Source: an optimization exercise on an open RTL-to-GDS flow (aim: small area and a short achievable clock period). Production flows keep margins and buffers that such runs may drop.
The RTL was checked by simulation tests, not by an equivalence proof against the original design.
The series may have gaps, and a smaller design here may also do less where the tests do not look.
No activity file was given, so power comes from the tool's default toggle rates.

`design/flow/config.mk`:
```
export PLATFORM = sky130hd
export DESIGN_NAME = CPU
export DESIGN_NICKNAME = CPU
export VERILOG_FILES = /design/flow/design.v
export SDC_FILE = /design/flow/constraint.sdc
export NUM_CORES = 4
export LEC_CHECK = 0
export CAP_MARGIN = 20
export CORE_MARGIN = 2
export CORE_UTILIZATION = 40
export PLACE_DENSITY = 0.6
export SLEW_MARGIN = 20
```
`design/flow/constraint.sdc`:
```
create_clock -name core_clock -period 11.0 [get_ports {clk_div}]
set_input_delay 2.2000 -clock core_clock [delete_from_list [all_inputs] [get_ports {clk_div}]]
set_output_delay 2.2000 -clock core_clock [all_outputs]
set_load 0.01 [all_outputs]
```
`design/flow/run.sh`:
```
#!/bin/bash
# synth_recipe.tcl (not shown) runs the flow's synth.tcl, then flattens the netlist and writes it again
# the make line also repeats each setting of config.mk as NAME=value (left out here)
make -C /OpenROAD-flow-scripts/flow DESIGN_CONFIG=/design/flow/config.mk WORK_HOME=/design/flow/orfs CLKGATE_MAP_FILE= SYNTH_SCRIPT=/design/flow/synth_recipe.tcl finish
```
`design/flow/design.v`:
```
module CPU(
    input clk_div, rst_n,
    input ext_irq,
    output [31:0] imem_addr,
    input  [31:0] imem_data,
    output [31:0] dmem_addr,
    output [31:0] dmem_wdata,
    output dmem_we,
    output dmem_re,
    input  [31:0] dmem_rdata
);
    wire clk;
    assign clk = clk_div;
    wire rst;
    assign rst = ~rst_n;
    wire IF_flush,
        IF2ID_flush, 
        IF2ID_EN, 
        ID2EX_flush, 
        PCWrite;
    wire [31:0] IFPC_In;
    wire [31:0] IFPC_Out,  
        IF2ID_PCIn,
        IF2ID_PCOut,
        ID2EX_PC_In,
        ID2EX_PC_Out,
        EX2MEM_PC_In,
        EX2MEM_PC_Out,
        MEM2WB_PC_In,
        MEM2WB_PC_Out;
    wire [31:0] IF2ID_InstructionIn,
        IF2ID_InstructionOut;
    wire ID2EX_AluSrc1_In, 
        ID2EX_AluSrc2_In, 
        ID2EX_RegWrite_In, 
        ID2EX_Branch_In, 
        ID2EX_Jump_In, 
        ID2EX_MemWrite_In, 
        ID2EX_MemRead_In, 
        ID2EX_Sign_In;
    wire [31:0] rdata1, 
        rdata2, 
        ID2EX_DataBusA_In, 
        ID2EX_DataBusB_In, 
        ID2EX_Imm_In;
    wire [4:0] ID2EX_Rd_In, 
        ID2EX_Rt_In, 
        ID2EX_Rs_In, 
        ID2EX_Shamt_In; 
    wire [5:0] ID2EX_ALUFun_In; 
    wire [2:0] ID2EX_PCSrc_In;
    wire [1:0] ID2EX_RegDst_In, 
        ID2EX_MemtoReg_In;
    wire ID2EX_AluSrc1_Out, 
        ID2EX_AluSrc2_Out, 
        ID2EX_RegWrite_Out, 
        ID2EX_Branch_Out, 
        ID2EX_Jump_Out, 
        ID2EX_MemWrite_Out, 
        ID2EX_MemRead_Out, 
        ID2EX_Sign_Out;
    wire [31:0] ID2EX_DataBusA_Out, 
        ID2EX_DataBusB_Out, 
        ID2EX_Imm_Out,
        DataBusC;
    wire [4:0] ID2EX_Rd_Out, 
        ID2EX_Rt_Out, 
        ID2EX_Rs_Out,
        ID2EX_Shamt_Out;
    wire [5:0] ID2EX_ALUFun_Out; 
    wire [2:0] ID2EX_PCSrc_Out;  
    wire [1:0] ID2EX_RegDst_Out, 
        ID2EX_MemtoReg_Out;
    wire IRQ,                
        IRQ_;
    reg IRQ__;
    wire ExtOp,LuOp,Sign;    
    wire [4:0] Rs;
    wire [4:0] Rd;
    wire [4:0] Rt;
    wire [15:0] Imm16;
    wire [31:0] ConBA;
    reg [31:0] wdata;
    wire Branch;
    wire EX2MEM_RegWrite_In, 
        EX2MEM_MemWrite_In, 
        EX2MEM_MemRead_In;
    wire [31:0] EX2MEM_ALUOut_In, 
        EX2MEM_DataBusB_In;
    wire [4:0] EX2MEM_AddrC_In;
    wire [1:0] EX2MEM_MemtoReg_In;
    wire EX2MEM_RegWrite_Out, 
        EX2MEM_MemWrite_Out, 
        EX2MEM_MemRead_Out;
    wire [31:0] EX2MEM_ALUOut_Out,
        EX2MEM_DataBusB_Out;
    wire [4:0] EX2MEM_AddrC_Out;
    wire [1:0] EX2MEM_MemtoReg_Out; 
    wire ForwardC, 
        ForwardD;
    wire [1:0] ForwardA, 
        ForwardB;
    reg [31:0] ALU1, 
        ForwardB_Out;
    wire [31:0] ALU2;
    wire MEM2WB_RegWrite_Out; 
    wire [4:0] MEM2WB_AddrC_Out; 
    wire MEM2WB_RegWrite_In; 
    wire [31:0] MEM2WB_ALUOut_In, 
        MEM2WB_rdata_In;
    wire [4:0] MEM2WB_AddrC_In; 
    wire [1:0] MEM2WB_MemtoReg_In;
    wire [31:0] MEM2WB_ALUOut_Out, 
        MEM2WB_rdata_Out; 
    wire [1:0] MEM2WB_MemtoReg_Out; 
    wire Branch_;
    assign Branch_ = ~IRQ_ & Branch;
    IF RegIF(
        .clk(clk), 
        .rst(rst), 
        .flush(IF_flush), 
        .PCSrc(ID2EX_PCSrc_In), 
        .PCWrite(PCWrite), 
        .Branch(Branch_), 
        .ConBA(ConBA), 
        .JT(IF2ID_InstructionOut[25:0]), 
        .DataBusA(ID2EX_DataBusA_In), 
        .PC_In(IF2ID_PCIn), 
        .PC_Out(IFPC_Out)
    );
    assign imem_addr = IFPC_Out;
    assign IF2ID_InstructionIn = imem_data;
    assign IF2ID_PCIn = IFPC_Out; 
    wire irq_IF2ID_flush;
    wire irq_ID2EX_flush;
    assign irq_ID2EX_flush = ~IRQ_ & ID2EX_flush;
    assign irq_IF2ID_flush = ~IRQ_ & IF2ID_flush;
    IF2ID RegIF2ID(
        .clk(clk), 
        .rst(rst), 
        .flush(irq_IF2ID_flush), 
        .EN(IF2ID_EN), 
        .PCIn(IF2ID_PCIn), 
        .InstructionIn(IF2ID_InstructionIn), 
        .PCOut(IF2ID_PCOut), 
        .InstructionOut(IF2ID_InstructionOut)
    );
    assign ID2EX_PC_In = IF2ID_PCOut;
    assign ID2EX_Shamt_In = IF2ID_InstructionOut[10:6];
    assign Rd = IF2ID_InstructionOut[15:11];
    assign Rt = IF2ID_InstructionOut[20:16];
    assign Rs = IF2ID_InstructionOut[25:21];
    assign Imm16 = IF2ID_InstructionOut[15:0];
    assign ID2EX_Sign_In = Sign;
    assign DataBusC = ExtOp ? {{16{Imm16[15]}}, Imm16} : {16'b0, Imm16};
    assign ID2EX_Imm_In = LuOp ? {Imm16, 16'b0} : DataBusC;
    assign ConBA = {ID2EX_Imm_Out[29:0],2'b0} + ID2EX_PC_In;  
    assign ID2EX_Rd_In = IRQ_ ? 5'h0 : IF2ID_InstructionOut[15:11];
    assign ID2EX_Rt_In = IRQ_ ? 5'h0 : IF2ID_InstructionOut[20:16];
    assign ID2EX_Rs_In = IRQ_ ? 5'h0 : IF2ID_InstructionOut[25:21];
    always @ (posedge clk)
            IRQ__ <= IRQ;  
    assign IRQ_ = ~IRQ__ & IRQ;
    Control control(
        .irq(IRQ_), .PC31(IF2ID_PCOut[31]), 
        .OpCode(IF2ID_InstructionOut[31:26]), 
        .Funct(IF2ID_InstructionOut[5:0]), 
        .PCSrc(ID2EX_PCSrc_In), 
        .RegDst(ID2EX_RegDst_In), .MemtoReg(ID2EX_MemtoReg_In), 
        .ALUFun(ID2EX_ALUFun_In), 
        .RegWrite(ID2EX_RegWrite_In), .ALUSrc1(ID2EX_AluSrc1_In), .ALUSrc2(ID2EX_AluSrc2_In), .Branch(ID2EX_Branch_In),
        .Jump(ID2EX_Jump_In), .MemWrite(ID2EX_MemWrite_In), .MemRead(ID2EX_MemRead_In), .ExtOp(ExtOp), .LuOp(LuOp), .Sign(Sign)
    );
    assign Branch = ID2EX_Branch_Out & EX2MEM_ALUOut_In[0];  
    Hazard hzd(
        .ID2EX_MemRead(ID2EX_MemRead_Out), 
        .Branch(Branch), 
        .Jump(ID2EX_Jump_In),  
        .ID2EX_Rt(ID2EX_Rt_Out), 
        .IF2ID_Rs(ID2EX_Rs_In), 
        .IF2ID_Rt(ID2EX_Rt_In), 
        .PCWrite(PCWrite), 
        .IF2ID_flush(IF2ID_flush), 
        .IF2ID_write(IF2ID_EN), 
        .ID2EX_flush(ID2EX_flush)
    );
    Register register(
        .clk(clk), .rst(rst),
        .RegWrite(MEM2WB_RegWrite_Out), 
        .PC(IFPC_Out), 
        .r1(Rs), .r2(Rt), .w(MEM2WB_AddrC_Out), 
        .wdata(wdata), 
        .rdata1(rdata1), .rdata2(rdata2)
    );
    assign ID2EX_DataBusA_In = (IRQ_ & ~IF2ID_PCOut[31]) ? 32'b0 : 
        ForwardC ? wdata : 
        rdata1;
    assign ID2EX_DataBusB_In = (IRQ_ & ~IF2ID_PCOut[31]) ? (Branch ? ConBA : ID2EX_PC_In) : 
        ForwardD ? wdata : 
        rdata2;
    ID2EX RegID2EX(
        .clk(clk), 
        .rst(rst), 
        .flush(irq_ID2EX_flush), 
        .PC_In(ID2EX_PC_In), 
        .DataBusA_In(ID2EX_DataBusA_In), 
        .DataBusB_In(ID2EX_DataBusB_In), 
        .Imm_In(ID2EX_Imm_In), 
        .Rd_In(ID2EX_Rd_In), 
        .Rt_In(ID2EX_Rt_In), 
        .Rs_In(ID2EX_Rs_In), 
        .Shamt_In(ID2EX_Shamt_In),
        .Sign_In(ID2EX_Sign_In), 
        .AluSrc1_In(ID2EX_AluSrc1_In), 
        .AluSrc2_In(ID2EX_AluSrc2_In), 
        .RegWrite_In(ID2EX_RegWrite_In), 
        .Branch_In(ID2EX_Branch_In), 
        .Jump_In(ID2EX_Jump_In), 
        .MemWrite_In(ID2EX_MemWrite_In), 
        .MemRead_In(ID2EX_MemRead_In), 
        .ALUFun_In(ID2EX_ALUFun_In), 
        .PCSrc_In(ID2EX_PCSrc_In), 
        .RegDst_In(ID2EX_RegDst_In), 
        .MemtoReg_In(ID2EX_MemtoReg_In), 
        .Shamt_Out(ID2EX_Shamt_Out),
        .AluSrc1_Out(ID2EX_AluSrc1_Out), 
        .AluSrc2_Out(ID2EX_AluSrc2_Out), 
        .RegWrite_Out(ID2EX_RegWrite_Out), 
        .Branch_Out(ID2EX_Branch_Out), 
        .Jump_Out(ID2EX_Jump_Out), 
        .MemWrite_Out(ID2EX_MemWrite_Out), 
        .MemRead_Out(ID2EX_MemRead_Out), 
        .Sign_Out(ID2EX_Sign_Out), 
        .PC_Out(ID2EX_PC_Out), 
        .DataBusA_Out(ID2EX_DataBusA_Out), 
        .DataBusB_Out(ID2EX_DataBusB_Out), 
        .Imm_Out(ID2EX_Imm_Out), 
        .Rd_Out(ID2EX_Rd_Out), 
        .Rt_Out(ID2EX_Rt_Out), 
        .Rs_Out(ID2EX_Rs_Out), 
        .ALUFun_Out(ID2EX_ALUFun_Out), 
        .PCSrc_Out(ID2EX_PCSrc_Out),  
        .RegDst_Out(ID2EX_RegDst_Out), 
        .MemtoReg_Out(ID2EX_MemtoReg_Out) 
    );
    assign EX2MEM_RegWrite_In = ID2EX_RegWrite_Out;
    assign EX2MEM_MemWrite_In = ID2EX_MemWrite_Out;
    assign EX2MEM_MemRead_In = ID2EX_MemRead_Out;
    assign EX2MEM_PC_In = ID2EX_PC_Out;
    assign EX2MEM_MemtoReg_In = ID2EX_MemtoReg_Out;
    assign EX2MEM_DataBusB_In = ForwardB_Out;
    always @ (*)
        case (ForwardA)
            2'h0: ALU1 = ID2EX_AluSrc1_Out ? {27'b0,ID2EX_Shamt_Out[4:0]} : ID2EX_DataBusA_Out;
            2'h1: ALU1 = wdata;
            2'h2: ALU1 = EX2MEM_ALUOut_Out;
            default: ALU1 = 32'h0;
        endcase
    always @ (*)
        case (ForwardB)
            2'h0: ForwardB_Out = ID2EX_DataBusB_Out;
            2'h1: ForwardB_Out = wdata;
            2'h2: ForwardB_Out = EX2MEM_ALUOut_Out;
            default: ForwardB_Out = 32'h0;
        endcase
    assign ALU2 = ID2EX_AluSrc2_Out ? ID2EX_Imm_Out : ForwardB_Out;
    ALU alu(
        .in1(ALU1), .in2(ALU2), 
        .ALUFun(ID2EX_ALUFun_Out), .sign(ID2EX_Sign_Out), 
        .out(EX2MEM_ALUOut_In)
    );
    Forward fwd(
        .EX2MEM_RegWrite(EX2MEM_RegWrite_Out), 
        .MEM2WB_RegWrite(MEM2WB_RegWrite_Out), 
        .EX2MEM_Rd(EX2MEM_AddrC_Out), 
        .MEM2WB_Rd(MEM2WB_AddrC_Out), 
        .ID2EX_Rs(ID2EX_Rs_Out), 
        .IF2ID_Rs(ID2EX_Rs_In), 
        .ID2EX_Rt(ID2EX_Rt_Out), 
        .IF2ID_Rt(ID2EX_Rt_In), 
        .ID2EX_Rd(ID2EX_Rd_Out), 
        .ForwardA(ForwardA), 
        .ForwardB(ForwardB), 
        .ForwardC(ForwardC), 
        .ForwardD(ForwardD)
    );
    assign EX2MEM_AddrC_In = (ID2EX_RegDst_Out==2'h0) ? ID2EX_Rd_Out : 
        (ID2EX_RegDst_Out==2'h1) ? ID2EX_Rt_Out : 
        (ID2EX_RegDst_Out==2'h2) ? 5'd31 :  
        (ID2EX_RegDst_Out==2'h3) ? 5'd26 :  
        5'b0;  
    EX2MEM RegEX2MEM(
        .clk(clk), 
        .rst(rst), 
        .RegWrite_In(EX2MEM_RegWrite_In), 
        .MemWrite_In(EX2MEM_MemWrite_In), 
        .MemRead_In(EX2MEM_MemRead_In), 
        .PC_In(EX2MEM_PC_In),  
        .DataBusB_In(EX2MEM_DataBusB_In), 
        .MemtoReg_In(EX2MEM_MemtoReg_In), 
        .ALUOut_In(EX2MEM_ALUOut_In), 
        .AddrC_In(EX2MEM_AddrC_In), 
        .RegWrite_Out(EX2MEM_RegWrite_Out), 
        .MemWrite_Out(EX2MEM_MemWrite_Out), 
        .MemRead_Out(EX2MEM_MemRead_Out), 
        .PC_Out(EX2MEM_PC_Out),  
        .DataBusB_Out(EX2MEM_DataBusB_Out), 
        .ALUOut_Out(EX2MEM_ALUOut_Out), 
        .AddrC_Out(EX2MEM_AddrC_Out), 
        .MemtoReg_Out(EX2MEM_MemtoReg_Out)
    );
    always @ (*) begin
        case (MEM2WB_MemtoReg_Out)
            2'h0: wdata = MEM2WB_ALUOut_Out;
            2'h1: wdata = MEM2WB_rdata_Out;  
            default : wdata = 32'b0;
        endcase
    end
    assign dmem_addr = EX2MEM_ALUOut_Out;
    assign dmem_wdata = EX2MEM_DataBusB_Out;
    assign dmem_we = EX2MEM_MemWrite_Out;
    assign dmem_re = EX2MEM_MemRead_Out;
    assign MEM2WB_rdata_In = EX2MEM_MemRead_Out ? dmem_rdata : 32'b0;
    assign IRQ = ext_irq;
    assign IF_flush = 1'b0;
    assign MEM2WB_RegWrite_In = EX2MEM_RegWrite_Out;
    assign MEM2WB_PC_In = EX2MEM_PC_Out;
    assign MEM2WB_ALUOut_In = EX2MEM_ALUOut_Out;
    assign MEM2WB_AddrC_In = EX2MEM_AddrC_Out;
    assign MEM2WB_MemtoReg_In = EX2MEM_MemtoReg_Out;
    MEM2WB RegMEM2WB(
        .clk(clk), 
        .rst(rst), 
        .RegWrite_In(MEM2WB_RegWrite_In), 
        .PC_In(MEM2WB_PC_In),  
        .ALUOut_In(MEM2WB_ALUOut_In), 
        .rdata_In(MEM2WB_rdata_In), 
        .AddrC_In(MEM2WB_AddrC_In), 
        .MemtoReg_In(MEM2WB_MemtoReg_In), 
        .RegWrite_Out(MEM2WB_RegWrite_Out), 
        .PC_Out(MEM2WB_PC_Out),  
        .ALUOut_Out(MEM2WB_ALUOut_Out), 
        .rdata_Out(MEM2WB_rdata_Out), 
        .AddrC_Out(MEM2WB_AddrC_Out), 
        .MemtoReg_Out(MEM2WB_MemtoReg_Out)
    );
endmodule
module IF(
    input clk, rst, flush,
    input [31:0] PC_In,
    input [2:0] PCSrc, 
    input PCWrite, 
        Branch, 
    input [31:0] ConBA, 
        DataBusA, 
    input [25:0] JT, 
    output reg [31:0] PC_Out
);
    always @(posedge clk or posedge rst) begin
        if (rst) begin
            PC_Out <= 0;
        end else if(flush)
            PC_Out <= {PC_Out[31], {31{1'b0}}};
        else if (PCWrite) begin
            if(Branch) begin
                PC_Out <= ConBA;
            end else case (PCSrc)                 
                3'h0: PC_Out <= PC_In+32'h4;  
                3'h1: PC_Out <= PC_In+32'h4;
                3'h2: PC_Out <= {PC_In[31:28], JT, 2'b0};
                3'h3: PC_Out <= DataBusA;  
                3'h4: PC_Out <= 32'h8000_0004;  
                3'h5: PC_Out <= 32'h8000_0008;  
                default: PC_Out <= 32'h8000_0008;
            endcase
        end else
            PC_Out <= PC_Out; 
        end
endmodule
module IF2ID(
    input clk, rst, flush, EN, 
    input [31:0]PCIn, InstructionIn, 
    output reg [31:0] PCOut, InstructionOut
);
    always @(posedge clk or posedge rst) begin
        if (rst) begin
            PCOut<=32'h8000_0000;
            InstructionOut<=0;
        end else if(flush) begin
            PCOut <= {PCOut[31], {31{1'b0}}};
            InstructionOut<=32'h0;
        end else if(EN) begin
            PCOut<=PCIn;
            InstructionOut<=InstructionIn;
        end else begin
            PCOut<=PCOut;
            InstructionOut<=InstructionOut;
        end
    end
endmodule
module ID2EX(
    input clk, rst, flush, 
    input AluSrc1_In, AluSrc2_In, RegWrite_In, Branch_In, Jump_In, MemWrite_In, MemRead_In, Sign_In,
    input [31:0] PC_In, DataBusA_In, DataBusB_In, Imm_In,
    input [4:0] Rd_In, Rt_In, Rs_In, Shamt_In, 
    input [5:0] ALUFun_In, 
    input [2:0] PCSrc_In, 
    input [1:0] RegDst_In, MemtoReg_In, 
    output reg AluSrc1_Out, AluSrc2_Out, RegWrite_Out, Branch_Out, Jump_Out, MemWrite_Out, MemRead_Out, Sign_Out,
    output reg [31:0] PC_Out, DataBusA_Out, DataBusB_Out, Imm_Out,
    output reg [4:0] Rd_Out, Rt_Out, Rs_Out, Shamt_Out, 
    output reg [5:0] ALUFun_Out, 
    output reg [2:0] PCSrc_Out, 
    output reg [1:0] RegDst_Out, MemtoReg_Out
);
    always @(posedge clk or posedge rst) begin
        if (rst) begin
            AluSrc1_Out <= 0;
            AluSrc2_Out <= 0;
            RegWrite_Out <= 0;
            Branch_Out <= 0;
            Jump_Out <= 0;
            MemWrite_Out <= 0;
            MemRead_Out <= 0;
            Sign_Out <= 0;
            PC_Out <= 0;
            DataBusA_Out <= 0;
            DataBusB_Out <= 0;
            Imm_Out <= 0;
            Rd_Out <= 0;
            Rt_Out <= 0;
            Rs_Out <= 0;
            ALUFun_Out <= 0;
            PCSrc_Out <= 0;
            RegDst_Out <= 0;
            MemtoReg_Out <= 0;
            Shamt_Out <= 0;
        end else if (flush) begin
            AluSrc1_Out <= 0;
            AluSrc2_Out <= 0;
            RegWrite_Out <= 0;
            Branch_Out <= 0;
            Jump_Out <= 0;
            MemWrite_Out <= 0;
            MemRead_Out <= 0;
            Sign_Out <= 0;
            PC_Out <= {PC_Out[31], {31{1'b0}}};
            DataBusA_Out <= 0;
            DataBusB_Out <= 0;
            Imm_Out <= 0;
            Rd_Out <= 0;
            Rt_Out <= 0;
            Rs_Out <= 0;
            ALUFun_Out <= 0;
            PCSrc_Out <= 0;
            RegDst_Out <= 0;
            MemtoReg_Out <= 0;
            Shamt_Out <= 0;
        end else begin
            AluSrc1_Out <= AluSrc1_In;
            AluSrc2_Out <= AluSrc2_In;
            RegWrite_Out <= RegWrite_In;
            Branch_Out <= Branch_In;
            Jump_Out <= Jump_In;
            MemWrite_Out <= MemWrite_In;
            MemRead_Out <= MemRead_In;
            Sign_Out <= Sign_In;
            PC_Out <= PC_In;
            DataBusA_Out <= DataBusA_In;
            DataBusB_Out <= DataBusB_In;
            Imm_Out <= Imm_In;
            Rd_Out <= Rd_In;
            Rt_Out <= Rt_In;
            Rs_Out <= Rs_In;
            ALUFun_Out <= ALUFun_In;
            PCSrc_Out <= PCSrc_In;
            RegDst_Out <= RegDst_In;
            MemtoReg_Out <= MemtoReg_In;
            Shamt_Out <= Shamt_In;
        end
    end
endmodule
module EX2MEM(
    input clk, rst, 
    input RegWrite_In, MemWrite_In, MemRead_In, 
    input [31:0] PC_In, ALUOut_In, DataBusB_In, 
    input [4:0] AddrC_In, 
    input [1:0] MemtoReg_In, 
    output reg RegWrite_Out, MemWrite_Out, MemRead_Out, 
    output reg [31:0] PC_Out, ALUOut_Out, DataBusB_Out, 
    output reg [4:0] AddrC_Out, 
    output reg [1:0] MemtoReg_Out
);
    always @(posedge clk or posedge rst) begin
        if (rst) begin
            RegWrite_Out <= 0;
            MemWrite_Out <= 0;
            MemRead_Out <= 0;
            PC_Out <= 0;
            ALUOut_Out <= 0;
            AddrC_Out <= 0;
            MemtoReg_Out <= 0;
            DataBusB_Out <= 0;
        end else begin
            RegWrite_Out <= RegWrite_In;
            MemWrite_Out <= MemWrite_In;
            MemRead_Out <= MemRead_In;
            PC_Out <= PC_In;
            ALUOut_Out <= ALUOut_In;
            AddrC_Out <= AddrC_In;
            MemtoReg_Out <= MemtoReg_In;
            DataBusB_Out <= DataBusB_In;
        end
    end
endmodule
module MEM2WB(
    input clk, rst,
    input RegWrite_In, 
    input [31:0] PC_In, ALUOut_In, rdata_In, 
    input [4:0] AddrC_In, 
    input [1:0] MemtoReg_In, 
    output reg RegWrite_Out, 
    output reg [31:0] PC_Out, ALUOut_Out, rdata_Out, 
    output reg [4:0] AddrC_Out, 
    output reg [1:0] MemtoReg_Out
);
    always @(posedge clk or posedge rst) begin
        if (rst) begin
            RegWrite_Out <= 0;
            PC_Out <= 0;
            ALUOut_Out <= 0;
            AddrC_Out <= 0;
            MemtoReg_Out <= 0;
            rdata_Out <= 0;
        end else begin
            RegWrite_Out <= RegWrite_In;
            PC_Out <= PC_In;
            ALUOut_Out <= ALUOut_In;
            AddrC_Out <= AddrC_In;
            MemtoReg_Out <= MemtoReg_In;
            rdata_Out <= rdata_In;
        end
    end
endmodule
module Control (
    input irq, PC31,
    input [5:0] OpCode, Funct,
    output [2:0] PCSrc,  
    output [1:0] RegDst, MemtoReg,  
    output RegWrite, ALUSrc1, ALUSrc2, Branch,
        MemWrite, MemRead, ExtOp, LuOp, Sign, 
    output reg Jump, 
    output reg [5:0] ALUFun
);
    wire EXC;  
    reg [5:0] f;
    parameter ALUadd = 6'b000_000;
    parameter ALUsub = 6'b000_001;
    parameter ALUand = 6'b011_000;
    parameter ALUor  = 6'b011_110;
    parameter ALUxor = 6'b010_110;
    parameter ALUnor = 6'b010_001;
    parameter ALUnop = 6'b011_010;
    parameter ALUsll = 6'b100_000;
    parameter ALUsrl = 6'b100_001;
    parameter ALUsra = 6'b100_011;
    parameter ALUeq  = 6'b110_011;
    parameter ALUneq = 6'b110_001;
    parameter ALUlt  = 6'b110_101;
    parameter ALUlez = 6'b111_101;
    parameter ALUgez = 6'b111_001;
    parameter ALUgtz = 6'b111_111;
    assign EXC = ~( ( OpCode <= 6'hd && OpCode >= 6'h1 ) || (OpCode == 6'hf || OpCode == 6'h23 || OpCode == 6'h2b) || 
    ( OpCode == 6'h0 && (Funct == 6'h8 || Funct == 6'h9 || Funct == 6'h0 || Funct == 6'h2 || Funct == 6'h3 || (Funct >= 6'h20 && Funct <= 6'h27) || Funct == 6'h2a || Funct == 6'h2b ) ) );
    assign PCSrc = (~PC31&irq) ? 3'h4 :      
        (~PC31&EXC) ? 3'h5 :  
        (OpCode == 6'h00) ? ( (Funct == 6'h08)|(Funct == 6'h09) ? 3'h3 : 3'h0 ) :  
        (OpCode == 6'h02 || OpCode == 6'h03) ? 3'h2 :  
        (OpCode == 6'h01 || (OpCode > 6'h03 && OpCode < 6'h08)) ? 3'h1 :  
        3'h0 ;  
    assign Branch = (OpCode <= 6'h07 && OpCode >= 6'h4)|(OpCode == 6'h1)|(OpCode == 6'h00 && (Funct == 6'h8 || Funct == 6'h9)) ? 1'b1 : 1'b0;
    always @ (*)
        case (OpCode)
            6'h2: Jump = 1'h1;
            6'h3: Jump = 1'h1;
            6'h0: Jump = (Funct == 6'h8 || Funct == 6'h9) ? 1'h1 : 1'h0;
            default: Jump = 1'h0;
        endcase
    assign RegWrite = (~PC31&irq)|(~PC31&EXC) ? 1'b1 : 
        (OpCode == 6'h01 || OpCode == 6'h02 || OpCode == 6'h04 || OpCode == 6'h05 || OpCode == 6'h06 || OpCode == 6'h07 || OpCode == 6'h2b || (OpCode==6'h00 && Funct==6'h08)) ? 1'b0 : 1'b1;
    assign RegDst = (~PC31&irq)|(~PC31&EXC) ? 2'h3 : 
        (OpCode == 6'h23 || OpCode == 6'hf || OpCode == 6'h8 || OpCode == 6'h9 || OpCode == 6'hc || OpCode == 6'hd || OpCode == 6'ha || OpCode == 6'hb) ? 2'h1 : 
        (OpCode == 6'h03 || (OpCode == 6'h0 && Funct == 6'h9) ) ? 2'h2 : 
        2'h0 ;
    assign MemRead = (~PC31&irq) ? 1'b0 : 
        (OpCode == 6'h23) ? 1'b1 : 1'b0;
    assign MemWrite = (OpCode == 6'h2b) ? 1'b1 : 1'b0;
    assign MemtoReg = (~PC31&irq) ? 2'h0 : 
        (~PC31&EXC) ? 2'h2 :
        (OpCode == 6'h23) ? 2'h1 : 
        ( OpCode == 6'h03 || (OpCode==6'h00 && (Funct == 6'h08 || Funct == 6'h09)) ) ? 2'h2 : 
        2'h0 ;
    assign ALUSrc1 = (~PC31&irq) ? 1'b0 : 
        (OpCode == 6'h00) ? ( (Funct == 6'h0 || Funct == 6'h2 || Funct == 6'h3) ? 1'b1 : 1'b0 ) : 1'b0;
    assign ALUSrc2 = (~PC31&irq) ? 1'b0 : 
        (OpCode == 6'h00 || (OpCode >= 6'h1 && OpCode <= 6'h7) ) ? 1'b0 : 1'b1;
    assign ExtOp = (OpCode == 6'h0) ? ( (Funct == 6'h20 || Funct == 6'h22 || Funct == 6'h2a || Funct == 6'h8) ? 1'b1 : 1'b0 ) : 
            ( (OpCode == 6'h23 || OpCode == 6'h2b || OpCode == 6'h8 || OpCode == 6'h1 || OpCode == 6'ha || (OpCode >= 6'h4 && OpCode <= 6'h7) ) ? 1'b1 : 1'b0 );
    assign LuOp = (OpCode == 6'h0f) ? 1'b1 : 1'b0;
    assign Sign = ExtOp;
    always @ (*)
        case (Funct)
            6'd32: f = ALUadd;
            6'd33: f = ALUadd;
            6'd34: f = ALUsub;
            6'd35: f = ALUsub;
            6'd36: f = ALUand;
            6'd37: f = ALUor;
            6'd38: f = ALUxor;
            6'd39: f = ALUnor;
            6'd0 : f = ALUsll;
            6'd2 : f = ALUsrl;
            6'd3 : f = ALUsra;
            6'd42: f = ALUlt;
            6'd43: f = ALUlt;
            6'd8 : f = ALUadd;
            6'd9 : f = ALUadd;
            default : f = ALUnop;
        endcase
    always @ (*)
        if (~PC31&irq)
            ALUFun = ALUadd;
        else 
            case (OpCode)
                6'h00: ALUFun = f;
                6'h23: ALUFun = ALUadd;
                6'h2b: ALUFun = ALUadd;
                6'h0f: ALUFun = ALUadd;
                6'h08: ALUFun = ALUadd;
                6'h09: ALUFun = ALUadd;
                6'h0c: ALUFun = ALUand;
                6'h0d: ALUFun = ALUor;
                6'h0a: ALUFun = ALUlt;
                6'h0b: ALUFun = ALUlt;
                6'h04: ALUFun = ALUeq;
                6'h05: ALUFun = ALUneq;
                6'h06: ALUFun = ALUlez;
                6'h07: ALUFun = ALUgtz;
                6'h01: ALUFun = ALUgez;
                6'h02: ALUFun = ALUadd;
                6'h03: ALUFun = ALUadd;
                default : ALUFun = ALUnop;  
            endcase
endmodule
module ALU (
    input [31:0] in1, in2, 
    input [5:0] ALUFun,
    input sign, 
    output reg [31:0] out
);
    reg zero, overflow; 
    wire negative;
    reg [31:0] out00, out01, out10, out11;
    reg nega;
    assign negative = sign&nega;
    always @ (*) begin
        case (ALUFun[0])
            1'b0: begin
                out00 = in1 + in2;
                zero = (out00 == 1'b0)? 1'b1 : 1'b0;
                overflow = (sign&(in1[31]&in2[31]) ^ (in1[30]&in2[30])) | (~sign&(in1[31]&in2[31]));
                nega = out00[31];
            end
            1'b1: begin
                out00 = in1 + ~in2 + 32'b1;
                zero = (out00 == 1'b0)? 1'b1 : 1'b0;
                overflow = (sign&(in1[31]&in2[31]) ^ (in1[30]&in2[30])) | (~sign&(in1[31]&in2[31]));
                nega = out00[31];
            end
            default : out00 = 32'b0;
        endcase
        case (ALUFun[3:1])
            3'b001: out11 = zero ? 32'b1 : 32'b0;
            3'b000: out11 = zero ? 32'b0 : 32'b1;
            3'b010: out11 = nega ? 32'b1 : 32'b0;
            3'b110: out11 = (nega|zero) ? 32'b1 : 32'b0;  
            3'b100: out11 = (~in1[31]) ? 32'b1 : 32'b0;  
            3'b111: out11 = (~in1[31]&~zero) ? 32'b1 : 32'b0;  
            default : out11 = 32'b0;
        endcase
        case (ALUFun[3:0])
            4'b1000: out01 = in1 & in2;
            4'b1110: out01 = in1 | in2;
            4'b0110: out01 = in1 ^ in2;
            4'b0001: out01 = ~(in1 | in2);
            4'b1010: out01 = in1;
            default : out01 = 32'b0;
        endcase
        case (ALUFun[1:0])
            2'b00: begin                             
                        out10 = in2;
                        if (in1[4]) out10 = out10<<16;
                        if (in1[3]) out10 = out10<<8;
                        if (in1[2]) out10 = out10<<4;
                        if (in1[1]) out10 = out10<<2;
                        if (in1[0]) out10 = out10<<1;
                    end
            2'b01: begin                             
                        out10 = in2;
                        if (in1[4]) out10 = out10>>16;
                        if (in1[3]) out10 = out10>>8;
                        if (in1[2]) out10 = out10>>4;
                        if (in1[1]) out10 = out10>>2;
                        if (in1[0]) out10 = out10>>1;
                    end
            2'b11: begin                             
                        out10 = in2;
                        if (in1[4]) out10 = (out10>>16) | {{16{in2[31]}},{16{1'b0}}};
                        if (in1[3]) out10 = ((out10>>8) | {{8{in2[31]}},{24{1'b0}}});
                        if (in1[2]) out10 = (out10>>4) | {{4{in2[31]}},{28{1'b0}}};
                        if (in1[1]) out10 = (out10>>2) | {{2{in2[31]}},{30{1'b0}}};
                        if (in1[0]) out10 = (out10>>1) | {{1{in2[31]}},{31{1'b0}}};
                    end
            default : out10 = 32'b0;
        endcase
        case(ALUFun[5:4])
            2'b00: out = out00;
            2'b01: out = out01;
            2'b10: out = out10;
            2'b11: out = out11;
            default: out<= 32'b0;
        endcase
    end
endmodule
module Register (
    input clk, rst,
    input RegWrite, 
    input [4:0] r1, r2, w,  
    input [31:0] wdata,  
        PC,              
    output [31:0] rdata1, rdata2
);
    reg [31:0] Reg[31:1];  
    integer i;
    assign rdata1 = (r1==5'b0) ? 32'b0 : Reg[r1];  
    assign rdata2 = (r2==5'b0) ? 32'b0 : Reg[r2];
    always @ (posedge clk or posedge rst) begin  
        if (rst)                                
            for(i=1;i<32;i=i+1) Reg[i]<=32'b0;   
        else begin 
            if ( RegWrite && ~(w==5'b0) )       
                Reg[w] <= wdata;
        end
    end
endmodule
module Forward(
    input EX2MEM_RegWrite, 
    input MEM2WB_RegWrite, 
    input [4:0] EX2MEM_Rd,      
            MEM2WB_Rd,      
            ID2EX_Rs, 
            IF2ID_Rs, 
            ID2EX_Rt, 
            IF2ID_Rt, 
            ID2EX_Rd, 
    output reg[1:0] ForwardA,
        ForwardB, 
    output reg ForwardC, 
        ForwardD
);
    always @(*) begin
        if((EX2MEM_RegWrite)&&(EX2MEM_Rd!=5'h0)&&(EX2MEM_Rd==ID2EX_Rs))
            ForwardA <= 2'h2;
        else if( (MEM2WB_RegWrite) & (|MEM2WB_Rd) & (MEM2WB_Rd==ID2EX_Rs) & ~(EX2MEM_Rd==ID2EX_Rs&&EX2MEM_RegWrite))
            ForwardA <= 2'h1;
        else
            ForwardA <= 2'h0;
    end
    always @(*) begin
        if((EX2MEM_RegWrite)&(|EX2MEM_Rd)&(EX2MEM_Rd==ID2EX_Rt))
            ForwardB <= 2'h2;
        else if((MEM2WB_RegWrite) & (|MEM2WB_Rd) & (MEM2WB_Rd==ID2EX_Rt) & ~(EX2MEM_Rd==ID2EX_Rt&&EX2MEM_RegWrite)  )
            ForwardB <= 2'h1;
        else
            ForwardB <= 2'h0;
    end
    always @ (*)
        if(MEM2WB_RegWrite & (|MEM2WB_Rd) & (MEM2WB_Rd == IF2ID_Rs))  
            ForwardC = 1'b1;
        else
            ForwardC = 1'b0;
    always @ (*)
        if(MEM2WB_RegWrite & (|MEM2WB_Rd) & (MEM2WB_Rd == IF2ID_Rt))  
            ForwardD = 1'b1;
        else
            ForwardD = 1'b0;
endmodule
module Hazard(
    input ID2EX_MemRead, 
        Branch, 
        Jump, 
    input[4:0] ID2EX_Rt, 
        IF2ID_Rs, 
        IF2ID_Rt, 
    output reg PCWrite, 
        IF2ID_flush, 
        IF2ID_write,
        ID2EX_flush
);
    always @(*) begin
        if(ID2EX_MemRead&((ID2EX_Rt==IF2ID_Rs)|(ID2EX_Rt==IF2ID_Rt))) begin
            PCWrite = 1'b0;
            IF2ID_flush = 1'b0;
            IF2ID_write = 1'b0;
            ID2EX_flush = 1'b1;
        end else if(Jump) begin
            PCWrite = 1'b1;
            IF2ID_flush = 1'b1;
            IF2ID_write = 1'b0;
            ID2EX_flush = 1'b0;
        end else if(Branch) begin 
            PCWrite = 1'b1;
            IF2ID_flush = 1'b1;
            IF2ID_write = 1'b0;
            ID2EX_flush = 1'b1;
        end else begin
            PCWrite = 1'b1;
            IF2ID_flush = 1'b0;
            IF2ID_write = 1'b1;
            ID2EX_flush = 1'b0;
        end
    end
 endmodule
```
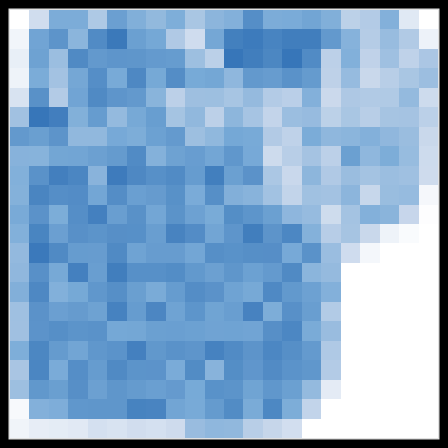
run_1/density.png
The die is cut into 22 by 22 equal tiles; white is low, dark blue is high, 0 to 100% covered.
The fullest tile reaches 72%. 11% of the tiles are nearly empty. The emptiest ninth of the die: south-east. The mean over all tiles is 43%.
core area: 0.188 mm^2
Initial Utilization: 0.403
Core Util, Final: 0.454

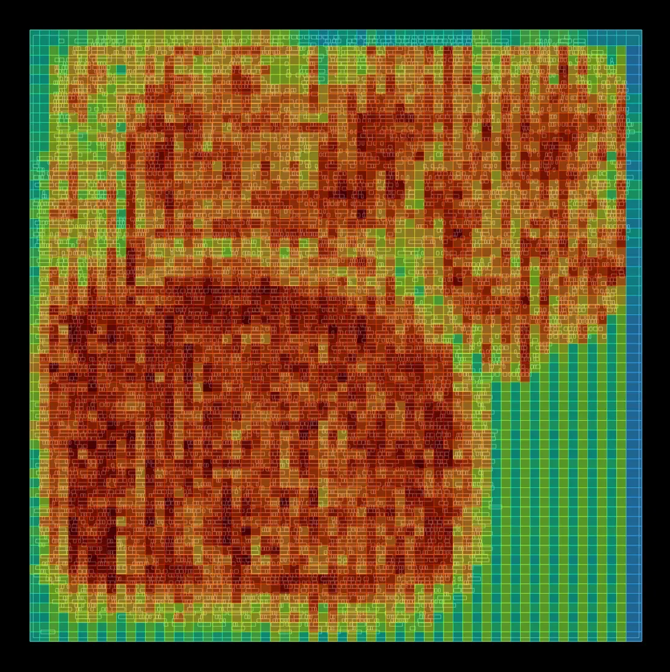
run_1/final_congestion.png
All-Layer GR Usage: 0.413
met2 GRT Util: 0.574
drt wl/cell: 36.7 um

==> impl_metrics.json, run 1 <==
{
  "p_int_uw": 12400,
  "route.met3.wl_um": 57800,
  "cp.required_ns": 11.75,
  "drc": 0,
  "clk-power_uw": 5190,
  "seq_cells": 1367,
  "synth-seq-cells": 1367,
  "finalSetupTns_ns": 0,
  "via_per_inst": 7.02,
  "cts_tree": "yes",
  "layout_common_cells": "1395 x nand2_1, 1361 x dfrtp_1, 1331 x o21ai_0, 516 x nor2_1, 481 x a22oi_1",
  "hold-path-cell-count": 0,
  "wirelength_um": 410000,
  "grt_max_degree": 163,
  "syn_nets": 8963,
  "routed-wl-met2_um": 165000,
  "fmax_ghz": 0.0980,
  "largest_reg_flops": 992,
  "area_dominant_class": "multi-input combinational cells",
  "synth_top_area_cell": "dfrtp_1",
  "top_power_group": "combinational cells",
  "critPathLaunch": "RegMEM2WB.AddrC_Out[2]",
  "cp_top_family": "simple AND/OR/NAND/NOR gates",
  "slew-limit-headroom": 0.0640,
  "dpl.cell_count": 10900,
  "synth-simple-area-share": 0.161,
  "end_kind": "register",
  "design.final.nets": 8734,
  "dpl-instance-area_mm2": 0.0803,
  "multi_input_area_share": 0.454,
  "worst_slew_pin_slew_ns": 1.39,
  "clockBufferDepth": 3,
  "cts_htree_levels": 4,
  "setup_slack_ns": 0.796,
  "holdBufCountCts": 0,
  "finalSetupViolCount": 0,
  "ys_types": 94,
  "yosys-top-cells-area": "dfrtp_1 45%, o21ai_0 8.8%, nand2_1 7.0%",
  "clk_pin_slew_ns": 0.06,
  "fin_crit_sh": 0.928,
  "synth_common_cells": "1420 x nand2_1, 1365 x dfrtp_1, 1333 x o21ai_0, 699 x clkbuf_1, 579 x nor2_1",
  "syn-instance-count": 8762,
  "synth_xor_area_frac": 0.0155,
  "p_comb_uw": 9380,
  "layout.cells.non_filler": 11200,
  "grt-busiest-layer": "met2",
  "post-place-ws_ns": 1.34,
  "p_leak_uw": 0.0364,
  "switching_share": 0.464,
  "post-route-min-period_ns": 10.20,
  "cp_common_cell": "buf_4",
  "fin_worst_skew_ns": 0.0427,
  "total_power_uw": 23100,
  "die_y_um": 439,
  "combPwrFrac": 0.407,
  "drtIter0Drc": 15500,
  "vias": 78500,
  "synth_adder_area_share": 0.0224,
  "routabilityCongestion": 1.03,
  "synth_compound_area_frac": 0.277,
  "final-nonclk-buf-share": 0.0441,
  "nNonClkInverters": 145,
  "grt_pass1_vias": 72300,
  "seq_share": 0.401,
  "synth_area_mm2": 0.0757,
  "worstSetupStartpointType": "register",
  "reg2reg_to": "RegID2EX.Imm_Out[18]",
  "met1_usage": 0.521,
  "r2r_slack_ns": 0.80,
  "peakVddDrop_v": 0.000203,
  "n_all_buffers": 431,
  "final_hold_viol_count": 0,
  "finalInstanceArea_mm2": 0.0854,
  "synth_edf_count": 0,
  "worstSetupEndpoint": "RegID2EX.Imm_Out[18]",
  "status": "timing/DRC/antenna clean",
  "regArea_mm2": 0.0342,
  "numCtsBuffers": 147,
  "top_register": "register.Reg"
}
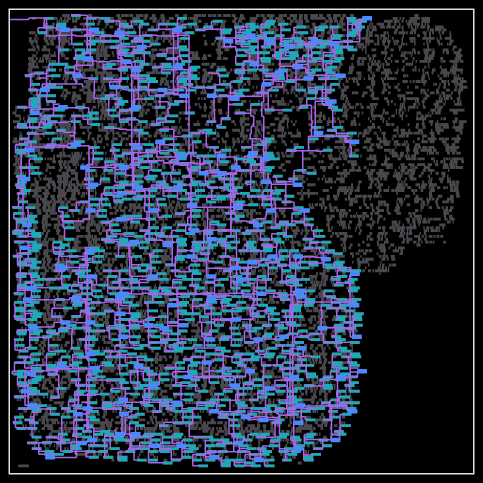
run_1/clock_map.png
Key: cyan = flip-flops [count 1367]; purple = clock wires [length 18600 um]; blue = cells driving clock nets [count 147]
There are 148 routed clock nets.

--- run 2 (changed files replaced; the others as in run 1) ---
==> design/flow/design.v <==
module CPU(
    input clk_div, rst_n,
    input ext_irq,
    output [31:0] imem_addr,
    input  [31:0] imem_data,
    output [31:0] dmem_addr,
    output [31:0] dmem_wdata,
    output dmem_we,
    output dmem_re,
    input  [31:0] dmem_rdata
);
    wire clk = clk_div;
    reg [31:0] pc;                  
    reg [31:0] d_pc, d_ins;         
    reg        irq_q;               
    reg [31:0] e_a, e_b;            
    reg [15:0] e_imm;
    reg        e_lu, e_ext;
    reg        e_rw, e_mw, e_mr, e_zr;
    reg [4:0]  e_ac;                
    reg        e_fa, e_fb;          
    reg        e_src2, e_sub;
    reg        e_rsum, e_rand, e_ror, e_rxor, e_rnor, e_rpass;
    reg        e_rsll, e_rsrl, e_rsra, e_rlt;
    reg        e_beq, e_bne, e_blez, e_bgez, e_bgtz, e_badd;
    reg        m_rw, m_mw, m_mr, m_zr;
    reg [4:0]  m_ac;
    reg [31:0] m_alu, m_b;
    reg        w_rw;
    reg [4:0]  w_ac;
    reg [31:0] w_d;
    reg [32*32-1:32] rf;
    reg [31:1]       rv;
    wire [31:0] memres = m_mr ? dmem_rdata : (m_zr ? 32'b0 : m_alu);
    wire        m_we = m_rw & (|m_ac);
    wire        w_we = w_rw & (|w_ac);
    assign dmem_addr  = m_alu;
    assign dmem_wdata = m_b;
    assign dmem_we    = m_mw;
    assign dmem_re    = m_mr;
    assign imem_addr  = pc;
    wire irq = ext_irq & ~irq_q;
    wire k   = d_pc[31];
    wire [5:0]  op = d_ins[31:26];
    wire [5:0]  fn = d_ins[5:0];
    wire [4:0]  rs = d_ins[25:21];
    wire [4:0]  rt = d_ins[20:16];
    wire [4:0]  rd = d_ins[15:11];
    wire [15:0] imm = d_ins[15:0];
    wire op0 = (op == 6'h00);
    wire fjr = op0 & (fn == 6'h08 | fn == 6'h09);
    wire legal = (op >= 6'h01 && op <= 6'h0d) | op == 6'h0f | op == 6'h23 | op == 6'h2b |
        (op0 & (fn == 6'h08 | fn == 6'h09 | fn == 6'h00 | fn == 6'h02 | fn == 6'h03 |
                (fn >= 6'h20 && fn <= 6'h27) | fn == 6'h2a | fn == 6'h2b));
    wire ti = irq & ~k;             
    wire te = ~legal & ~k;          
    wire jump = (op == 6'h02) | (op == 6'h03) | fjr;
    wire brn  = (op >= 6'h04 && op <= 6'h07) | (op == 6'h01) | fjr;
    wire rw_i = (ti | te) ? 1'b1 :
        ~(op == 6'h01 || op == 6'h02 || op == 6'h04 || op == 6'h05 || op == 6'h06 ||
          op == 6'h07 || op == 6'h2b || (op0 && fn == 6'h08));
    wire [1:0] rdst = (ti | te) ? 2'h3 :
        (op == 6'h23 || op == 6'h0f || op == 6'h08 || op == 6'h09 || op == 6'h0c ||
         op == 6'h0d || op == 6'h0a || op == 6'h0b) ? 2'h1 :
        (op == 6'h03 || (op0 && fn == 6'h09)) ? 2'h2 : 2'h0;
    wire mr_i = ~ti & (op == 6'h23);
    wire mw_i = (op == 6'h2b);
    wire zr_i = ~ti & (te | op == 6'h03 | fjr);
    wire src1 = ~ti & op0 & (fn == 6'h00 | fn == 6'h02 | fn == 6'h03);
    wire src2 = ~ti & ~(op0 | (op >= 6'h01 && op <= 6'h07));
    wire ext = op0 ? (fn == 6'h20 | fn == 6'h22 | fn == 6'h2a | fn == 6'h08) :
        (op == 6'h23 | op == 6'h2b | op == 6'h08 | op == 6'h01 | op == 6'h0a |
         (op >= 6'h04 && op <= 6'h07));
    wire lu = (op == 6'h0f);
    localparam [5:0] ALUadd = 6'b000_000, ALUsub = 6'b000_001, ALUand = 6'b011_000,
        ALUor = 6'b011_110, ALUxor = 6'b010_110, ALUnor = 6'b010_001, ALUnop = 6'b011_010,
        ALUsll = 6'b100_000, ALUsrl = 6'b100_001, ALUsra = 6'b100_011, ALUeq = 6'b110_011,
        ALUneq = 6'b110_001, ALUlt = 6'b110_101, ALUlez = 6'b111_101, ALUgez = 6'b111_001,
        ALUgtz = 6'b111_111;
    reg [5:0] ff, af;
    always @(*) begin
        case (fn)
            6'd32, 6'd33, 6'd8, 6'd9: ff = ALUadd;
            6'd34, 6'd35: ff = ALUsub;
            6'd36: ff = ALUand;
            6'd37: ff = ALUor;
            6'd38: ff = ALUxor;
            6'd39: ff = ALUnor;
            6'd0:  ff = ALUsll;
            6'd2:  ff = ALUsrl;
            6'd3:  ff = ALUsra;
            6'd42, 6'd43: ff = ALUlt;
            default: ff = ALUnop;
        endcase
        if (ti)
            af = ALUadd;
        else case (op)
            6'h00: af = ff;
            6'h23, 6'h2b, 6'h0f, 6'h08, 6'h09, 6'h02, 6'h03: af = ALUadd;
            6'h0c: af = ALUand;
            6'h0d: af = ALUor;
            6'h0a, 6'h0b: af = ALUlt;
            6'h04: af = ALUeq;
            6'h05: af = ALUneq;
            6'h06: af = ALUlez;
            6'h07: af = ALUgtz;
            6'h01: af = ALUgez;
            default: af = ALUnop;
        endcase
    end
    reg [31:0] rd1, rd2;
    integer j;
    always @(*) begin
        rd1 = 32'b0;
        rd2 = 32'b0;
        for (j = 1; j < 32; j = j + 1) begin
            rd1 = rd1 | ({32{rs == j && rv[j]}} & rf[j*32 +: 32]);
            rd2 = rd2 | ({32{rt == j && rv[j]}} & rf[j*32 +: 32]);
        end
    end
    wire e_we = e_rw & (|e_ac);
    wire fa2_r = e_we & (e_ac == rs);
    wire fb2_r = e_we & (e_ac == rt);
    wire fa1_r = ~fa2_r & m_we & (m_ac == rs);
    wire fb1_r = ~fb2_r & m_we & (m_ac == rt);
    wire fc_r  = w_we & (w_ac == rs);
    wire fd_r  = w_we & (w_ac == rt);
    wire stall_n = e_mr & ((e_ac == rs) | (e_ac == rt));
    wire stall_i = e_mr & (e_ac == 5'd0);
    wire stall = irq ? stall_i : stall_n;
    wire [31:0] rs_wb = (fc_r & ~irq) ? w_d : rd1;      
    wire [31:0] a_id  = (fa1_r & ~irq) ? memres :
                        src1 ? {27'b0, d_ins[10:6]} :
                        ti ? 32'b0 : rs_wb;
    wire [31:0] imm32 = e_lu ? {e_imm, 16'b0} : {{16{e_ext & e_imm[15]}}, e_imm};
    wire [31:0] conba = {imm32[29:0], 2'b00} + d_pc;
    wire [31:0] A  = e_fa ? m_alu : e_a;
    wire [31:0] Bf = e_fb ? m_alu : e_b;
    wire [31:0] B  = e_src2 ? imm32 : Bf;
    wire [31:0] sum = A + (B ^ {32{e_sub}}) + {31'b0, e_sub};
    wire z = (A == B);
    wire n = sum[31];
    wire branch = (e_beq & z) | (e_bne & ~z) | (e_blez & (n | z)) | (e_bgez & ~A[31]) |
                  (e_bgtz & ~A[31] & ~z) | (e_badd & (A[0] ^ B[0]));
    wire [31:0] srl = B >> A[4:0];
    wire [31:0] sra = srl | ({32{B[31]}} & ~(32'hFFFF_FFFF >> A[4:0]));
    wire [31:0] alu =
        ({32{e_rsum}}  & sum) |
        ({32{e_rand}}  & (A & B)) |
        ({32{e_ror}}   & (A | B)) |
        ({32{e_rxor}}  & (A ^ B)) |
        ({32{e_rnor}}  & ~(A | B)) |
        ({32{e_rpass}} & A) |
        ({32{e_rsll}}  & (B << A[4:0])) |
        ({32{e_rsrl}}  & srl) |
        ({32{e_rsra}}  & sra) |
        {31'b0, e_rlt & n};
    wire [31:0] b_id = (fb1_r & ~irq) ? memres :
                       ti ? (branch ? conba : d_pc) :
                       (fd_r & ~irq) ? w_d : rd2;
    wire if_flush = ~irq & ~stall & (jump | branch);
    wire if_en    = ~stall & ~jump & ~branch;
    wire ex_flush = ~irq & (stall | (~jump & branch));
    wire [31:0] pc4 = pc + 32'h4;
    reg  [31:0] pc_nx;
    always @(*) begin
        if (~irq & branch)  pc_nx = conba;
        else if (ti)        pc_nx = 32'h8000_0004;
        else if (te)        pc_nx = 32'h8000_0008;
        else if (fjr)       pc_nx = rs_wb;
        else if (op == 6'h02 || op == 6'h03) pc_nx = {pc[31:28], d_ins[25:0], 2'b00};
        else                pc_nx = pc4;
    end
    always @(posedge clk)
        irq_q <= ext_irq;
    always @(posedge clk or negedge rst_n) begin
        if (!rst_n) begin
            pc    <= 32'b0;
            d_pc  <= 32'h8000_0000;
            d_ins <= 32'b0;
        end else begin
            if (~stall) pc <= pc_nx;
            if (if_flush) begin
                d_pc  <= {d_pc[31], 31'b0};
                d_ins <= 32'b0;
            end else if (if_en) begin
                d_pc  <= pc;
                d_ins <= imem_data;
            end
        end
    end
    always @(posedge clk or negedge rst_n) begin
        if (!rst_n) begin
            {e_rw, e_mw, e_mr, e_zr, e_ac, e_fa, e_fb, e_src2, e_sub} <= 0;
            {e_rsum, e_rand, e_ror, e_rxor, e_rnor, e_rpass, e_rsll, e_rsrl, e_rsra, e_rlt} <= 0;
            {e_beq, e_bne, e_blez, e_bgez, e_bgtz, e_badd} <= 0;
        end else if (ex_flush) begin
            {e_rw, e_mw, e_mr, e_zr, e_ac, e_fa, e_fb, e_src2, e_sub} <= 0;
            {e_rsum, e_rand, e_ror, e_rxor, e_rnor, e_rpass, e_rsll, e_rsrl, e_rsra, e_rlt} <= 0;
            {e_beq, e_bne, e_blez, e_bgez, e_bgtz, e_badd} <= 0;
        end else begin
            e_rw   <= rw_i;
            e_mw   <= mw_i;
            e_mr   <= mr_i;
            e_zr   <= zr_i;
            e_ac   <= (rdst == 2'h0) ? (irq ? 5'd0 : rd) :
                      (rdst == 2'h1) ? (irq ? 5'd0 : rt) :
                      (rdst == 2'h2) ? 5'd31 : 5'd26;
            e_fa   <= fa2_r & ~irq;
            e_fb   <= fb2_r & ~irq;
            e_src2 <= src2;
            e_sub  <= af[0];
            e_rsum  <= (af == ALUadd) | (af == ALUsub);
            e_rand  <= (af == ALUand);
            e_ror   <= (af == ALUor);
            e_rxor  <= (af == ALUxor);
            e_rnor  <= (af == ALUnor);
            e_rpass <= (af == ALUnop);
            e_rsll  <= (af == ALUsll);
            e_rsrl  <= (af == ALUsrl);
            e_rsra  <= (af == ALUsra);
            e_rlt   <= (af == ALUlt);
            e_beq  <= brn & (af == ALUeq);
            e_bne  <= brn & (af == ALUneq);
            e_blez <= brn & (af == ALUlez);
            e_bgez <= brn & (af == ALUgez);
            e_bgtz <= brn & (af == ALUgtz);
            e_badd <= brn & (af == ALUadd);
        end
    end
    always @(posedge clk) begin
        e_a   <= a_id;
        e_b   <= b_id;
        e_imm <= imm;
        e_lu  <= lu;
        e_ext <= ext;
    end
    always @(posedge clk or negedge rst_n) begin
        if (!rst_n) begin
            {m_rw, m_mw, m_mr, m_zr, m_ac} <= 0;
        end else begin
            m_rw <= e_rw;
            m_mw <= e_mw;
            m_mr <= e_mr;
            m_zr <= e_zr;
            m_ac <= e_ac;
        end
    end
    always @(posedge clk) begin
        m_alu <= alu;
        m_b   <= Bf;
    end
    always @(posedge clk or negedge rst_n) begin
        if (!rst_n) begin
            w_rw <= 1'b0;
            w_ac <= 5'd0;
        end else begin
            w_rw <= m_rw;
            w_ac <= m_ac;
        end
    end
    always @(posedge clk)
        w_d <= memres;
    genvar i;
    generate
        for (i = 1; i < 32; i = i + 1) begin : g_rf
            always @(posedge clk)
                if (w_we && w_ac == i) rf[i*32 +: 32] <= w_d;
            always @(posedge clk or negedge rst_n)
                if (!rst_n) rv[i] <= 1'b0;
                else if (w_we && w_ac == i) rv[i] <= 1'b1;
        end
    endgenerate
endmodule
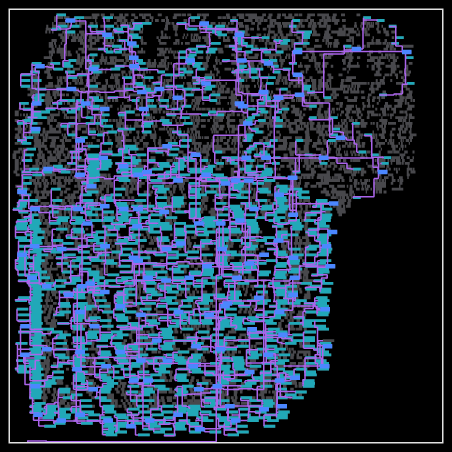
run_2/clock_map.png
clk_skew: 0.0371 ns
clock network power: 5270 uW
Clk network pwr share: 0.275

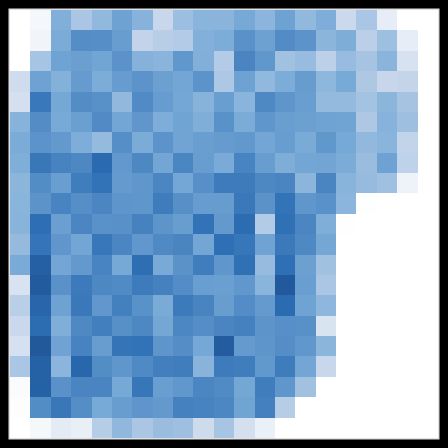
run_2/density.png
The die is cut into 21 by 21 equal tiles; white is low, dark blue is high, 0 to 100% covered.
The fullest tile reaches 83%. The emptiest ninth of the die: south-east. 18% of the tiles are nearly empty. The mean over all tiles is 43%. 2.9% of the tiles are over 75% full.
Core Util, Final: 0.461
core area: 0.165 mm^2
Initial Utilization: 0.403

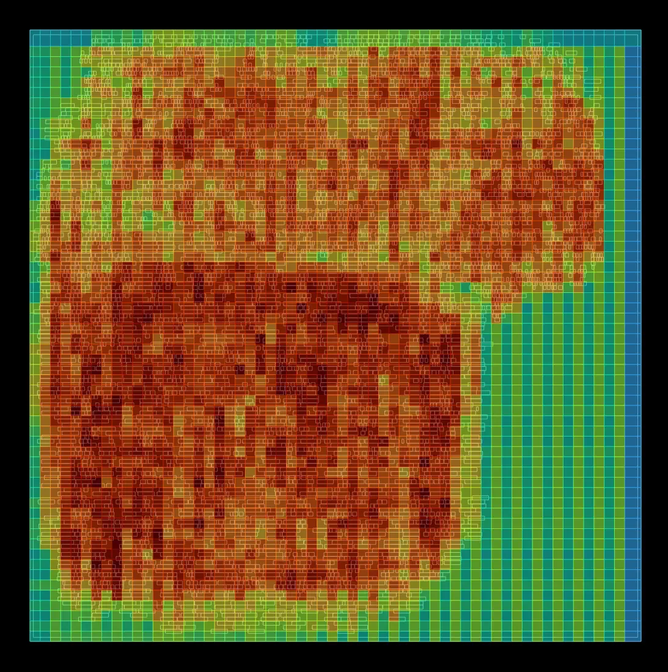
run_2/final_congestion.png
Most Used Layer, Global Route: met2
met1 global-route usage: 0.509
drt wl/cell: 42.1 um

==> run 2 against run 1 <==
Net effect:
- still clean
- sequential share of layout area is 9.5 points higher
- synthesized area is 12% lower
- first-iteration DRC count is 8.9% lower
- hold slack worse by 0.0022 ns
- clock power is 2% higher
- global-route usage is 2.1 points lower
- synthesized cell count is 34% lower
- total power is 17% lower
- count of clock-buffer cells in the layout is 35 lower
- critical endpoint is now d_pc[9]
==> impl_metrics.json, run 2 <==
{
  "post-place-ws_ns": 4.18,
  "hold_end": "m_mw",
  "cp.required_ns": 11.72,
  "critPathLaunch": "e_lu",
  "synth_area_mm2": 0.0663,
  "die_y_um": 411,
  "drc": 0,
  "regArea_mm2": 0.0377,
  "clk_pin_slew_ns": 0.06,
  "drtIter0Drc": 14200,
  "syn-instance-count": 5766,
  "synth-seq-area-share": 0.568,
  "synth-seq-cells": 1342,
  "finalSetupTns_ns": 0,
  "grt_max_degree": 71,
  "dpl.cell_count": 7831,
  "fmax_ghz": 0.139,
  "grt_use_met2": 0.537,
  "end_kind": "register",
  "slew-limit-headroom": 0.111,
  "via_per_inst": 7.49,
  "synth-simple-area-share": 0.105,
  "p_int_uw": 11500,
  "fin_crit_sh": 0.653,
  "synth_adder_area_share": 0.0249,
  "seq_share": 0.496,
  "finalSetupViolCount": 0,
  "routabilityCongestion": 1.04,
  "multi_input_area_share": 0.350,
  "synth_compound_area_frac": 0.210,
  "setup_slack_ns": 3.81,
  "synth_common_cells": "992 x edfxtp_1, 402 x clkbuf_1, 353 x a22oi_1, 316 x nor2_1, 313 x a221oi_1",
  "area_dominant_class": "sequential cells",
  "ys_types": 89,
  "p_leak_uw": 0.0274,
  "r2r_slack_ns": 3.81,
  "cp_common_cell": "nand3_1",
  "final_hold_viol_count": 0,
  "grt.total_usage": 0.392,
  "n_all_buffers": 358,
  "dpl-instance-area_mm2": 0.0707,
  "worst_slew_pin_slew_ns": 1.32,
  "nNonClkInverters": 193,
  "peakVddDrop_v": 0.000177,
  "top_register": "rf",
  "cts_tree": "yes",
  "cp_top_family": "simple AND/OR/NAND/NOR gates",
  "design.final.nets": 5991,
  "yosys-top-cells-area": "edfxtp_1 45%, dfrtp_1 6.4%, dfxtp_1 5.4%",
  "finalInstanceArea_mm2": 0.0760,
  "routed-wl-met2_um": 135000,
  "layout.cells.non_filler": 8115,
  "clockBufferDepth": 3,
  "p_comb_uw": 6400,
  "status": "timing/DRC/antenna clean",
  "worstSetupEndpoint": "d_pc[9]",
  "switching_share": 0.398,
  "top_power_group": "sequential cells",
  "combPwrFrac": 0.334,
  "reg2reg_to": "d_pc[9]",
  "synth_xor_area_frac": 0.0171,
  "wirelength_um": 342000,
  "synth_top_area_cell": "edfxtp_1",
  "layout_common_cells": "992 x edfxtp_1, 353 x a22oi_1, 313 x a221oi_1, 292 x a22o_1, 284 x nor2_1",
  "syn_nets": 5964,
  "total_power_uw": 19200,
  "holdBufCountCts": 0,
  "largest_reg_flops": 992,
  "post-route-min-period_ns": 7.19,
  "seq_cells": 1342,
  "numCtsBuffers": 148
}
run_2/pins.png
Pins as bars across the die edge, other pins in grey.
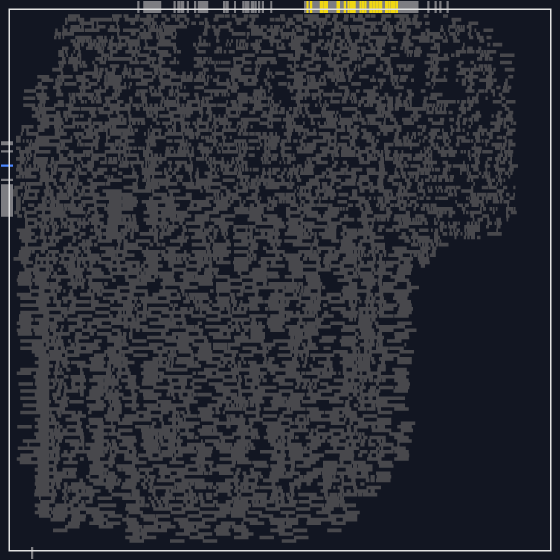

--- run 3 (diff from run 2) ---
--- a/design/flow/design.v
+++ b/design/flow/design.v
@@ -138,10 +138,10 @@
     wire [31:0] Bf = e_fb ? m_alu : e_b;
     wire [31:0] B  = e_src2 ? imm32 : Bf;
     wire [31:0] sum = A + (B ^ {32{e_sub}}) + {31'b0, e_sub};
-    wire z = (A == B);
+    wire z = (A == Bf);                
     wire n = sum[31];
     wire branch = (e_beq & z) | (e_bne & ~z) | (e_blez & (n | z)) | (e_bgez & ~A[31]) |
-                  (e_bgtz & ~A[31] & ~z) | (e_badd & (A[0] ^ B[0]));
+                  (e_bgtz & ~A[31] & ~z) | (e_badd & (A[0] ^ Bf[0]));
     wire [31:0] srl = B >> A[4:0];
     wire [31:0] sra = srl | ({32{B[31]}} & ~(32'hFFFF_FFFF >> A[4:0]));
     wire [31:0] alu =
==> design/flow/flow/run.sh (new file) <==
#!/bin/bash
set -uo pipefail
bash standard.sh SETUP_SLACK_MARGIN=${MARGIN:-7} finish > make_flow.log 2>&1
==> design/flow/standard.sh (new file) <==
#!/bin/bash
# synth_recipe.tcl (not shown) runs the flow's synth.tcl, then flattens the netlist and writes it again
# the make line also repeats each setting of config.mk as NAME=value (left out here)
make -C /OpenROAD-flow-scripts/flow DESIGN_CONFIG=/design/flow/config.mk WORK_HOME=/design/flow/orfs CLKGATE_MAP_FILE= SYNTH_SCRIPT=/design/flow/synth_recipe.tcl "${@:-finish}"
removed: design/flow/run.sh
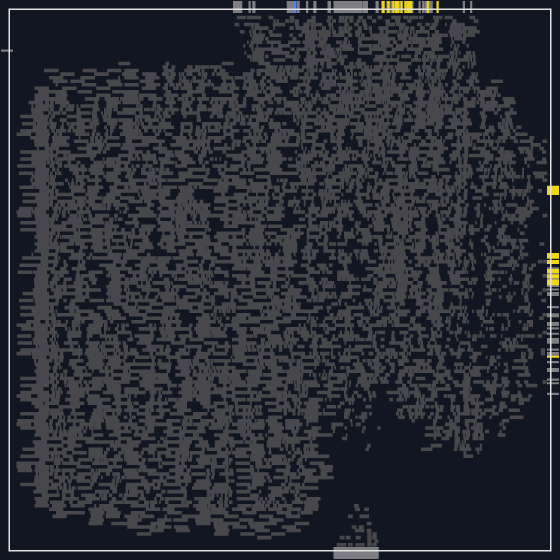
run_3/pins.png
Pins as bars across the die edge, other pins in grey.
Key: yellow = dmem_wdata [pins 32, direction output, edge 18 east, 14 north]; blue = ext_irq [pins 1, direction input, edge north]
All pins by edge: 83 north, 44 east, 37 south, 1 west.

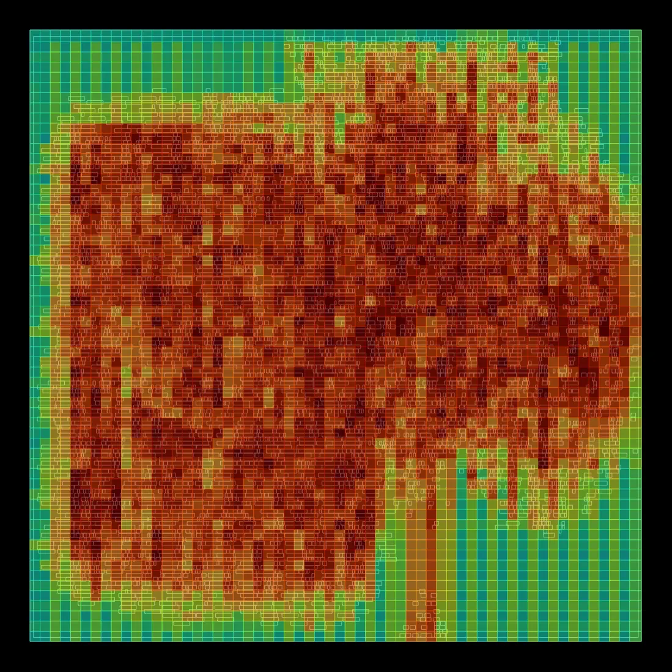
run_3/final_congestion.png
met1 global-route usage: 0.458
drt wl/cell: 42.4 um
met3 Use GR: 0.161

==> run 3 against run 2 <==
Net effect:
- critical path type unchanged
- largest cell class unchanged
- synthesized area is 1.9% higher
- critical path depth increased by 3
- first-iteration DRC count fell by 6.1%
- fmax grew 47%
- still clean on timing, DRC and antenna
- non-clock buffer count increased by 158
- cell area grew 6.9%
- highest routed layer unchanged
- clock power hardly changed
==> impl_metrics.json, run 3 <==
{
  "top_power_group": "sequential cells",
  "synth_common_cells": "992 x edfxtp_1, 789 x a22oi_1, 616 x nand2_1, 353 x nor2_1, 348 x clkbuf_1",
  "worstSetupEndpoint": "pc[30]",
  "grt_max_degree": 102,
  "layout.cells.non_filler": 8629,
  "status": "timing/DRC/antenna clean",
  "yosys-top-cells-area": "edfxtp_1 44%, a22oi_1 8.8%, dfrtp_1 6.3%",
  "seq_cells": 1342,
  "synth_area_mm2": 0.0676,
  "r2r_slack_ns": 6.10,
  "synth-simple-area-share": 0.116,
  "syn_nets": 6264,
  "drc": 0,
  "finalSetupTns_ns": 0,
  "area_dominant_class": "sequential cells",
  "peakVddDrop_v": 0.000185,
  "routabilityCongestion": 1.06,
  "dpl-instance-area_mm2": 0.0722,
  "die_y_um": 415,
  "wirelength_um": 366000,
  "finalSetupViolCount": 0,
  "critPathLaunch": "e_fb",
  "cp_top_family": "compound AO/OA/AOI/OAI gates",
  "via_per_inst": 7.25,
  "coreArea_mm2": 0.168,
  "fin_worst_skew_ns": 0.0672,
  "synth-seq-area-share": 0.557,
  "switching_share": 0.418,
  "post-place-ws_ns": 4.41,
  "reg2reg_to": "pc[30]",
  "layout_common_cells": "992 x edfxtp_1, 789 x a22oi_1, 611 x nand2_1, 308 x nor2_1, 271 x buf_4",
  "p_comb_uw": 8100,
  "synth_compound_area_frac": 0.199,
  "clk-power_uw": 5300,
  "slew-limit-headroom": 0.208,
  "grt_use_met2": 0.595,
  "clk_pin_slew_ns": 0.06,
  "end_kind": "register",
  "synth_adder_area_share": 0.0245,
  "total_power_uw": 21500,
  "hold_end": "m_mw",
  "fmax_ghz": 0.204,
  "final_hold_viol_count": 0,
  "grt.total_usage": 0.408,
  "synth-seq-cells": 1342,
  "clockBufferDepth": 3,
  "drtIter0Drc": 13300,
  "synth_xor_area_frac": 0.0256,
  "numCtsBuffers": 148,
  "multi_input_area_share": 0.365,
  "cp.required_ns": 11.72,
  "clkPwrFrac": 0.246,
  "nNonClkInverters": 151,
  "p_leak_uw": 0.0302,
  "p_int_uw": 12500,
  "syn-instance-count": 6066,
  "combPwrFrac": 0.377,
  "start_util": 0.403,
  "finalInstanceArea_mm2": 0.0812,
  "n_all_buffers": 516,
  "routed-wl-met2_um": 152000,
  "seq_share": 0.466
}
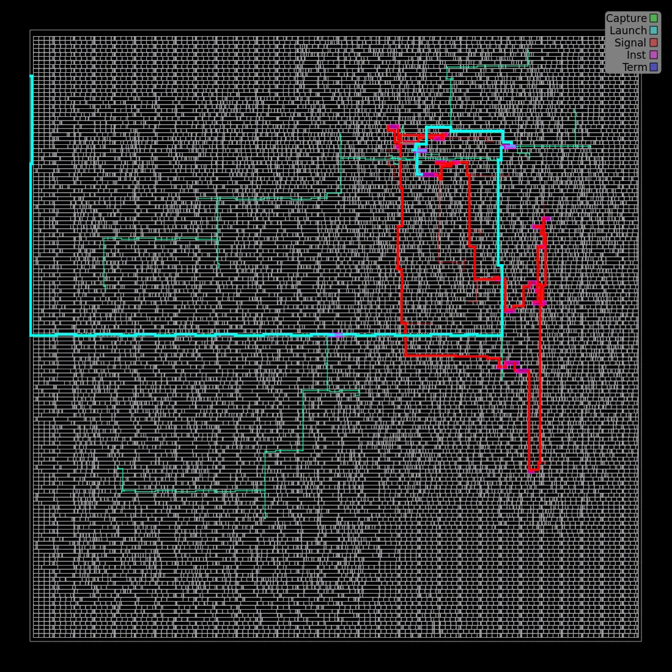
run_3/final_worst_path.png
Core Util, Final: 0.485
Final Worst Setup Slack: 6.10 ns

## Run 4: files that changed since run 3, shown whole
==> design/flow/design.v <==
module CPU(
    input clk_div, rst_n,
    input ext_irq,
    output [31:0] imem_addr,
    input  [31:0] imem_data,
    output [31:0] dmem_addr,
    output [31:0] dmem_wdata,
    output dmem_we,
    output dmem_re,
    input  [31:0] dmem_rdata
);
    wire clk = clk_div;
    reg [31:0] pc;                  
    reg [31:0] d_pc, d_ins;         
    reg        irq_q;               
    reg [31:0] e_a, e_b;            
    reg [15:0] e_imm;
    reg        e_lu, e_ext;
    reg        e_rw, e_mw, e_mr, e_zr;
    reg [4:0]  e_ac;                
    reg        e_fa, e_fb;          
    reg        e_src2, e_sub;
    reg        e_rsum, e_rand, e_ror, e_rxor, e_rnor, e_rpass;
    reg        e_rsll, e_rsrl, e_rsra, e_rlt;
    reg        e_beq, e_bne, e_blez, e_bgez, e_bgtz, e_badd;
    reg        m_rw, m_mw, m_mr, m_zr;
    reg [4:0]  m_ac;
    reg [31:0] m_alu, m_b;
    reg        w_rw;
    reg [4:0]  w_ac;
    reg [31:0] w_d;
    reg [32*32-1:32] rf;
    reg [31:1]       rv;
    wire [31:0] memres = m_mr ? dmem_rdata : (m_zr ? 32'b0 : m_alu);
    wire        m_we = m_rw & (|m_ac);
    wire        w_we = w_rw & (|w_ac);
    assign dmem_addr  = m_alu;
    assign dmem_wdata = m_b;
    assign dmem_we    = m_mw;
    assign dmem_re    = m_mr;
    assign imem_addr  = pc;
    wire irq = ext_irq & ~irq_q;
    wire k   = d_pc[31];
    wire [5:0]  op = d_ins[31:26];
    wire [5:0]  fn = d_ins[5:0];
    wire [4:0]  rs = d_ins[25:21];
    wire [4:0]  rt = d_ins[20:16];
    wire [4:0]  rd = d_ins[15:11];
    wire [15:0] imm = d_ins[15:0];
    wire op0 = (op == 6'h00);
    wire fjr = op0 & (fn == 6'h08 | fn == 6'h09);
    wire legal = (op >= 6'h01 && op <= 6'h0d) | op == 6'h0f | op == 6'h23 | op == 6'h2b |
        (op0 & (fn == 6'h08 | fn == 6'h09 | fn == 6'h00 | fn == 6'h02 | fn == 6'h03 |
                (fn >= 6'h20 && fn <= 6'h27) | fn == 6'h2a | fn == 6'h2b));
    wire te = ~legal & ~k;          
    wire jump = (op == 6'h02) | (op == 6'h03) | fjr;
    wire brn  = (op >= 6'h04 && op <= 6'h07) | (op == 6'h01) | fjr;
    wire rw_r = te ? 1'b1 :
        ~(op == 6'h01 || op == 6'h02 || op == 6'h04 || op == 6'h05 || op == 6'h06 ||
          op == 6'h07 || op == 6'h2b || (op0 && fn == 6'h08));
    wire [1:0] rdst_r = te ? 2'h3 :
        (op == 6'h23 || op == 6'h0f || op == 6'h08 || op == 6'h09 || op == 6'h0c ||
         op == 6'h0d || op == 6'h0a || op == 6'h0b) ? 2'h1 :
        (op == 6'h03 || (op0 && fn == 6'h09)) ? 2'h2 : 2'h0;
    wire mr_r = (op == 6'h23);
    wire mw   = (op == 6'h2b);
    wire zr_r = te | op == 6'h03 | fjr;
    wire src1_r = op0 & (fn == 6'h00 | fn == 6'h02 | fn == 6'h03);
    wire src2_r = ~(op0 | (op >= 6'h01 && op <= 6'h07));
    wire ext = op0 ? (fn == 6'h20 | fn == 6'h22 | fn == 6'h2a | fn == 6'h08) :
        (op == 6'h23 | op == 6'h2b | op == 6'h08 | op == 6'h01 | op == 6'h0a |
         (op >= 6'h04 && op <= 6'h07));
    wire lu = (op == 6'h0f);
    localparam [5:0] ALUadd = 6'b000_000, ALUsub = 6'b000_001, ALUand = 6'b011_000,
        ALUor = 6'b011_110, ALUxor = 6'b010_110, ALUnor = 6'b010_001, ALUnop = 6'b011_010,
        ALUsll = 6'b100_000, ALUsrl = 6'b100_001, ALUsra = 6'b100_011, ALUeq = 6'b110_011,
        ALUneq = 6'b110_001, ALUlt = 6'b110_101, ALUlez = 6'b111_101, ALUgez = 6'b111_001,
        ALUgtz = 6'b111_111;
    reg [5:0] ff, af;
    always @(*) begin
        case (fn)
            6'd32, 6'd33, 6'd8, 6'd9: ff = ALUadd;
            6'd34, 6'd35: ff = ALUsub;
            6'd36: ff = ALUand;
            6'd37: ff = ALUor;
            6'd38: ff = ALUxor;
            6'd39: ff = ALUnor;
            6'd0:  ff = ALUsll;
            6'd2:  ff = ALUsrl;
            6'd3:  ff = ALUsra;
            6'd42, 6'd43: ff = ALUlt;
            default: ff = ALUnop;
        endcase
        case (op)
            6'h00: af = ff;
            6'h23, 6'h2b, 6'h0f, 6'h08, 6'h09, 6'h02, 6'h03: af = ALUadd;
            6'h0c: af = ALUand;
            6'h0d: af = ALUor;
            6'h0a, 6'h0b: af = ALUlt;
            6'h04: af = ALUeq;
            6'h05: af = ALUneq;
            6'h06: af = ALUlez;
            6'h07: af = ALUgtz;
            6'h01: af = ALUgez;
            default: af = ALUnop;
        endcase
    end
    wire [9:0] hot_r = {af == ALUadd || af == ALUsub, af == ALUand, af == ALUor, af == ALUxor,
                        af == ALUnor, af == ALUnop, af == ALUsll, af == ALUsrl, af == ALUsra,
                        af == ALUlt};
    wire [5:0] bhot_r = {6{brn}} & {af == ALUeq, af == ALUneq, af == ALUlez, af == ALUgez,
                                    af == ALUgtz, af == ALUadd};
    wire [9:0] hot_t  = 10'b10_0000_0000;
    wire [5:0] bhot_t = {5'b0, brn};
    reg [31:0] rd1, rd2;
    integer j;
    always @(*) begin
        rd1 = 32'b0;
        rd2 = 32'b0;
        for (j = 1; j < 32; j = j + 1) begin
            rd1 = rd1 | ({32{rs == j && rv[j]}} & rf[j*32 +: 32]);
            rd2 = rd2 | ({32{rt == j && rv[j]}} & rf[j*32 +: 32]);
        end
    end
    wire e_we = e_rw & (|e_ac);
    wire fa2_r = e_we & (e_ac == rs);
    wire fb2_r = e_we & (e_ac == rt);
    wire fa1_r = ~fa2_r & m_we & (m_ac == rs);
    wire fb1_r = ~fb2_r & m_we & (m_ac == rt);
    wire fc_r  = w_we & (w_ac == rs);
    wire fd_r  = w_we & (w_ac == rt);
    wire stall_n = e_mr & ((e_ac == rs) | (e_ac == rt));
    wire stall_i = e_mr & (e_ac == 5'd0);
    wire stall = irq ? stall_i : stall_n;
    wire [31:0] shamt = {27'b0, d_ins[10:6]};
    wire [31:0] a_id_n = fa1_r ? memres : src1_r ? shamt : fc_r ? w_d : rd1;
    wire [31:0] a_id_i = ~k ? 32'b0 : src1_r ? shamt : rd1;
    wire [31:0] a_id = irq ? a_id_i : a_id_n;
    wire [31:0] imm32 = e_lu ? {e_imm, 16'b0} : {{16{e_ext & e_imm[15]}}, e_imm};
    wire [31:0] conba = {imm32[29:0], 2'b00} + d_pc;
    wire [31:0] A  = e_fa ? m_alu : e_a;
    wire [31:0] Bf = e_fb ? m_alu : e_b;
    wire [31:0] B  = e_src2 ? imm32 : Bf;
    wire [31:0] sum;
    AddKS addks(.a(A), .b(B ^ {32{e_sub}}), .cin(e_sub), .s(sum));
    wire z, n;
    BrCmp brcmp(.a(A), .b(Bf), .z(z), .n(n));
    wire branch = (e_beq & z) | (e_bne & ~z) | (e_blez & (n | z)) | (e_bgez & ~A[31]) |
                  (e_bgtz & ~A[31] & ~z) | (e_badd & (A[0] ^ Bf[0]));
    wire [31:0] srl = B >> A[4:0];
    wire [31:0] sra = srl | ({32{B[31]}} & ~(32'hFFFF_FFFF >> A[4:0]));
    wire [31:0] alu =
        ({32{e_rsum}}  & sum) |
        ({32{e_rand}}  & (A & B)) |
        ({32{e_ror}}   & (A | B)) |
        ({32{e_rxor}}  & (A ^ B)) |
        ({32{e_rnor}}  & ~(A | B)) |
        ({32{e_rpass}} & A) |
        ({32{e_rsll}}  & (B << A[4:0])) |
        ({32{e_rsrl}}  & srl) |
        ({32{e_rsra}}  & sra) |
        {31'b0, e_rlt & sum[31]};
    wire [31:0] b_id_n = fb1_r ? memres : fd_r ? w_d : rd2;
    wire [31:0] b_id_i = ~k ? (branch ? conba : d_pc) : rd2;
    wire [31:0] b_id = irq ? b_id_i : b_id_n;
    wire jmp = (op == 6'h02) | (op == 6'h03);
    wire [31:0] jt  = {pc[31:28], d_ins[25:0], 2'b00};
    wire [31:0] pc4 = pc + 32'h4;
    reg [31:0] pc_n, pc_i;
    always @(*) begin
        if (stall_n)     pc_n = pc;
        else if (branch) pc_n = conba;
        else if (te)     pc_n = 32'h8000_0008;
        else if (fjr)    pc_n = fc_r ? w_d : rd1;
        else if (jmp)    pc_n = jt;
        else             pc_n = pc4;
        if (stall_i)     pc_i = pc;
        else if (~k)     pc_i = 32'h8000_0004;
        else if (fjr)    pc_i = rd1;
        else if (jmp)    pc_i = jt;
        else             pc_i = pc4;
    end
    wire [31:0] pc_d = irq ? pc_i : pc_n;
    wire if_flush_n = ~stall_n & (jump | branch);
    wire if_hold_n  = stall_n;
    wire if_hold_i  = stall_i | jump | branch;
    wire [31:0] d_ins_n = if_flush_n ? 32'b0 : if_hold_n ? d_ins : imem_data;
    wire [31:0] d_pc_n  = if_flush_n ? {d_pc[31], 31'b0} : if_hold_n ? d_pc : pc;
    wire [31:0] d_ins_i = if_hold_i ? d_ins : imem_data;
    wire [31:0] d_pc_i  = if_hold_i ? d_pc : pc;
    wire [31:0] d_ins_d = irq ? d_ins_i : d_ins_n;
    wire [31:0] d_pc_d  = irq ? d_pc_i : d_pc_n;
    wire ex_flush_n = stall_n | (~jump & branch);
    always @(posedge clk)
        irq_q <= ext_irq;
    always @(posedge clk or negedge rst_n) begin
        if (!rst_n) begin
            pc    <= 32'b0;
            d_pc  <= 32'h8000_0000;
            d_ins <= 32'b0;
        end else begin
            pc    <= pc_d;
            d_pc  <= d_pc_d;
            d_ins <= d_ins_d;
        end
    end
    localparam NC = 29;
    wire [NC-1:0] ctl_n, ctl_i;
    wire [4:0] ac_n = (rdst_r == 2'h0) ? rd : (rdst_r == 2'h1) ? rt :
                      (rdst_r == 2'h2) ? 5'd31 : 5'd26;
    wire [4:0] ac_k = (rdst_r == 2'h2) ? 5'd31 : (rdst_r == 2'h3) ? 5'd26 : 5'd0;
    assign ctl_n = ex_flush_n ? {NC{1'b0}} :
        {rw_r, mw, mr_r, zr_r, ac_n, fa2_r, fb2_r, src2_r, af[0], hot_r, bhot_r};
    assign ctl_i = k ?
        {rw_r, mw, mr_r, zr_r, ac_k, 2'b00, src2_r, af[0], hot_r, bhot_r} :
        {1'b1, mw, 1'b0, 1'b0, 5'd26, 2'b00, 1'b0, 1'b0, hot_t, bhot_t};
    wire [NC-1:0] ctl_d = irq ? ctl_i : ctl_n;
    always @(posedge clk or negedge rst_n) begin
        if (!rst_n)
            {e_rw, e_mw, e_mr, e_zr, e_ac, e_fa, e_fb, e_src2, e_sub,
             e_rsum, e_rand, e_ror, e_rxor, e_rnor, e_rpass, e_rsll, e_rsrl, e_rsra, e_rlt,
             e_beq, e_bne, e_blez, e_bgez, e_bgtz, e_badd} <= {NC{1'b0}};
        else
            {e_rw, e_mw, e_mr, e_zr, e_ac, e_fa, e_fb, e_src2, e_sub,
             e_rsum, e_rand, e_ror, e_rxor, e_rnor, e_rpass, e_rsll, e_rsrl, e_rsra, e_rlt,
             e_beq, e_bne, e_blez, e_bgez, e_bgtz, e_badd} <= ctl_d;
    end
    always @(posedge clk) begin
        e_a   <= a_id;
        e_b   <= b_id;
        e_imm <= imm;
        e_lu  <= lu;
        e_ext <= ext;
    end
    always @(posedge clk or negedge rst_n) begin
        if (!rst_n) begin
            {m_rw, m_mw, m_mr, m_zr, m_ac} <= 0;
        end else begin
            m_rw <= e_rw;
            m_mw <= e_mw;
            m_mr <= e_mr;
            m_zr <= e_zr;
            m_ac <= e_ac;
        end
    end
    always @(posedge clk) begin
        m_alu <= alu;
        m_b   <= Bf;
    end
    always @(posedge clk or negedge rst_n) begin
        if (!rst_n) begin
            w_rw <= 1'b0;
            w_ac <= 5'd0;
        end else begin
            w_rw <= m_rw;
            w_ac <= m_ac;
        end
    end
    always @(posedge clk)
        w_d <= memres;
    genvar i;
    generate
        for (i = 1; i < 32; i = i + 1) begin : g_rf
            always @(posedge clk)
                if (w_we && w_ac == i) rf[i*32 +: 32] <= w_d;
            always @(posedge clk or negedge rst_n)
                if (!rst_n) rv[i] <= 1'b0;
                else if (w_we && w_ac == i) rv[i] <= 1'b1;
        end
    endgenerate
endmodule
module BrCmp (
    input  [31:0] a, b,
    output z, n
);
    wire [31:0] p = a ~^ b;           
    wire [31:0] g = a & ~b;           
    reg  [30:0] G, P;
    integer i, s;
    always @(*) begin
        G = {g[30:1], g[0] | p[0]};   
        P = p[30:0];
        for (s = 1; s < 31; s = s * 2)
            for (i = 30; i >= 0; i = i - 1)
                if (i >= s) begin
                    G[i] = G[i] | (P[i] & G[i-s]);
                    P[i] = P[i] & P[i-s];
                end
    end
    assign n = p[31] ^ G[30];
    assign z = &p;
endmodule
module AddKS (
    input  [31:0] a, b,
    input  cin,
    output [31:0] s
);
    wire [31:0] p = a ^ b;
    wire [31:0] g = a & b;
    reg  [31:0] G, P;
    integer i, d;
    always @(*) begin
        G = {g[31:1], g[0] | (p[0] & cin)};
        P = p;
        for (d = 1; d < 32; d = d * 2)
            for (i = 31; i >= 0; i = i - 1)
                if (i >= d) begin
                    G[i] = G[i] | (P[i] & G[i-d]);
                    P[i] = P[i] & P[i-d];
                end
    end
    assign s = p ^ {G[30:0], cin};
endmodule
==> design/flow/flow/run.sh <==
#!/bin/bash
set -uo pipefail
bash standard.sh SETUP_SLACK_MARGIN=7 finish > make_flow.log 2>&1
==> design/flow/config.mk <==
export PLATFORM = sky130hd
export DESIGN_NAME = CPU
export DESIGN_NICKNAME = CPU
export VERILOG_FILES = /design/flow/design.v
export SDC_FILE = /design/flow/constraint.sdc
export NUM_CORES = 4
export LEC_CHECK = 0
export CAP_MARGIN = 30
export CORE_MARGIN = 2
export CORE_UTILIZATION = 40
export PLACE_DENSITY = 0.6
export SLEW_MARGIN = 30
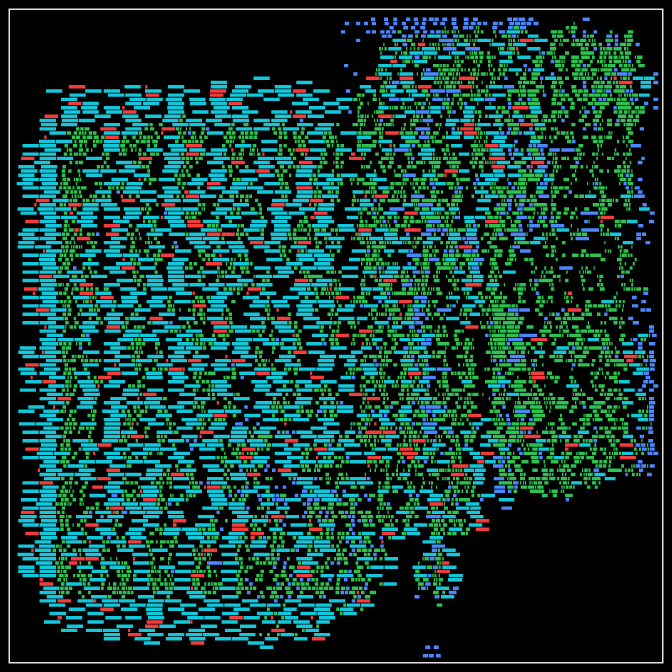
run_4/cell_classes.png
Key: blue = other buffers and delay cells [cells 606, share of their area 7.7%]; green = all other logic [cells 4386, share of their area 40%]; cyan = flip-flops [cells 1342, share of their area 46%]; red = clock drivers and dummy loads [cells 273, share of their area 6.2%]

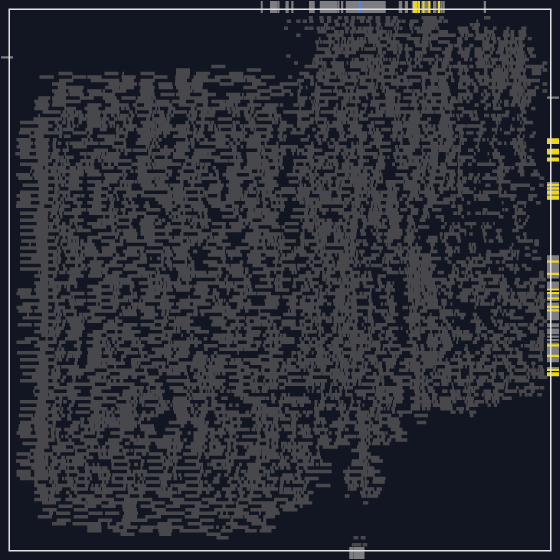
run_4/pins.png
Pins as bars across the die edge, other pins in grey.
Port Buf Inserts: 164
die width: 421 um
Die Y: 421 um

==> run 4 against run 3 <==
Net effect:
- still clean on timing, DRC and antenna
- sequential power decreased by 9.6%
- count of clock-buffer cells in the layout up 1
- clock power about the same
- global-route usage increased by 1.1 points
- critical path depth shrank 7
- die area is 2.7% higher
==> impl_metrics.json, run 4 <==
{
  "status": "timing/DRC/antenna clean",
  "met3_usage": 0.186,
  "hold_end": "m_mw",
  "reg2reg_to": "pc[19]",
  "seq_share": 0.445,
  "synth-simple-area-share": 0.128,
  "via_per_inst": 7.47,
  "synth-seq-cells": 1342,
  "seq_cells": 1342,
  "met1_usage": 0.473,
  "synth_xor_area_frac": 0.0169,
  "dpl-instance-area_mm2": 0.0742,
  "synth_adder_area_share": 0.0294,
  "syn_nets": 6432,
  "synth_common_cells": "992 x edfxtp_1, 755 x a22oi_1, 526 x nand2_1, 354 x clkbuf_1, 287 x o21ai_0",
  "total_power_uw": 18800,
  "fin_worst_skew_ns": 0.0680,
  "wirelength_um": 388000,
  "synth_compound_area_frac": 0.194,
  "start_util": 0.404,
  "syn-instance-count": 6203,
  "coreArea_mm2": 0.172,
  "nNonClkInverters": 141,
  "fmax_ghz": 0.234,
  "area_dominant_class": "sequential cells",
  "layout_common_cells": "992 x edfxtp_1, 755 x a22oi_1, 485 x nand2_1, 325 x buf_4, 252 x and3_1",
  "finalSetupViolCount": 0,
  "grt.total_usage": 0.419,
  "drc": 0,
  "drtIter0Drc": 15200,
  "n_all_buffers": 606,
  "p_leak_uw": 0.0322,
  "top_power_group": "sequential cells",
  "cp.required_ns": 11.70,
  "end_kind": "register",
  "clockBufferDepth": 3,
  "numCtsBuffers": 149,
  "clk_pin_slew_ns": 0.06,
  "grt_use_met2": 0.593,
  "combPwrFrac": 0.330,
  "clk-power_uw": 5280,
  "peakVddDrop_v": 0.000154,
  "r2r_slack_ns": 6.73,
  "yosys-top-cells-area": "edfxtp_1 43%, a22oi_1 8.2%, dfrtp_1 6.1%",
  "worstSetupEndpoint": "pc[19]",
  "switching_share": 0.386,
  "grt_max_degree": 119
}
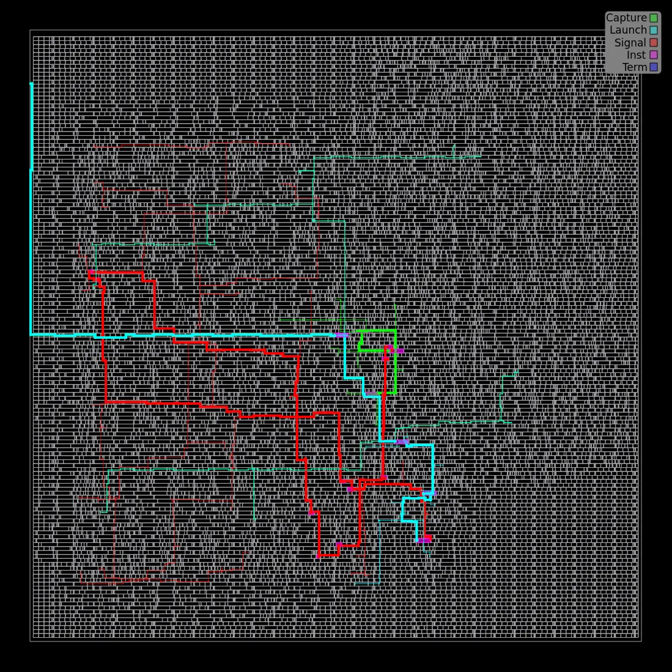
run_4/final_worst_path.png
setup TNS: 0 ns
Core Util, Final: 0.493
post-layout minimum cycle time: 4.27 ns
Final Worst Setup Slack: 6.73 ns
fin cells: 8983

--- run 5 (diff from run 4) ---
==> design/flow/flow/run.sh (replaced) <==
#!/bin/bash
set -uo pipefail
bash standard.sh SETUP_SLACK_MARGIN=7 "BUFFER_PORTS_ARGS=-buffer_cell sky130_fd_sc_hd__buf_2" finish > make_flow.log 2>&1
--- a/design/flow/config.mk
+++ b/design/flow/config.mk
@@ -8,5 +8,7 @@
 export CAP_MARGIN = 30
 export CORE_MARGIN = 2
 export CORE_UTILIZATION = 40
+export CTS_CLUSTER_DIAMETER = 80
+export CTS_CLUSTER_SIZE = 24
 export PLACE_DENSITY = 0.6
 export SLEW_MARGIN = 30
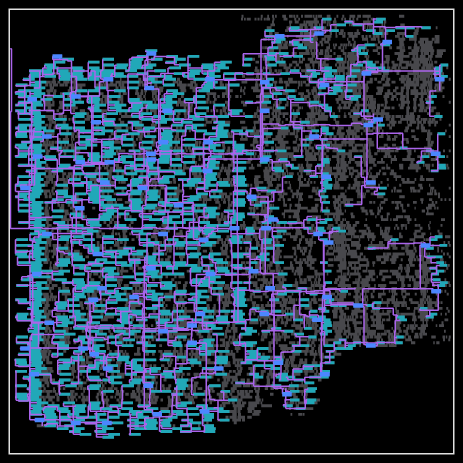
run_5/clock_map.png
clk_skew: 0.0779 ns
clock network power: 3600 uW

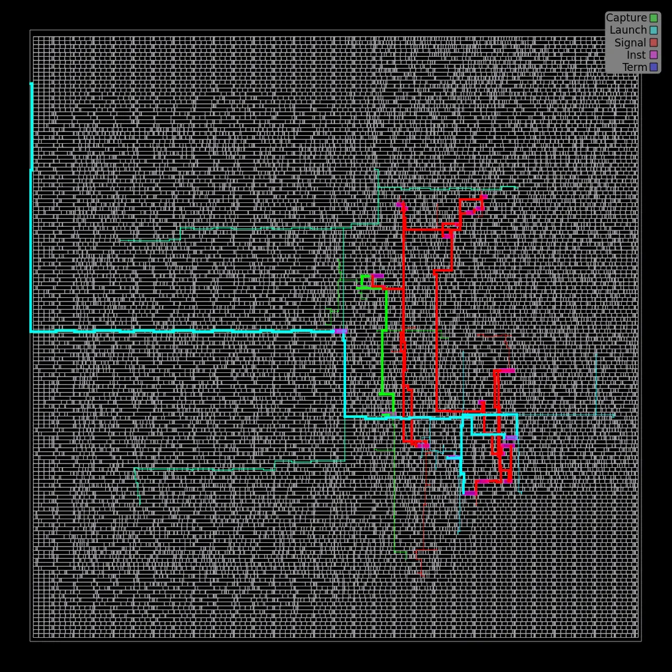
run_5/final_worst_path.png
Final Worst Setup Slack: 6.76 ns
fin cells: 8862
post-layout minimum cycle time: 4.24 ns

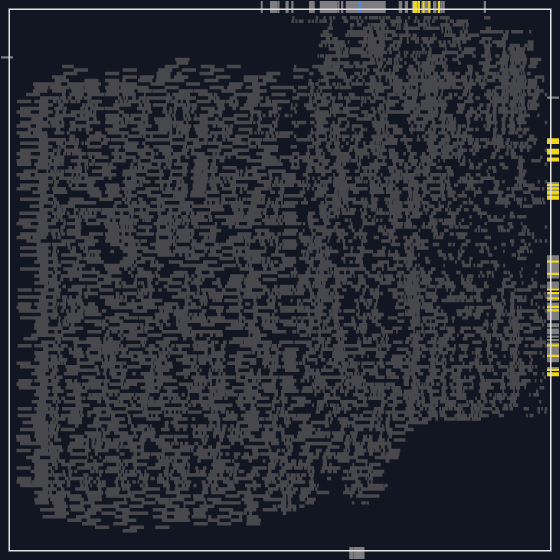
run_5/pins.png
Pins as bars across the die edge, other pins in grey.
Key: blue = ext_irq [pins 1, direction input, edge north]; yellow = dmem_wdata [pins 32, direction output, edge 26 east, 6 north]

==> run 5 against run 4 <==
Net effect:
- sequential share of layout area grew 1.9 points
- total power shrank 10%
- sequential power shrank 1%
- fmax grew 0.71%
- still clean on timing, DRC and antenna
- global-route usage grew 0.15 points
- setup slack gained 0.030 ns
- routed wire length is essentially flat
- clock power shrank 32%
- cell area shrank 4.3%
- largest power group unchanged
- first-iteration DRC count grew 2.0%
- clock skew grew 0.0099 ns
- sequential cell count is the same
==> impl_metrics.json, run 5 <==
{
  "status": "timing/DRC/antenna clean",
  "synth_compound_area_frac": 0.194,
  "drc": 0,
  "timing.rr.start": "e_fa",
  "hpwl_um": 234000,
  "fmax_ghz": 0.236,
  "synth-simple-area-share": 0.128,
  "crit_path_cell_trace": "buf_12, buf_16, mux2_4, ha_4, nand4_1, or4_4, or4_4, nor3_4, a2bb2oi_2, nand2_2, buf_12, nor3_4, buf_6, clkbuf_16, o21ai_0",
  "worstSetupEndpoint": "d_pc[14]",
  "top_register": "rf",
  "met1_usage": 0.491,
  "drtIter0Drc": 15500,
  "cp_data_arrival_time_ns": 4.86,
  "synth-seq-cells": 1342,
  "avgSynthCellArea_um2": 11.2,
  "finalInstanceArea_mm2": 0.0812,
  "worstSetupStartpointType": "register",
  "syn_nets": 6432,
  "start_util": 0.404,
  "clkPwrFrac": 0.214,
  "antenna_found_initial": 52,
  "numCtsBuffers": 83,
  "clk_pin_slew_ns": 0.08,
  "combPwrFrac": 0.358,
  "num_io_pins": 165,
  "synth_common_cells": "992 x edfxtp_1, 755 x a22oi_1, 526 x nand2_1, 354 x clkbuf_1, 287 x o21ai_0",
  "synthFlopType": "edfxtp_1",
  "die_w_um": 421,
  "critical_path_class": "reg -> reg",
  "clock_cell_area_share": 0.0347,
  "cp_top_family": "simple AND/OR/NAND/NOR gates",
  "syn-instance-count": 6203,
  "clockRootBuffer": "clkbuf_16",
  "grt_use_met2": 0.600,
  "synthArstFlopShare": 0.127,
  "synth_xor_area_frac": 0.0169,
  "final_layout_size_suffix_gt1_frac": 0.207,
  "synth_top_area_cell": "edfxtp_1",
  "hold_class": "reg -> reg",
  "slew-limit-headroom": 0.230,
  "end_kind": "register",
  "synth_most_common_cell": "edfxtp_1",
  "synth_adder_area_share": 0.0294,
  "multi_input_area_mm2": 0.0319,
  "reg2reg_to": "d_pc[14]",
  "fin_util": 0.472,
  "portBuffers": 164,
  "drv_slew": 0,
  "rsz0062_at_grt": "yes",
  "yosys_warnings": 3,
  "yosys-top-cells-area": "edfxtp_1 43%, a22oi_1 8.2%, dfrtp_1 6.1%",
  "seq_cells": 1342,
  "holdBufCountCts": 0,
  "final_hold_viol_count": 0,
  "maxCapViolations": 0,
  "cts_htree_levels": 3,
  "tap_cells": 2310,
  "cts_resized": 306,
  "coreArea_mm2": 0.172,
  "finalSetupViolCount": 0,
  "nNonClkInverters": 141,
  "seq_share": 0.464,
  "peakVddDrop_v": 0.000144,
  "power.switching_uw": 6910,
  "critPathLaunch": "e_fa",
  "p_seq_uw": 7230,
  "grt.total_usage": 0.421,
  "r2r_slack_ns": 6.76,
  "largest_reg_flops": 992,
  "vias": 66200,
  "crit_slowest_cell": "or4_4",
  "cp.required_ns": 11.62,
  "rows": 152,
  "grt_max_degree": 71,
  "grt-busiest-layer": "met2",
  "hold_slack_ns": 0.371,
  "p_leak_uw": 0.0307,
  "clockBufferDepth": 3,
  "dpl-instance-area_mm2": 0.0735,
  "switching_share": 0.410,
  "via_per_inst": 7.47,
  "die_y_um": 421,
  "total_power_uw": 16900,
  "finalSetupTns_ns": 0,
  "met3_usage": 0.170,
  "wirelength_um": 388000,
  "reg2reg_depth": 15,
  "top_power_group": "sequential cells",
  "hold-path-cell-count": 0,
  "multi_input_area_share": 0.393,
  "synth-seq-area-share": 0.542,
  "p_comb_uw": 6030,
  "hold_end": "m_zr",
  "die-area_mm2": 0.177,
  "highest_layer": "met5",
  "layout_common_cells": "992 x edfxtp_1, 755 x a22oi_1, 508 x nand2_1, 303 x buf_4, 252 x and3_1",
  "post-place-ws_ns": 5.21,
  "grt_pass1_vias": 60000,
  "n_all_buffers": 583,
  "final-nonclk-buf-share": 0.0631,
  "insertedDiodeCount": 100,
  "area_dominant_class": "sequential cells",
  "cp.buffers_inverters": 5
}
--- run 6 (diff from run 5) ---
--- a/design/flow/design.v
+++ b/design/flow/design.v
@@ -105,6 +105,7 @@
             default: af = ALUnop;
         endcase
     end
+    wire sub_r = (af == ALUsub) | (af == ALUlt);
     wire [9:0] hot_r = {af == ALUadd || af == ALUsub, af == ALUand, af == ALUor, af == ALUxor,
                         af == ALUnor, af == ALUnop, af == ALUsll, af == ALUsrl, af == ALUsra,
                         af == ALUlt};
@@ -141,24 +142,30 @@
     wire [31:0] A  = e_fa ? m_alu : e_a;
     wire [31:0] Bf = e_fb ? m_alu : e_b;
     wire [31:0] B  = e_src2 ? imm32 : Bf;
-    wire [31:0] sum;
-    AddKS addks(.a(A), .b(B ^ {32{e_sub}}), .cin(e_sub), .s(sum));
+    wire [31:0] sum, ap, ag;
+    AddKS addks(.a(A), .b(B ^ {32{e_sub}}), .cin(e_sub), .s(sum), .p(ap), .g(ag));
     wire z, n;
     BrCmp brcmp(.a(A), .b(Bf), .z(z), .n(n));
     wire branch = (e_beq & z) | (e_bne & ~z) | (e_blez & (n | z)) | (e_bgez & ~A[31]) |
                   (e_bgtz & ~A[31] & ~z) | (e_badd & (A[0] ^ Bf[0]));
-    wire [31:0] srl = B >> A[4:0];
-    wire [31:0] sra = srl | ({32{B[31]}} & ~(32'hFFFF_FFFF >> A[4:0]));
+    wire [31:0] shr, B_rev, shr_rev;
+    genvar q;
+    generate
+        for (q = 0; q < 32; q = q + 1) begin : g_rev
+            assign B_rev[q]   = B[31-q];
+            assign shr_rev[q] = shr[31-q];
+        end
+    endgenerate
+    ShiftR shifter(.x(e_rsll ? B_rev : B), .fill(e_rsra & B[31]), .s(A[4:0]), .y(shr));
     wire [31:0] alu =
         ({32{e_rsum}}  & sum) |
-        ({32{e_rand}}  & (A & B)) |
-        ({32{e_ror}}   & (A | B)) |
-        ({32{e_rxor}}  & (A ^ B)) |
-        ({32{e_rnor}}  & ~(A | B)) |
+        ({32{e_rand}}  & ag) |
+        ({32{e_ror}}   & (ap | ag)) |
+        ({32{e_rxor}}  & ap) |
+        ({32{e_rnor}}  & ~(ap | ag)) |
         ({32{e_rpass}} & A) |
-        ({32{e_rsll}}  & (B << A[4:0])) |
-        ({32{e_rsrl}}  & srl) |
-        ({32{e_rsra}}  & sra) |
+        ({32{e_rsll}}  & shr_rev) |
+        ({32{e_rsrl | e_rsra}} & shr) |
         {31'b0, e_rlt & sum[31]};
     wire [31:0] b_id_n = fb1_r ? memres : fd_r ? w_d : rd2;
     wire [31:0] b_id_i = ~k ? (branch ? conba : d_pc) : rd2;
@@ -210,9 +217,9 @@
                       (rdst_r == 2'h2) ? 5'd31 : 5'd26;
     wire [4:0] ac_k = (rdst_r == 2'h2) ? 5'd31 : (rdst_r == 2'h3) ? 5'd26 : 5'd0;
     assign ctl_n = ex_flush_n ? {NC{1'b0}} :
-        {rw_r, mw, mr_r, zr_r, ac_n, fa2_r, fb2_r, src2_r, af[0], hot_r, bhot_r};
+        {rw_r, mw, mr_r, zr_r, ac_n, fa2_r, fb2_r, src2_r, sub_r, hot_r, bhot_r};
     assign ctl_i = k ?
-        {rw_r, mw, mr_r, zr_r, ac_k, 2'b00, src2_r, af[0], hot_r, bhot_r} :
+        {rw_r, mw, mr_r, zr_r, ac_k, 2'b00, src2_r, sub_r, hot_r, bhot_r} :
         {1'b1, mw, 1'b0, 1'b0, 5'd26, 2'b00, 1'b0, 1'b0, hot_t, bhot_t};
     wire [NC-1:0] ctl_d = irq ? ctl_i : ctl_n;
     always @(posedge clk or negedge rst_n) begin
@@ -293,10 +300,11 @@
 module AddKS (
     input  [31:0] a, b,
     input  cin,
-    output [31:0] s
+    output [31:0] s,
+    output [31:0] p, g
 );
-    wire [31:0] p = a ^ b;
-    wire [31:0] g = a & b;
+    assign p = a ^ b;
+    assign g = a & b;
     reg  [31:0] G, P;
     integer i, d;
     always @(*) begin
@@ -311,3 +319,15 @@
     end
     assign s = p ^ {G[30:0], cin};
 endmodule
+module ShiftR (
+    input  [31:0] x,
+    input  fill,
+    input  [4:0] s,
+    output [31:0] y
+);
+    wire [31:0] s0 = s[0] ? {fill, x[31:1]} : x;
+    wire [31:0] s1 = s[1] ? {{2{fill}}, s0[31:2]} : s0;
+    wire [31:0] s2 = s[2] ? {{4{fill}}, s1[31:4]} : s1;
+    wire [31:0] s3 = s[3] ? {{8{fill}}, s2[31:8]} : s2;
+    assign y = s[4] ? {{16{fill}}, s3[31:16]} : s3;
+endmodule
--- a/design/flow/config.mk
+++ b/design/flow/config.mk
@@ -7,8 +7,8 @@
 export LEC_CHECK = 0
 export CAP_MARGIN = 30
 export CORE_MARGIN = 2
-export CORE_UTILIZATION = 40
+export CORE_UTILIZATION = 55
 export CTS_CLUSTER_DIAMETER = 80
 export CTS_CLUSTER_SIZE = 24
-export PLACE_DENSITY = 0.6
+export PLACE_DENSITY = 0.7
 export SLEW_MARGIN = 30
==> run 6 against run 5 <==
Net effect:
- sequential power down 0.6%
- die area shrank 29%
- sequential cell count did not move
- register-to-register slack got worse by 0.11 ns
- utilization is 15 points higher
- non-clock buffer count shrank 127
- critical path type unchanged
- clock skew is 0.029 ns lower
- still clean
==> impl_metrics.json, run 6 <==
{
  "status": "timing/DRC/antenna clean",
  "met3_usage": 0.266,
  "clock_cell_area_share": 0.0331,
  "finalInstanceArea_mm2": 0.0756,
  "p_seq_uw": 7190,
  "post-route-min-period_ns": 4.35,
  "synthArstFlopShare": 0.127,
  "crit_slowest_cell": "o32ai_4",
  "multi_input_area_share": 0.380,
  "synth-simple-area-share": 0.111,
  "clk_pin_slew_ns": 0.10,
  "p_leak_uw": 0.0277,
  "cts_htree_levels": 3,
  "yosys-top-cells-area": "edfxtp_1 44%, a22oi_1 7.0%, dfrtp_1 6.3%",
  "hpwl_um": 202000,
  "drv_slew": 0,
  "rsz0062_at_grt": "yes",
  "synth-seq-area-share": 0.558,
  "via_per_inst": 8.24,
  "insertedDiodeCount": 19,
  "layout.cells.non_filler": 7666,
  "cp.required_ns": 11.59,
  "holdBufCountCts": 0,
  "finalSetupTns_ns": 0,
  "final_layout_size_suffix_gt1_frac": 0.173,
  "reg2reg_depth": 11,
  "numCtsBuffers": 77,
  "multi_input_area_mm2": 0.0288,
  "syn-instance-count": 5901,
  "synth_most_common_cell": "edfxtp_1",
  "timing.rr.start": "d_ins[22]",
  "hold_end": "m_zr",
  "final_hold_viol_count": 0,
  "syn_nets": 6099,
  "synth_compound_area_frac": 0.209,
  "top_register": "rf",
  "largest_reg_flops": 992,
  "area_dominant_class": "sequential cells",
  "top_power_group": "sequential cells",
  "layout_common_cells": "992 x edfxtp_1, 633 x a22oi_1, 312 x nand2_1, 267 x nand3_1, 231 x o21ai_0",
  "num_io_pins": 165,
  "synth_xor_area_frac": 0.0175,
  "tap_cells": 1625,
  "seq_share": 0.499,
  "critPathLaunch": "d_ins[22]",
  "cp.buffers_inverters": 2,
  "portBuffers": 164,
  "drtIter0Drc": 16200,
  "hold-path-cell-count": 0,
  "cp_top_family": "simple AND/OR/NAND/NOR gates",
  "highest_layer": "met5",
  "clockBufferDepth": 3,
  "dpl-instance-area_mm2": 0.0701,
  "worstSetupEndpoint": "e_a[3]",
  "grt-busiest-layer": "met2",
  "p_comb_uw": 5550,
  "cts_resized": 182,
  "post-place-ws_ns": 5.16,
  "combPwrFrac": 0.345,
  "total_power_uw": 16100
}
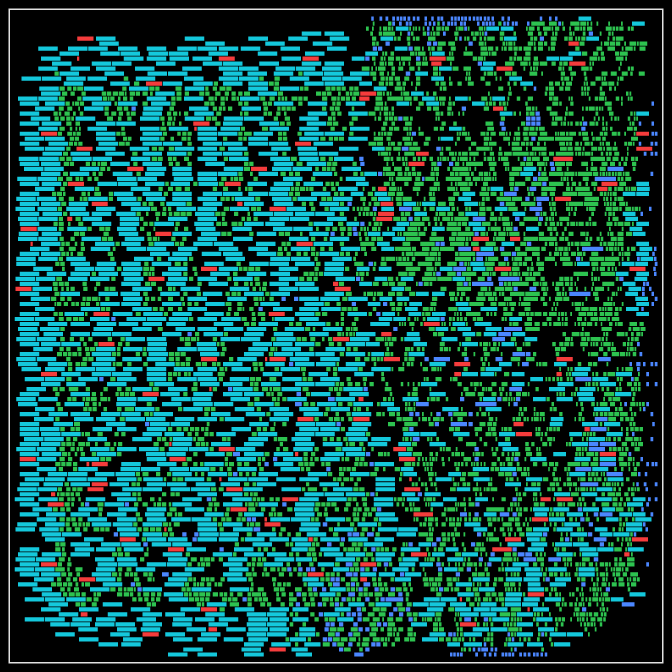
run_6/cell_classes.png
Key: red = clock drivers and dummy loads [cells 124, share of their area 3.4%]; green = all other logic [cells 4100, share of their area 40%]; blue = other buffers and delay cells [cells 456, share of their area 5.1%]; cyan = flip-flops [cells 1342, share of their area 51%]

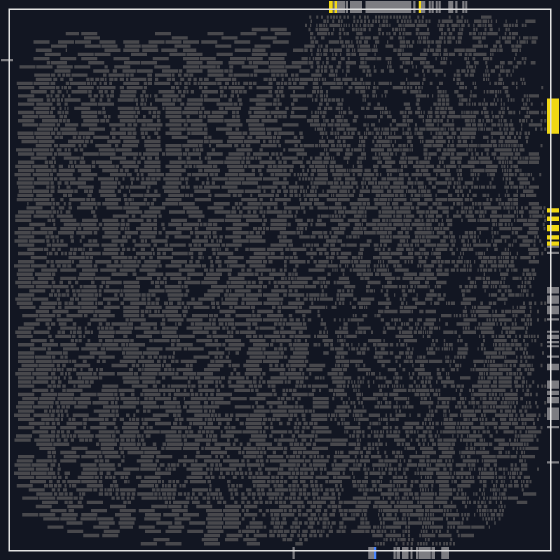
run_6/pins.png
Pins as bars across the die edge, other pins in grey.
die width: 354 um
Die Y: 354 um

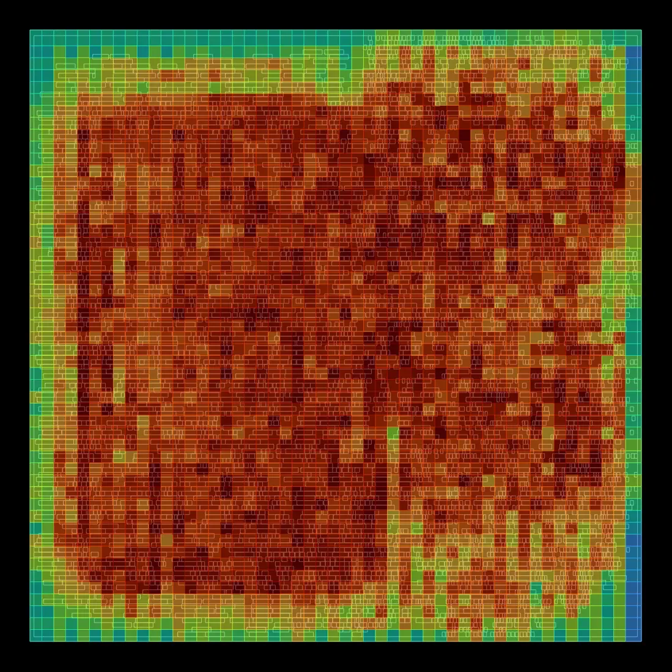
run_6/final_congestion.png
met2 GRT Util: 0.699
All-Layer GR Usage: 0.523
Core Util, Final: 0.621

--- run 7 (diff from run 6) ---
--- a/design/flow/design.v
+++ b/design/flow/design.v
@@ -211,27 +211,25 @@
             d_ins <= d_ins_d;
         end
     end
-    localparam NC = 29;
-    wire [NC-1:0] ctl_n, ctl_i;
     wire [4:0] ac_n = (rdst_r == 2'h0) ? rd : (rdst_r == 2'h1) ? rt :
                       (rdst_r == 2'h2) ? 5'd31 : 5'd26;
     wire [4:0] ac_k = (rdst_r == 2'h2) ? 5'd31 : (rdst_r == 2'h3) ? 5'd26 : 5'd0;
-    assign ctl_n = ex_flush_n ? {NC{1'b0}} :
-        {rw_r, mw, mr_r, zr_r, ac_n, fa2_r, fb2_r, src2_r, sub_r, hot_r, bhot_r};
-    assign ctl_i = k ?
-        {rw_r, mw, mr_r, zr_r, ac_k, 2'b00, src2_r, sub_r, hot_r, bhot_r} :
-        {1'b1, mw, 1'b0, 1'b0, 5'd26, 2'b00, 1'b0, 1'b0, hot_t, bhot_t};
-    wire [NC-1:0] ctl_d = irq ? ctl_i : ctl_n;
+    wire [8:0] act_n = ex_flush_n ? 9'b0 : {rw_r, mw, mr_r, bhot_r};
+    wire [8:0] act_i = k ? {rw_r, mw, mr_r, bhot_r} : {1'b1, mw, 1'b0, bhot_t};
+    wire [8:0] act_d = irq ? act_i : act_n;
+    wire [19:0] opc_n = {zr_r, ac_n, fa2_r, fb2_r, src2_r, sub_r, hot_r};
+    wire [19:0] opc_i = k ? {zr_r, ac_k, 2'b00, src2_r, sub_r, hot_r} :
+                            {1'b0, 5'd26, 2'b00, 1'b0, 1'b0, hot_t};
+    wire [19:0] opc_d = irq ? opc_i : opc_n;
     always @(posedge clk or negedge rst_n) begin
         if (!rst_n)
-            {e_rw, e_mw, e_mr, e_zr, e_ac, e_fa, e_fb, e_src2, e_sub,
-             e_rsum, e_rand, e_ror, e_rxor, e_rnor, e_rpass, e_rsll, e_rsrl, e_rsra, e_rlt,
-             e_beq, e_bne, e_blez, e_bgez, e_bgtz, e_badd} <= {NC{1'b0}};
+            {e_rw, e_mw, e_mr, e_beq, e_bne, e_blez, e_bgez, e_bgtz, e_badd} <= 9'b0;
         else
-            {e_rw, e_mw, e_mr, e_zr, e_ac, e_fa, e_fb, e_src2, e_sub,
-             e_rsum, e_rand, e_ror, e_rxor, e_rnor, e_rpass, e_rsll, e_rsrl, e_rsra, e_rlt,
-             e_beq, e_bne, e_blez, e_bgez, e_bgtz, e_badd} <= ctl_d;
+            {e_rw, e_mw, e_mr, e_beq, e_bne, e_blez, e_bgez, e_bgtz, e_badd} <= act_d;
     end
+    always @(posedge clk)
+        {e_zr, e_ac, e_fa, e_fb, e_src2, e_sub,
+         e_rsum, e_rand, e_ror, e_rxor, e_rnor, e_rpass, e_rsll, e_rsrl, e_rsra, e_rlt} <= opc_d;
     always @(posedge clk) begin
         e_a   <= a_id;
         e_b   <= b_id;
@@ -241,30 +239,29 @@
     end
     always @(posedge clk or negedge rst_n) begin
         if (!rst_n) begin
-            {m_rw, m_mw, m_mr, m_zr, m_ac} <= 0;
+            {m_rw, m_mw, m_mr} <= 3'b0;
         end else begin
             m_rw <= e_rw;
             m_mw <= e_mw;
             m_mr <= e_mr;
-            m_zr <= e_zr;
-            m_ac <= e_ac;
         end
     end
     always @(posedge clk) begin
+        m_zr  <= e_zr;
+        m_ac  <= e_ac;
         m_alu <= alu;
         m_b   <= Bf;
     end
     always @(posedge clk or negedge rst_n) begin
-        if (!rst_n) begin
+        if (!rst_n)
             w_rw <= 1'b0;
-            w_ac <= 5'd0;
-        end else begin
+        else
             w_rw <= m_rw;
-            w_ac <= m_ac;
-        end
     end
-    always @(posedge clk)
-        w_d <= memres;
+    always @(posedge clk) begin
+        w_ac <= m_ac;
+        w_d  <= memres;
+    end
     genvar i;
     generate
         for (i = 1; i < 32; i = i + 1) begin : g_rf
==> design/flow/flow/run.sh (replaced) <==
#!/bin/bash
set -uo pipefail
PORTS="BUFFER_PORTS_ARGS=-buffer_cell sky130_fd_sc_hd__buf_2"
bash standard.sh SETUP_SLACK_MARGIN=7 "$PORTS" cts > make_flow_cts.log 2>&1 || exit 1
bash standard.sh SETUP_SLACK_MARGIN=5 "$PORTS" finish > make_flow_finish.log 2>&1
==> run 7 against run 6 <==
Net effect:
- routed wire length increased by 7.3%
- largest power group unchanged
- utilization shrank 0.19 points
- cell count up 5.1%
- critical path depth shrank 4
- total power up 7.4%
- global-route usage rose by 3.8 points
- highest routed layer unchanged
- critical endpoint is now e_b[14]
- non-clock buffer count increased by 7
- fmax fell by 2.6%
- setup slack lost 0.12 ns
- largest cell class unchanged
- first-iteration DRC count rose by 0.59%
- die area increased by 1.4%
==> impl_metrics.json, run 7 <==
{
  "status": "timing/DRC/antenna clean",
  "p_leak_uw": 0.0285,
  "die_y_um": 357,
  "numCtsBuffers": 75,
  "synth_xor_area_frac": 0.0168,
  "synth.area.mux_share": 0.0317,
  "synth_adder_area_share": 0.0242,
  "clockBufferDepth": 3,
  "top_register": "rf",
  "critical_path_class": "in -> reg",
  "cp.depth": 7,
  "via_per_inst": 8.28,
  "power_frac_seq": 0.445,
  "cts_resized": 316,
  "synthFlopType": "edfxtp_1",
  "wl_met1_um": 117000,
  "grt_use_met2": 0.752,
  "synth_area_mm2": 0.0684,
  "synth-seq-area-share": 0.548,
  "timing.rr.start": "d_ins[25]",
  "cp_data_arrival_time_ns": 5.13,
  "slew-limit-headroom": 0.110,
  "switching_share": 0.427,
  "post-place-ws_ns": 4.72,
  "largest_reg_flops": 992,
  "synthArstFlopShare": 0.104,
  "cp_top_family": "compound AO/OA/AOI/OAI gates",
  "die_w_um": 357,
  "cts_htree_levels": 3,
  "insertion_delay_ns": 0.77,
  "drtIter0Drc": 16300,
  "synth_top_area_share": 0.436,
  "r2r_slack_ns": 6.55,
  "finalSetupTns_ns": 0,
  "p_comb_uw": 6340,
  "power.switching_uw": 7370,
  "vias": 66700,
  "grt_pass1_wl_um": 491000,
  "multi_input_area_mm2": 0.0299,
  "dpl.cell_count": 7789,
  "drtPass1Iterations": 17,
  "highest_layer": "met5",
  "nNonClkInverters": 144,
  "hpwl_um": 222000,
  "rsz0062_at_grt": "no",
  "wl_per_cell_um": 45.4,
  "antenna_found_initial": 49,
  "multi_input_area_share": 0.391,
  "synth_compound_area_frac": 0.214,
  "grt_pass1_vias": 60000,
  "start_util": 0.554,
  "holdBufCountCts": 0,
  "powerDensity_mw_per_mm2": 226,
  "fin_crit_sh": 0.406,
  "drv_slew": 0,
  "synth_common_cells": "992 x edfxtp_1, 780 x a22oi_1, 579 x nand2_1, 385 x clkbuf_1, 296 x o21ai_0",
  "cp_common_cell": "o21ai_0",
  "critPathLaunch": "ext_irq",
  "synth_top_family_by_area": "compound AO/OA/AOI/OAI gates",
  "routed-wl-met2_um": 140000,
  "syn-instance-count": 6252,
  "final_layout_size_suffix_gt1_frac": 0.157,
  "yosys-top-cells-area": "edfxtp_1 44%, a22oi_1 8.6%, dfxtp_1 6.1%",
  "insertedDiodeCount": 70,
  "grt.total_usage": 0.561,
  "hold_class": "reg -> reg",
  "gr-total-overflow": 0,
  "hold_end": "m_mw",
  "reg2reg_depth": 12,
  "clk-power_uw": 3250,
  "route.met3.wl_um": 64800,
  "tap_cells": 1637,
  "cp.required_ns": 11.67,
  "dpl-instance-area_mm2": 0.0716,
  "combPwrFrac": 0.367,
  "synth_most_common_cell": "edfxtp_1",
  "syn_to_final_growth_pct": 11.8,
  "p_int_uw": 9900,
  "final-nonclk-buf-share": 0.0496,
  "hold-path-cell-count": 0,
  "regArea_mm2": 0.0375,
  "worstSetupEndpoint": "e_b[14]",
  "area_dominant_class": "sequential cells",
  "worstSetupStartpointType": "input pin",
  "total_power_uw": 17300,
  "drc": 0,
  "grt-busiest-layer": "met2",
  "critPathMaxFanout": 51,
  "syn_nets": 6450,
  "synth-simple-area-share": 0.129,
  "p_seq_uw": 7680,
  "cp.buffers_inverters": 2,
  "top_power_group": "sequential cells",
  "synth_edf_count": 992,
  "clock_cell_area_share": 0.0312,
  "layout_common_cells": "992 x edfxtp_1, 780 x a22oi_1, 569 x nand2_1, 259 x o21ai_0, 254 x a21oi_1",
  "met3_usage": 0.273,
  "portBuffers": 164,
  "final_hold_viol_count": 0,
  "num_io_pins": 165,
  "crit_slowest_cell": "o21ai_0",
  "clk_pin_slew_ns": 0.10,
  "max_stage_delay_ns": 0.92,
  "maxCapViolations": 0
}
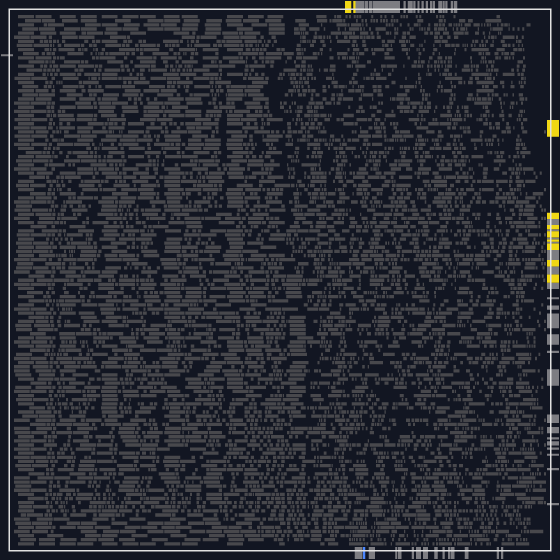
run_7/pins.png
Pins as bars across the die edge, other pins in grey.
Key: blue = ext_irq [pins 1, direction input, edge south]; yellow = dmem_wdata [pins 32, direction output, edge 27 east, 5 north]

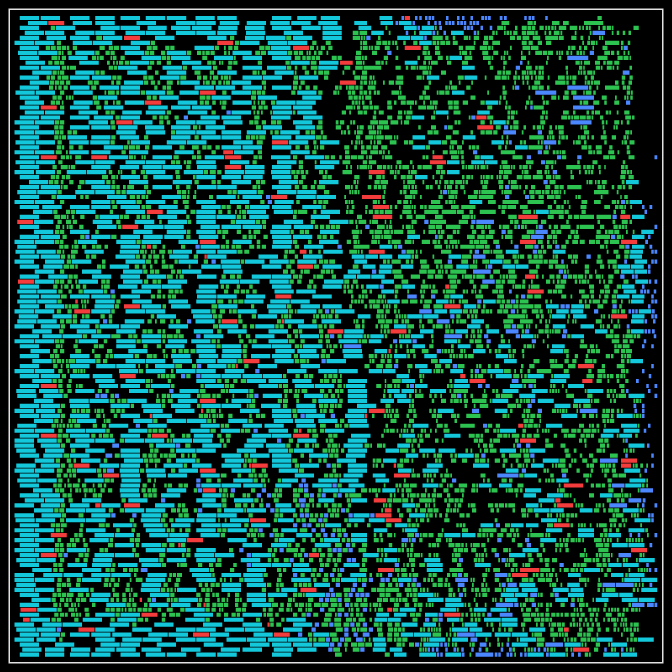
run_7/cell_classes.png
core area: 0.123 mm^2
fraction of area in registers: 0.491
Final Instance Area: 0.0765 mm^2
Rows: 129
Core Util, Final: 0.619

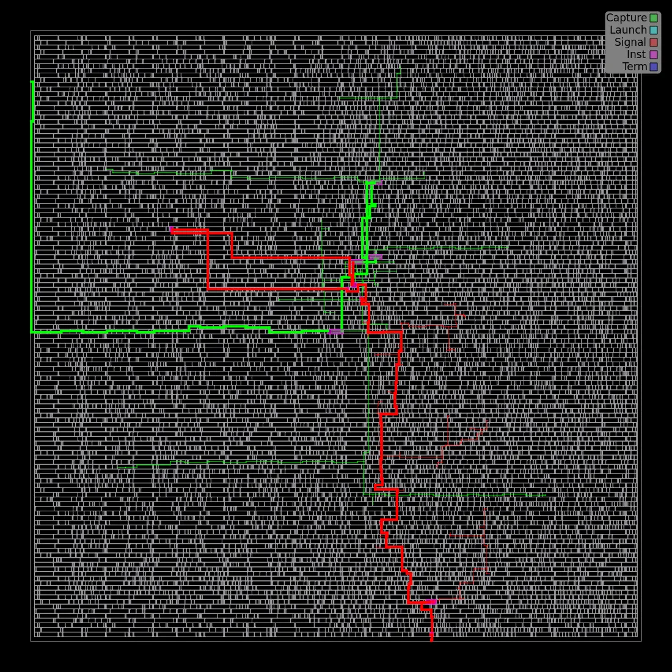
run_7/final_worst_path.png
fin cells: 8058
post-layout minimum cycle time: 4.46 ns
Final Worst Setup Slack: 6.54 ns


==> notes/layouts.md <==
Pictures saved along the way, in no particular order.

Track usage over the die.
(a)
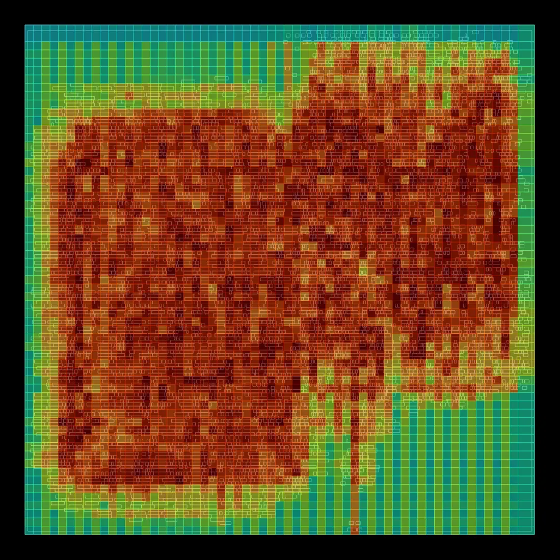
(b)
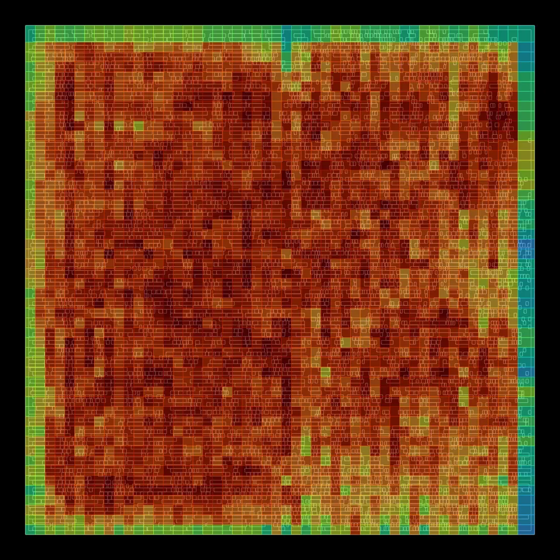
Of these, highest utilization: (b)
Of these, highest track usage: (b)
(a) comes from run 4.
(b) comes from run 7.

[port drivers added, routing unchanged]
How much do the figures lean on ideal ports? The routed layouts below were timed once more, with nothing changed but the port constraints. Step 1, drivers: a clkbuf_16 drives clk_div and a buf_2 each remaining input, both assumed. Step 2, shift: input delay + t, output delay - t, t = (earliest + latest rising clock arrival at the registers) / 2. This alone moves slack from input paths to output paths. Three values: ideal, step 1, step 2; two values: the first two.
| run | t (ns) | setup WS [ns] | hold WS [ns] | worst setup path at the end | pins driven straight from the clock port |
|---|---|---|---|---|---|
| run 1 | 0.912 | 0.796 / 0.796 / 0.796 | 0.348 / 0.348 / 0.348 | register to register | 1 |
| run 2 | 0.907 | 3.813 / 3.813 / 3.813 | 0.346 / 0.346 / 0.346 | register to register | 1 |
| run 3 | 0.895 | 6.101 / 6.101 / 5.622 | 0.350 / 0.350 / 0.350 | input to register | 1 |
| run 4 | 0.895 | 6.729 / 6.729 / 5.865 | 0.355 / 0.355 / 0.355 | input to register | 1 |
| run 5 | 0.849 | 6.759 / 6.759 / 6.008 | 0.371 / 0.371 / 0.371 | input to register | 1 |
| run 6 | 0.842 | 6.653 / 6.653 / 6.047 | 0.406 / 0.406 / 0.406 | input to register | 1 |
| run 7 | 0.824 | 6.537 / 6.551 / 5.774 | 0.356 / 0.356 / 0.356 | input to register | 1 |
After both steps setup and hold are still met in every run listed. For run 4, which loses most, drivers alone change the setup slack by 0.000 ns; drivers and shift together by -0.864 ns.
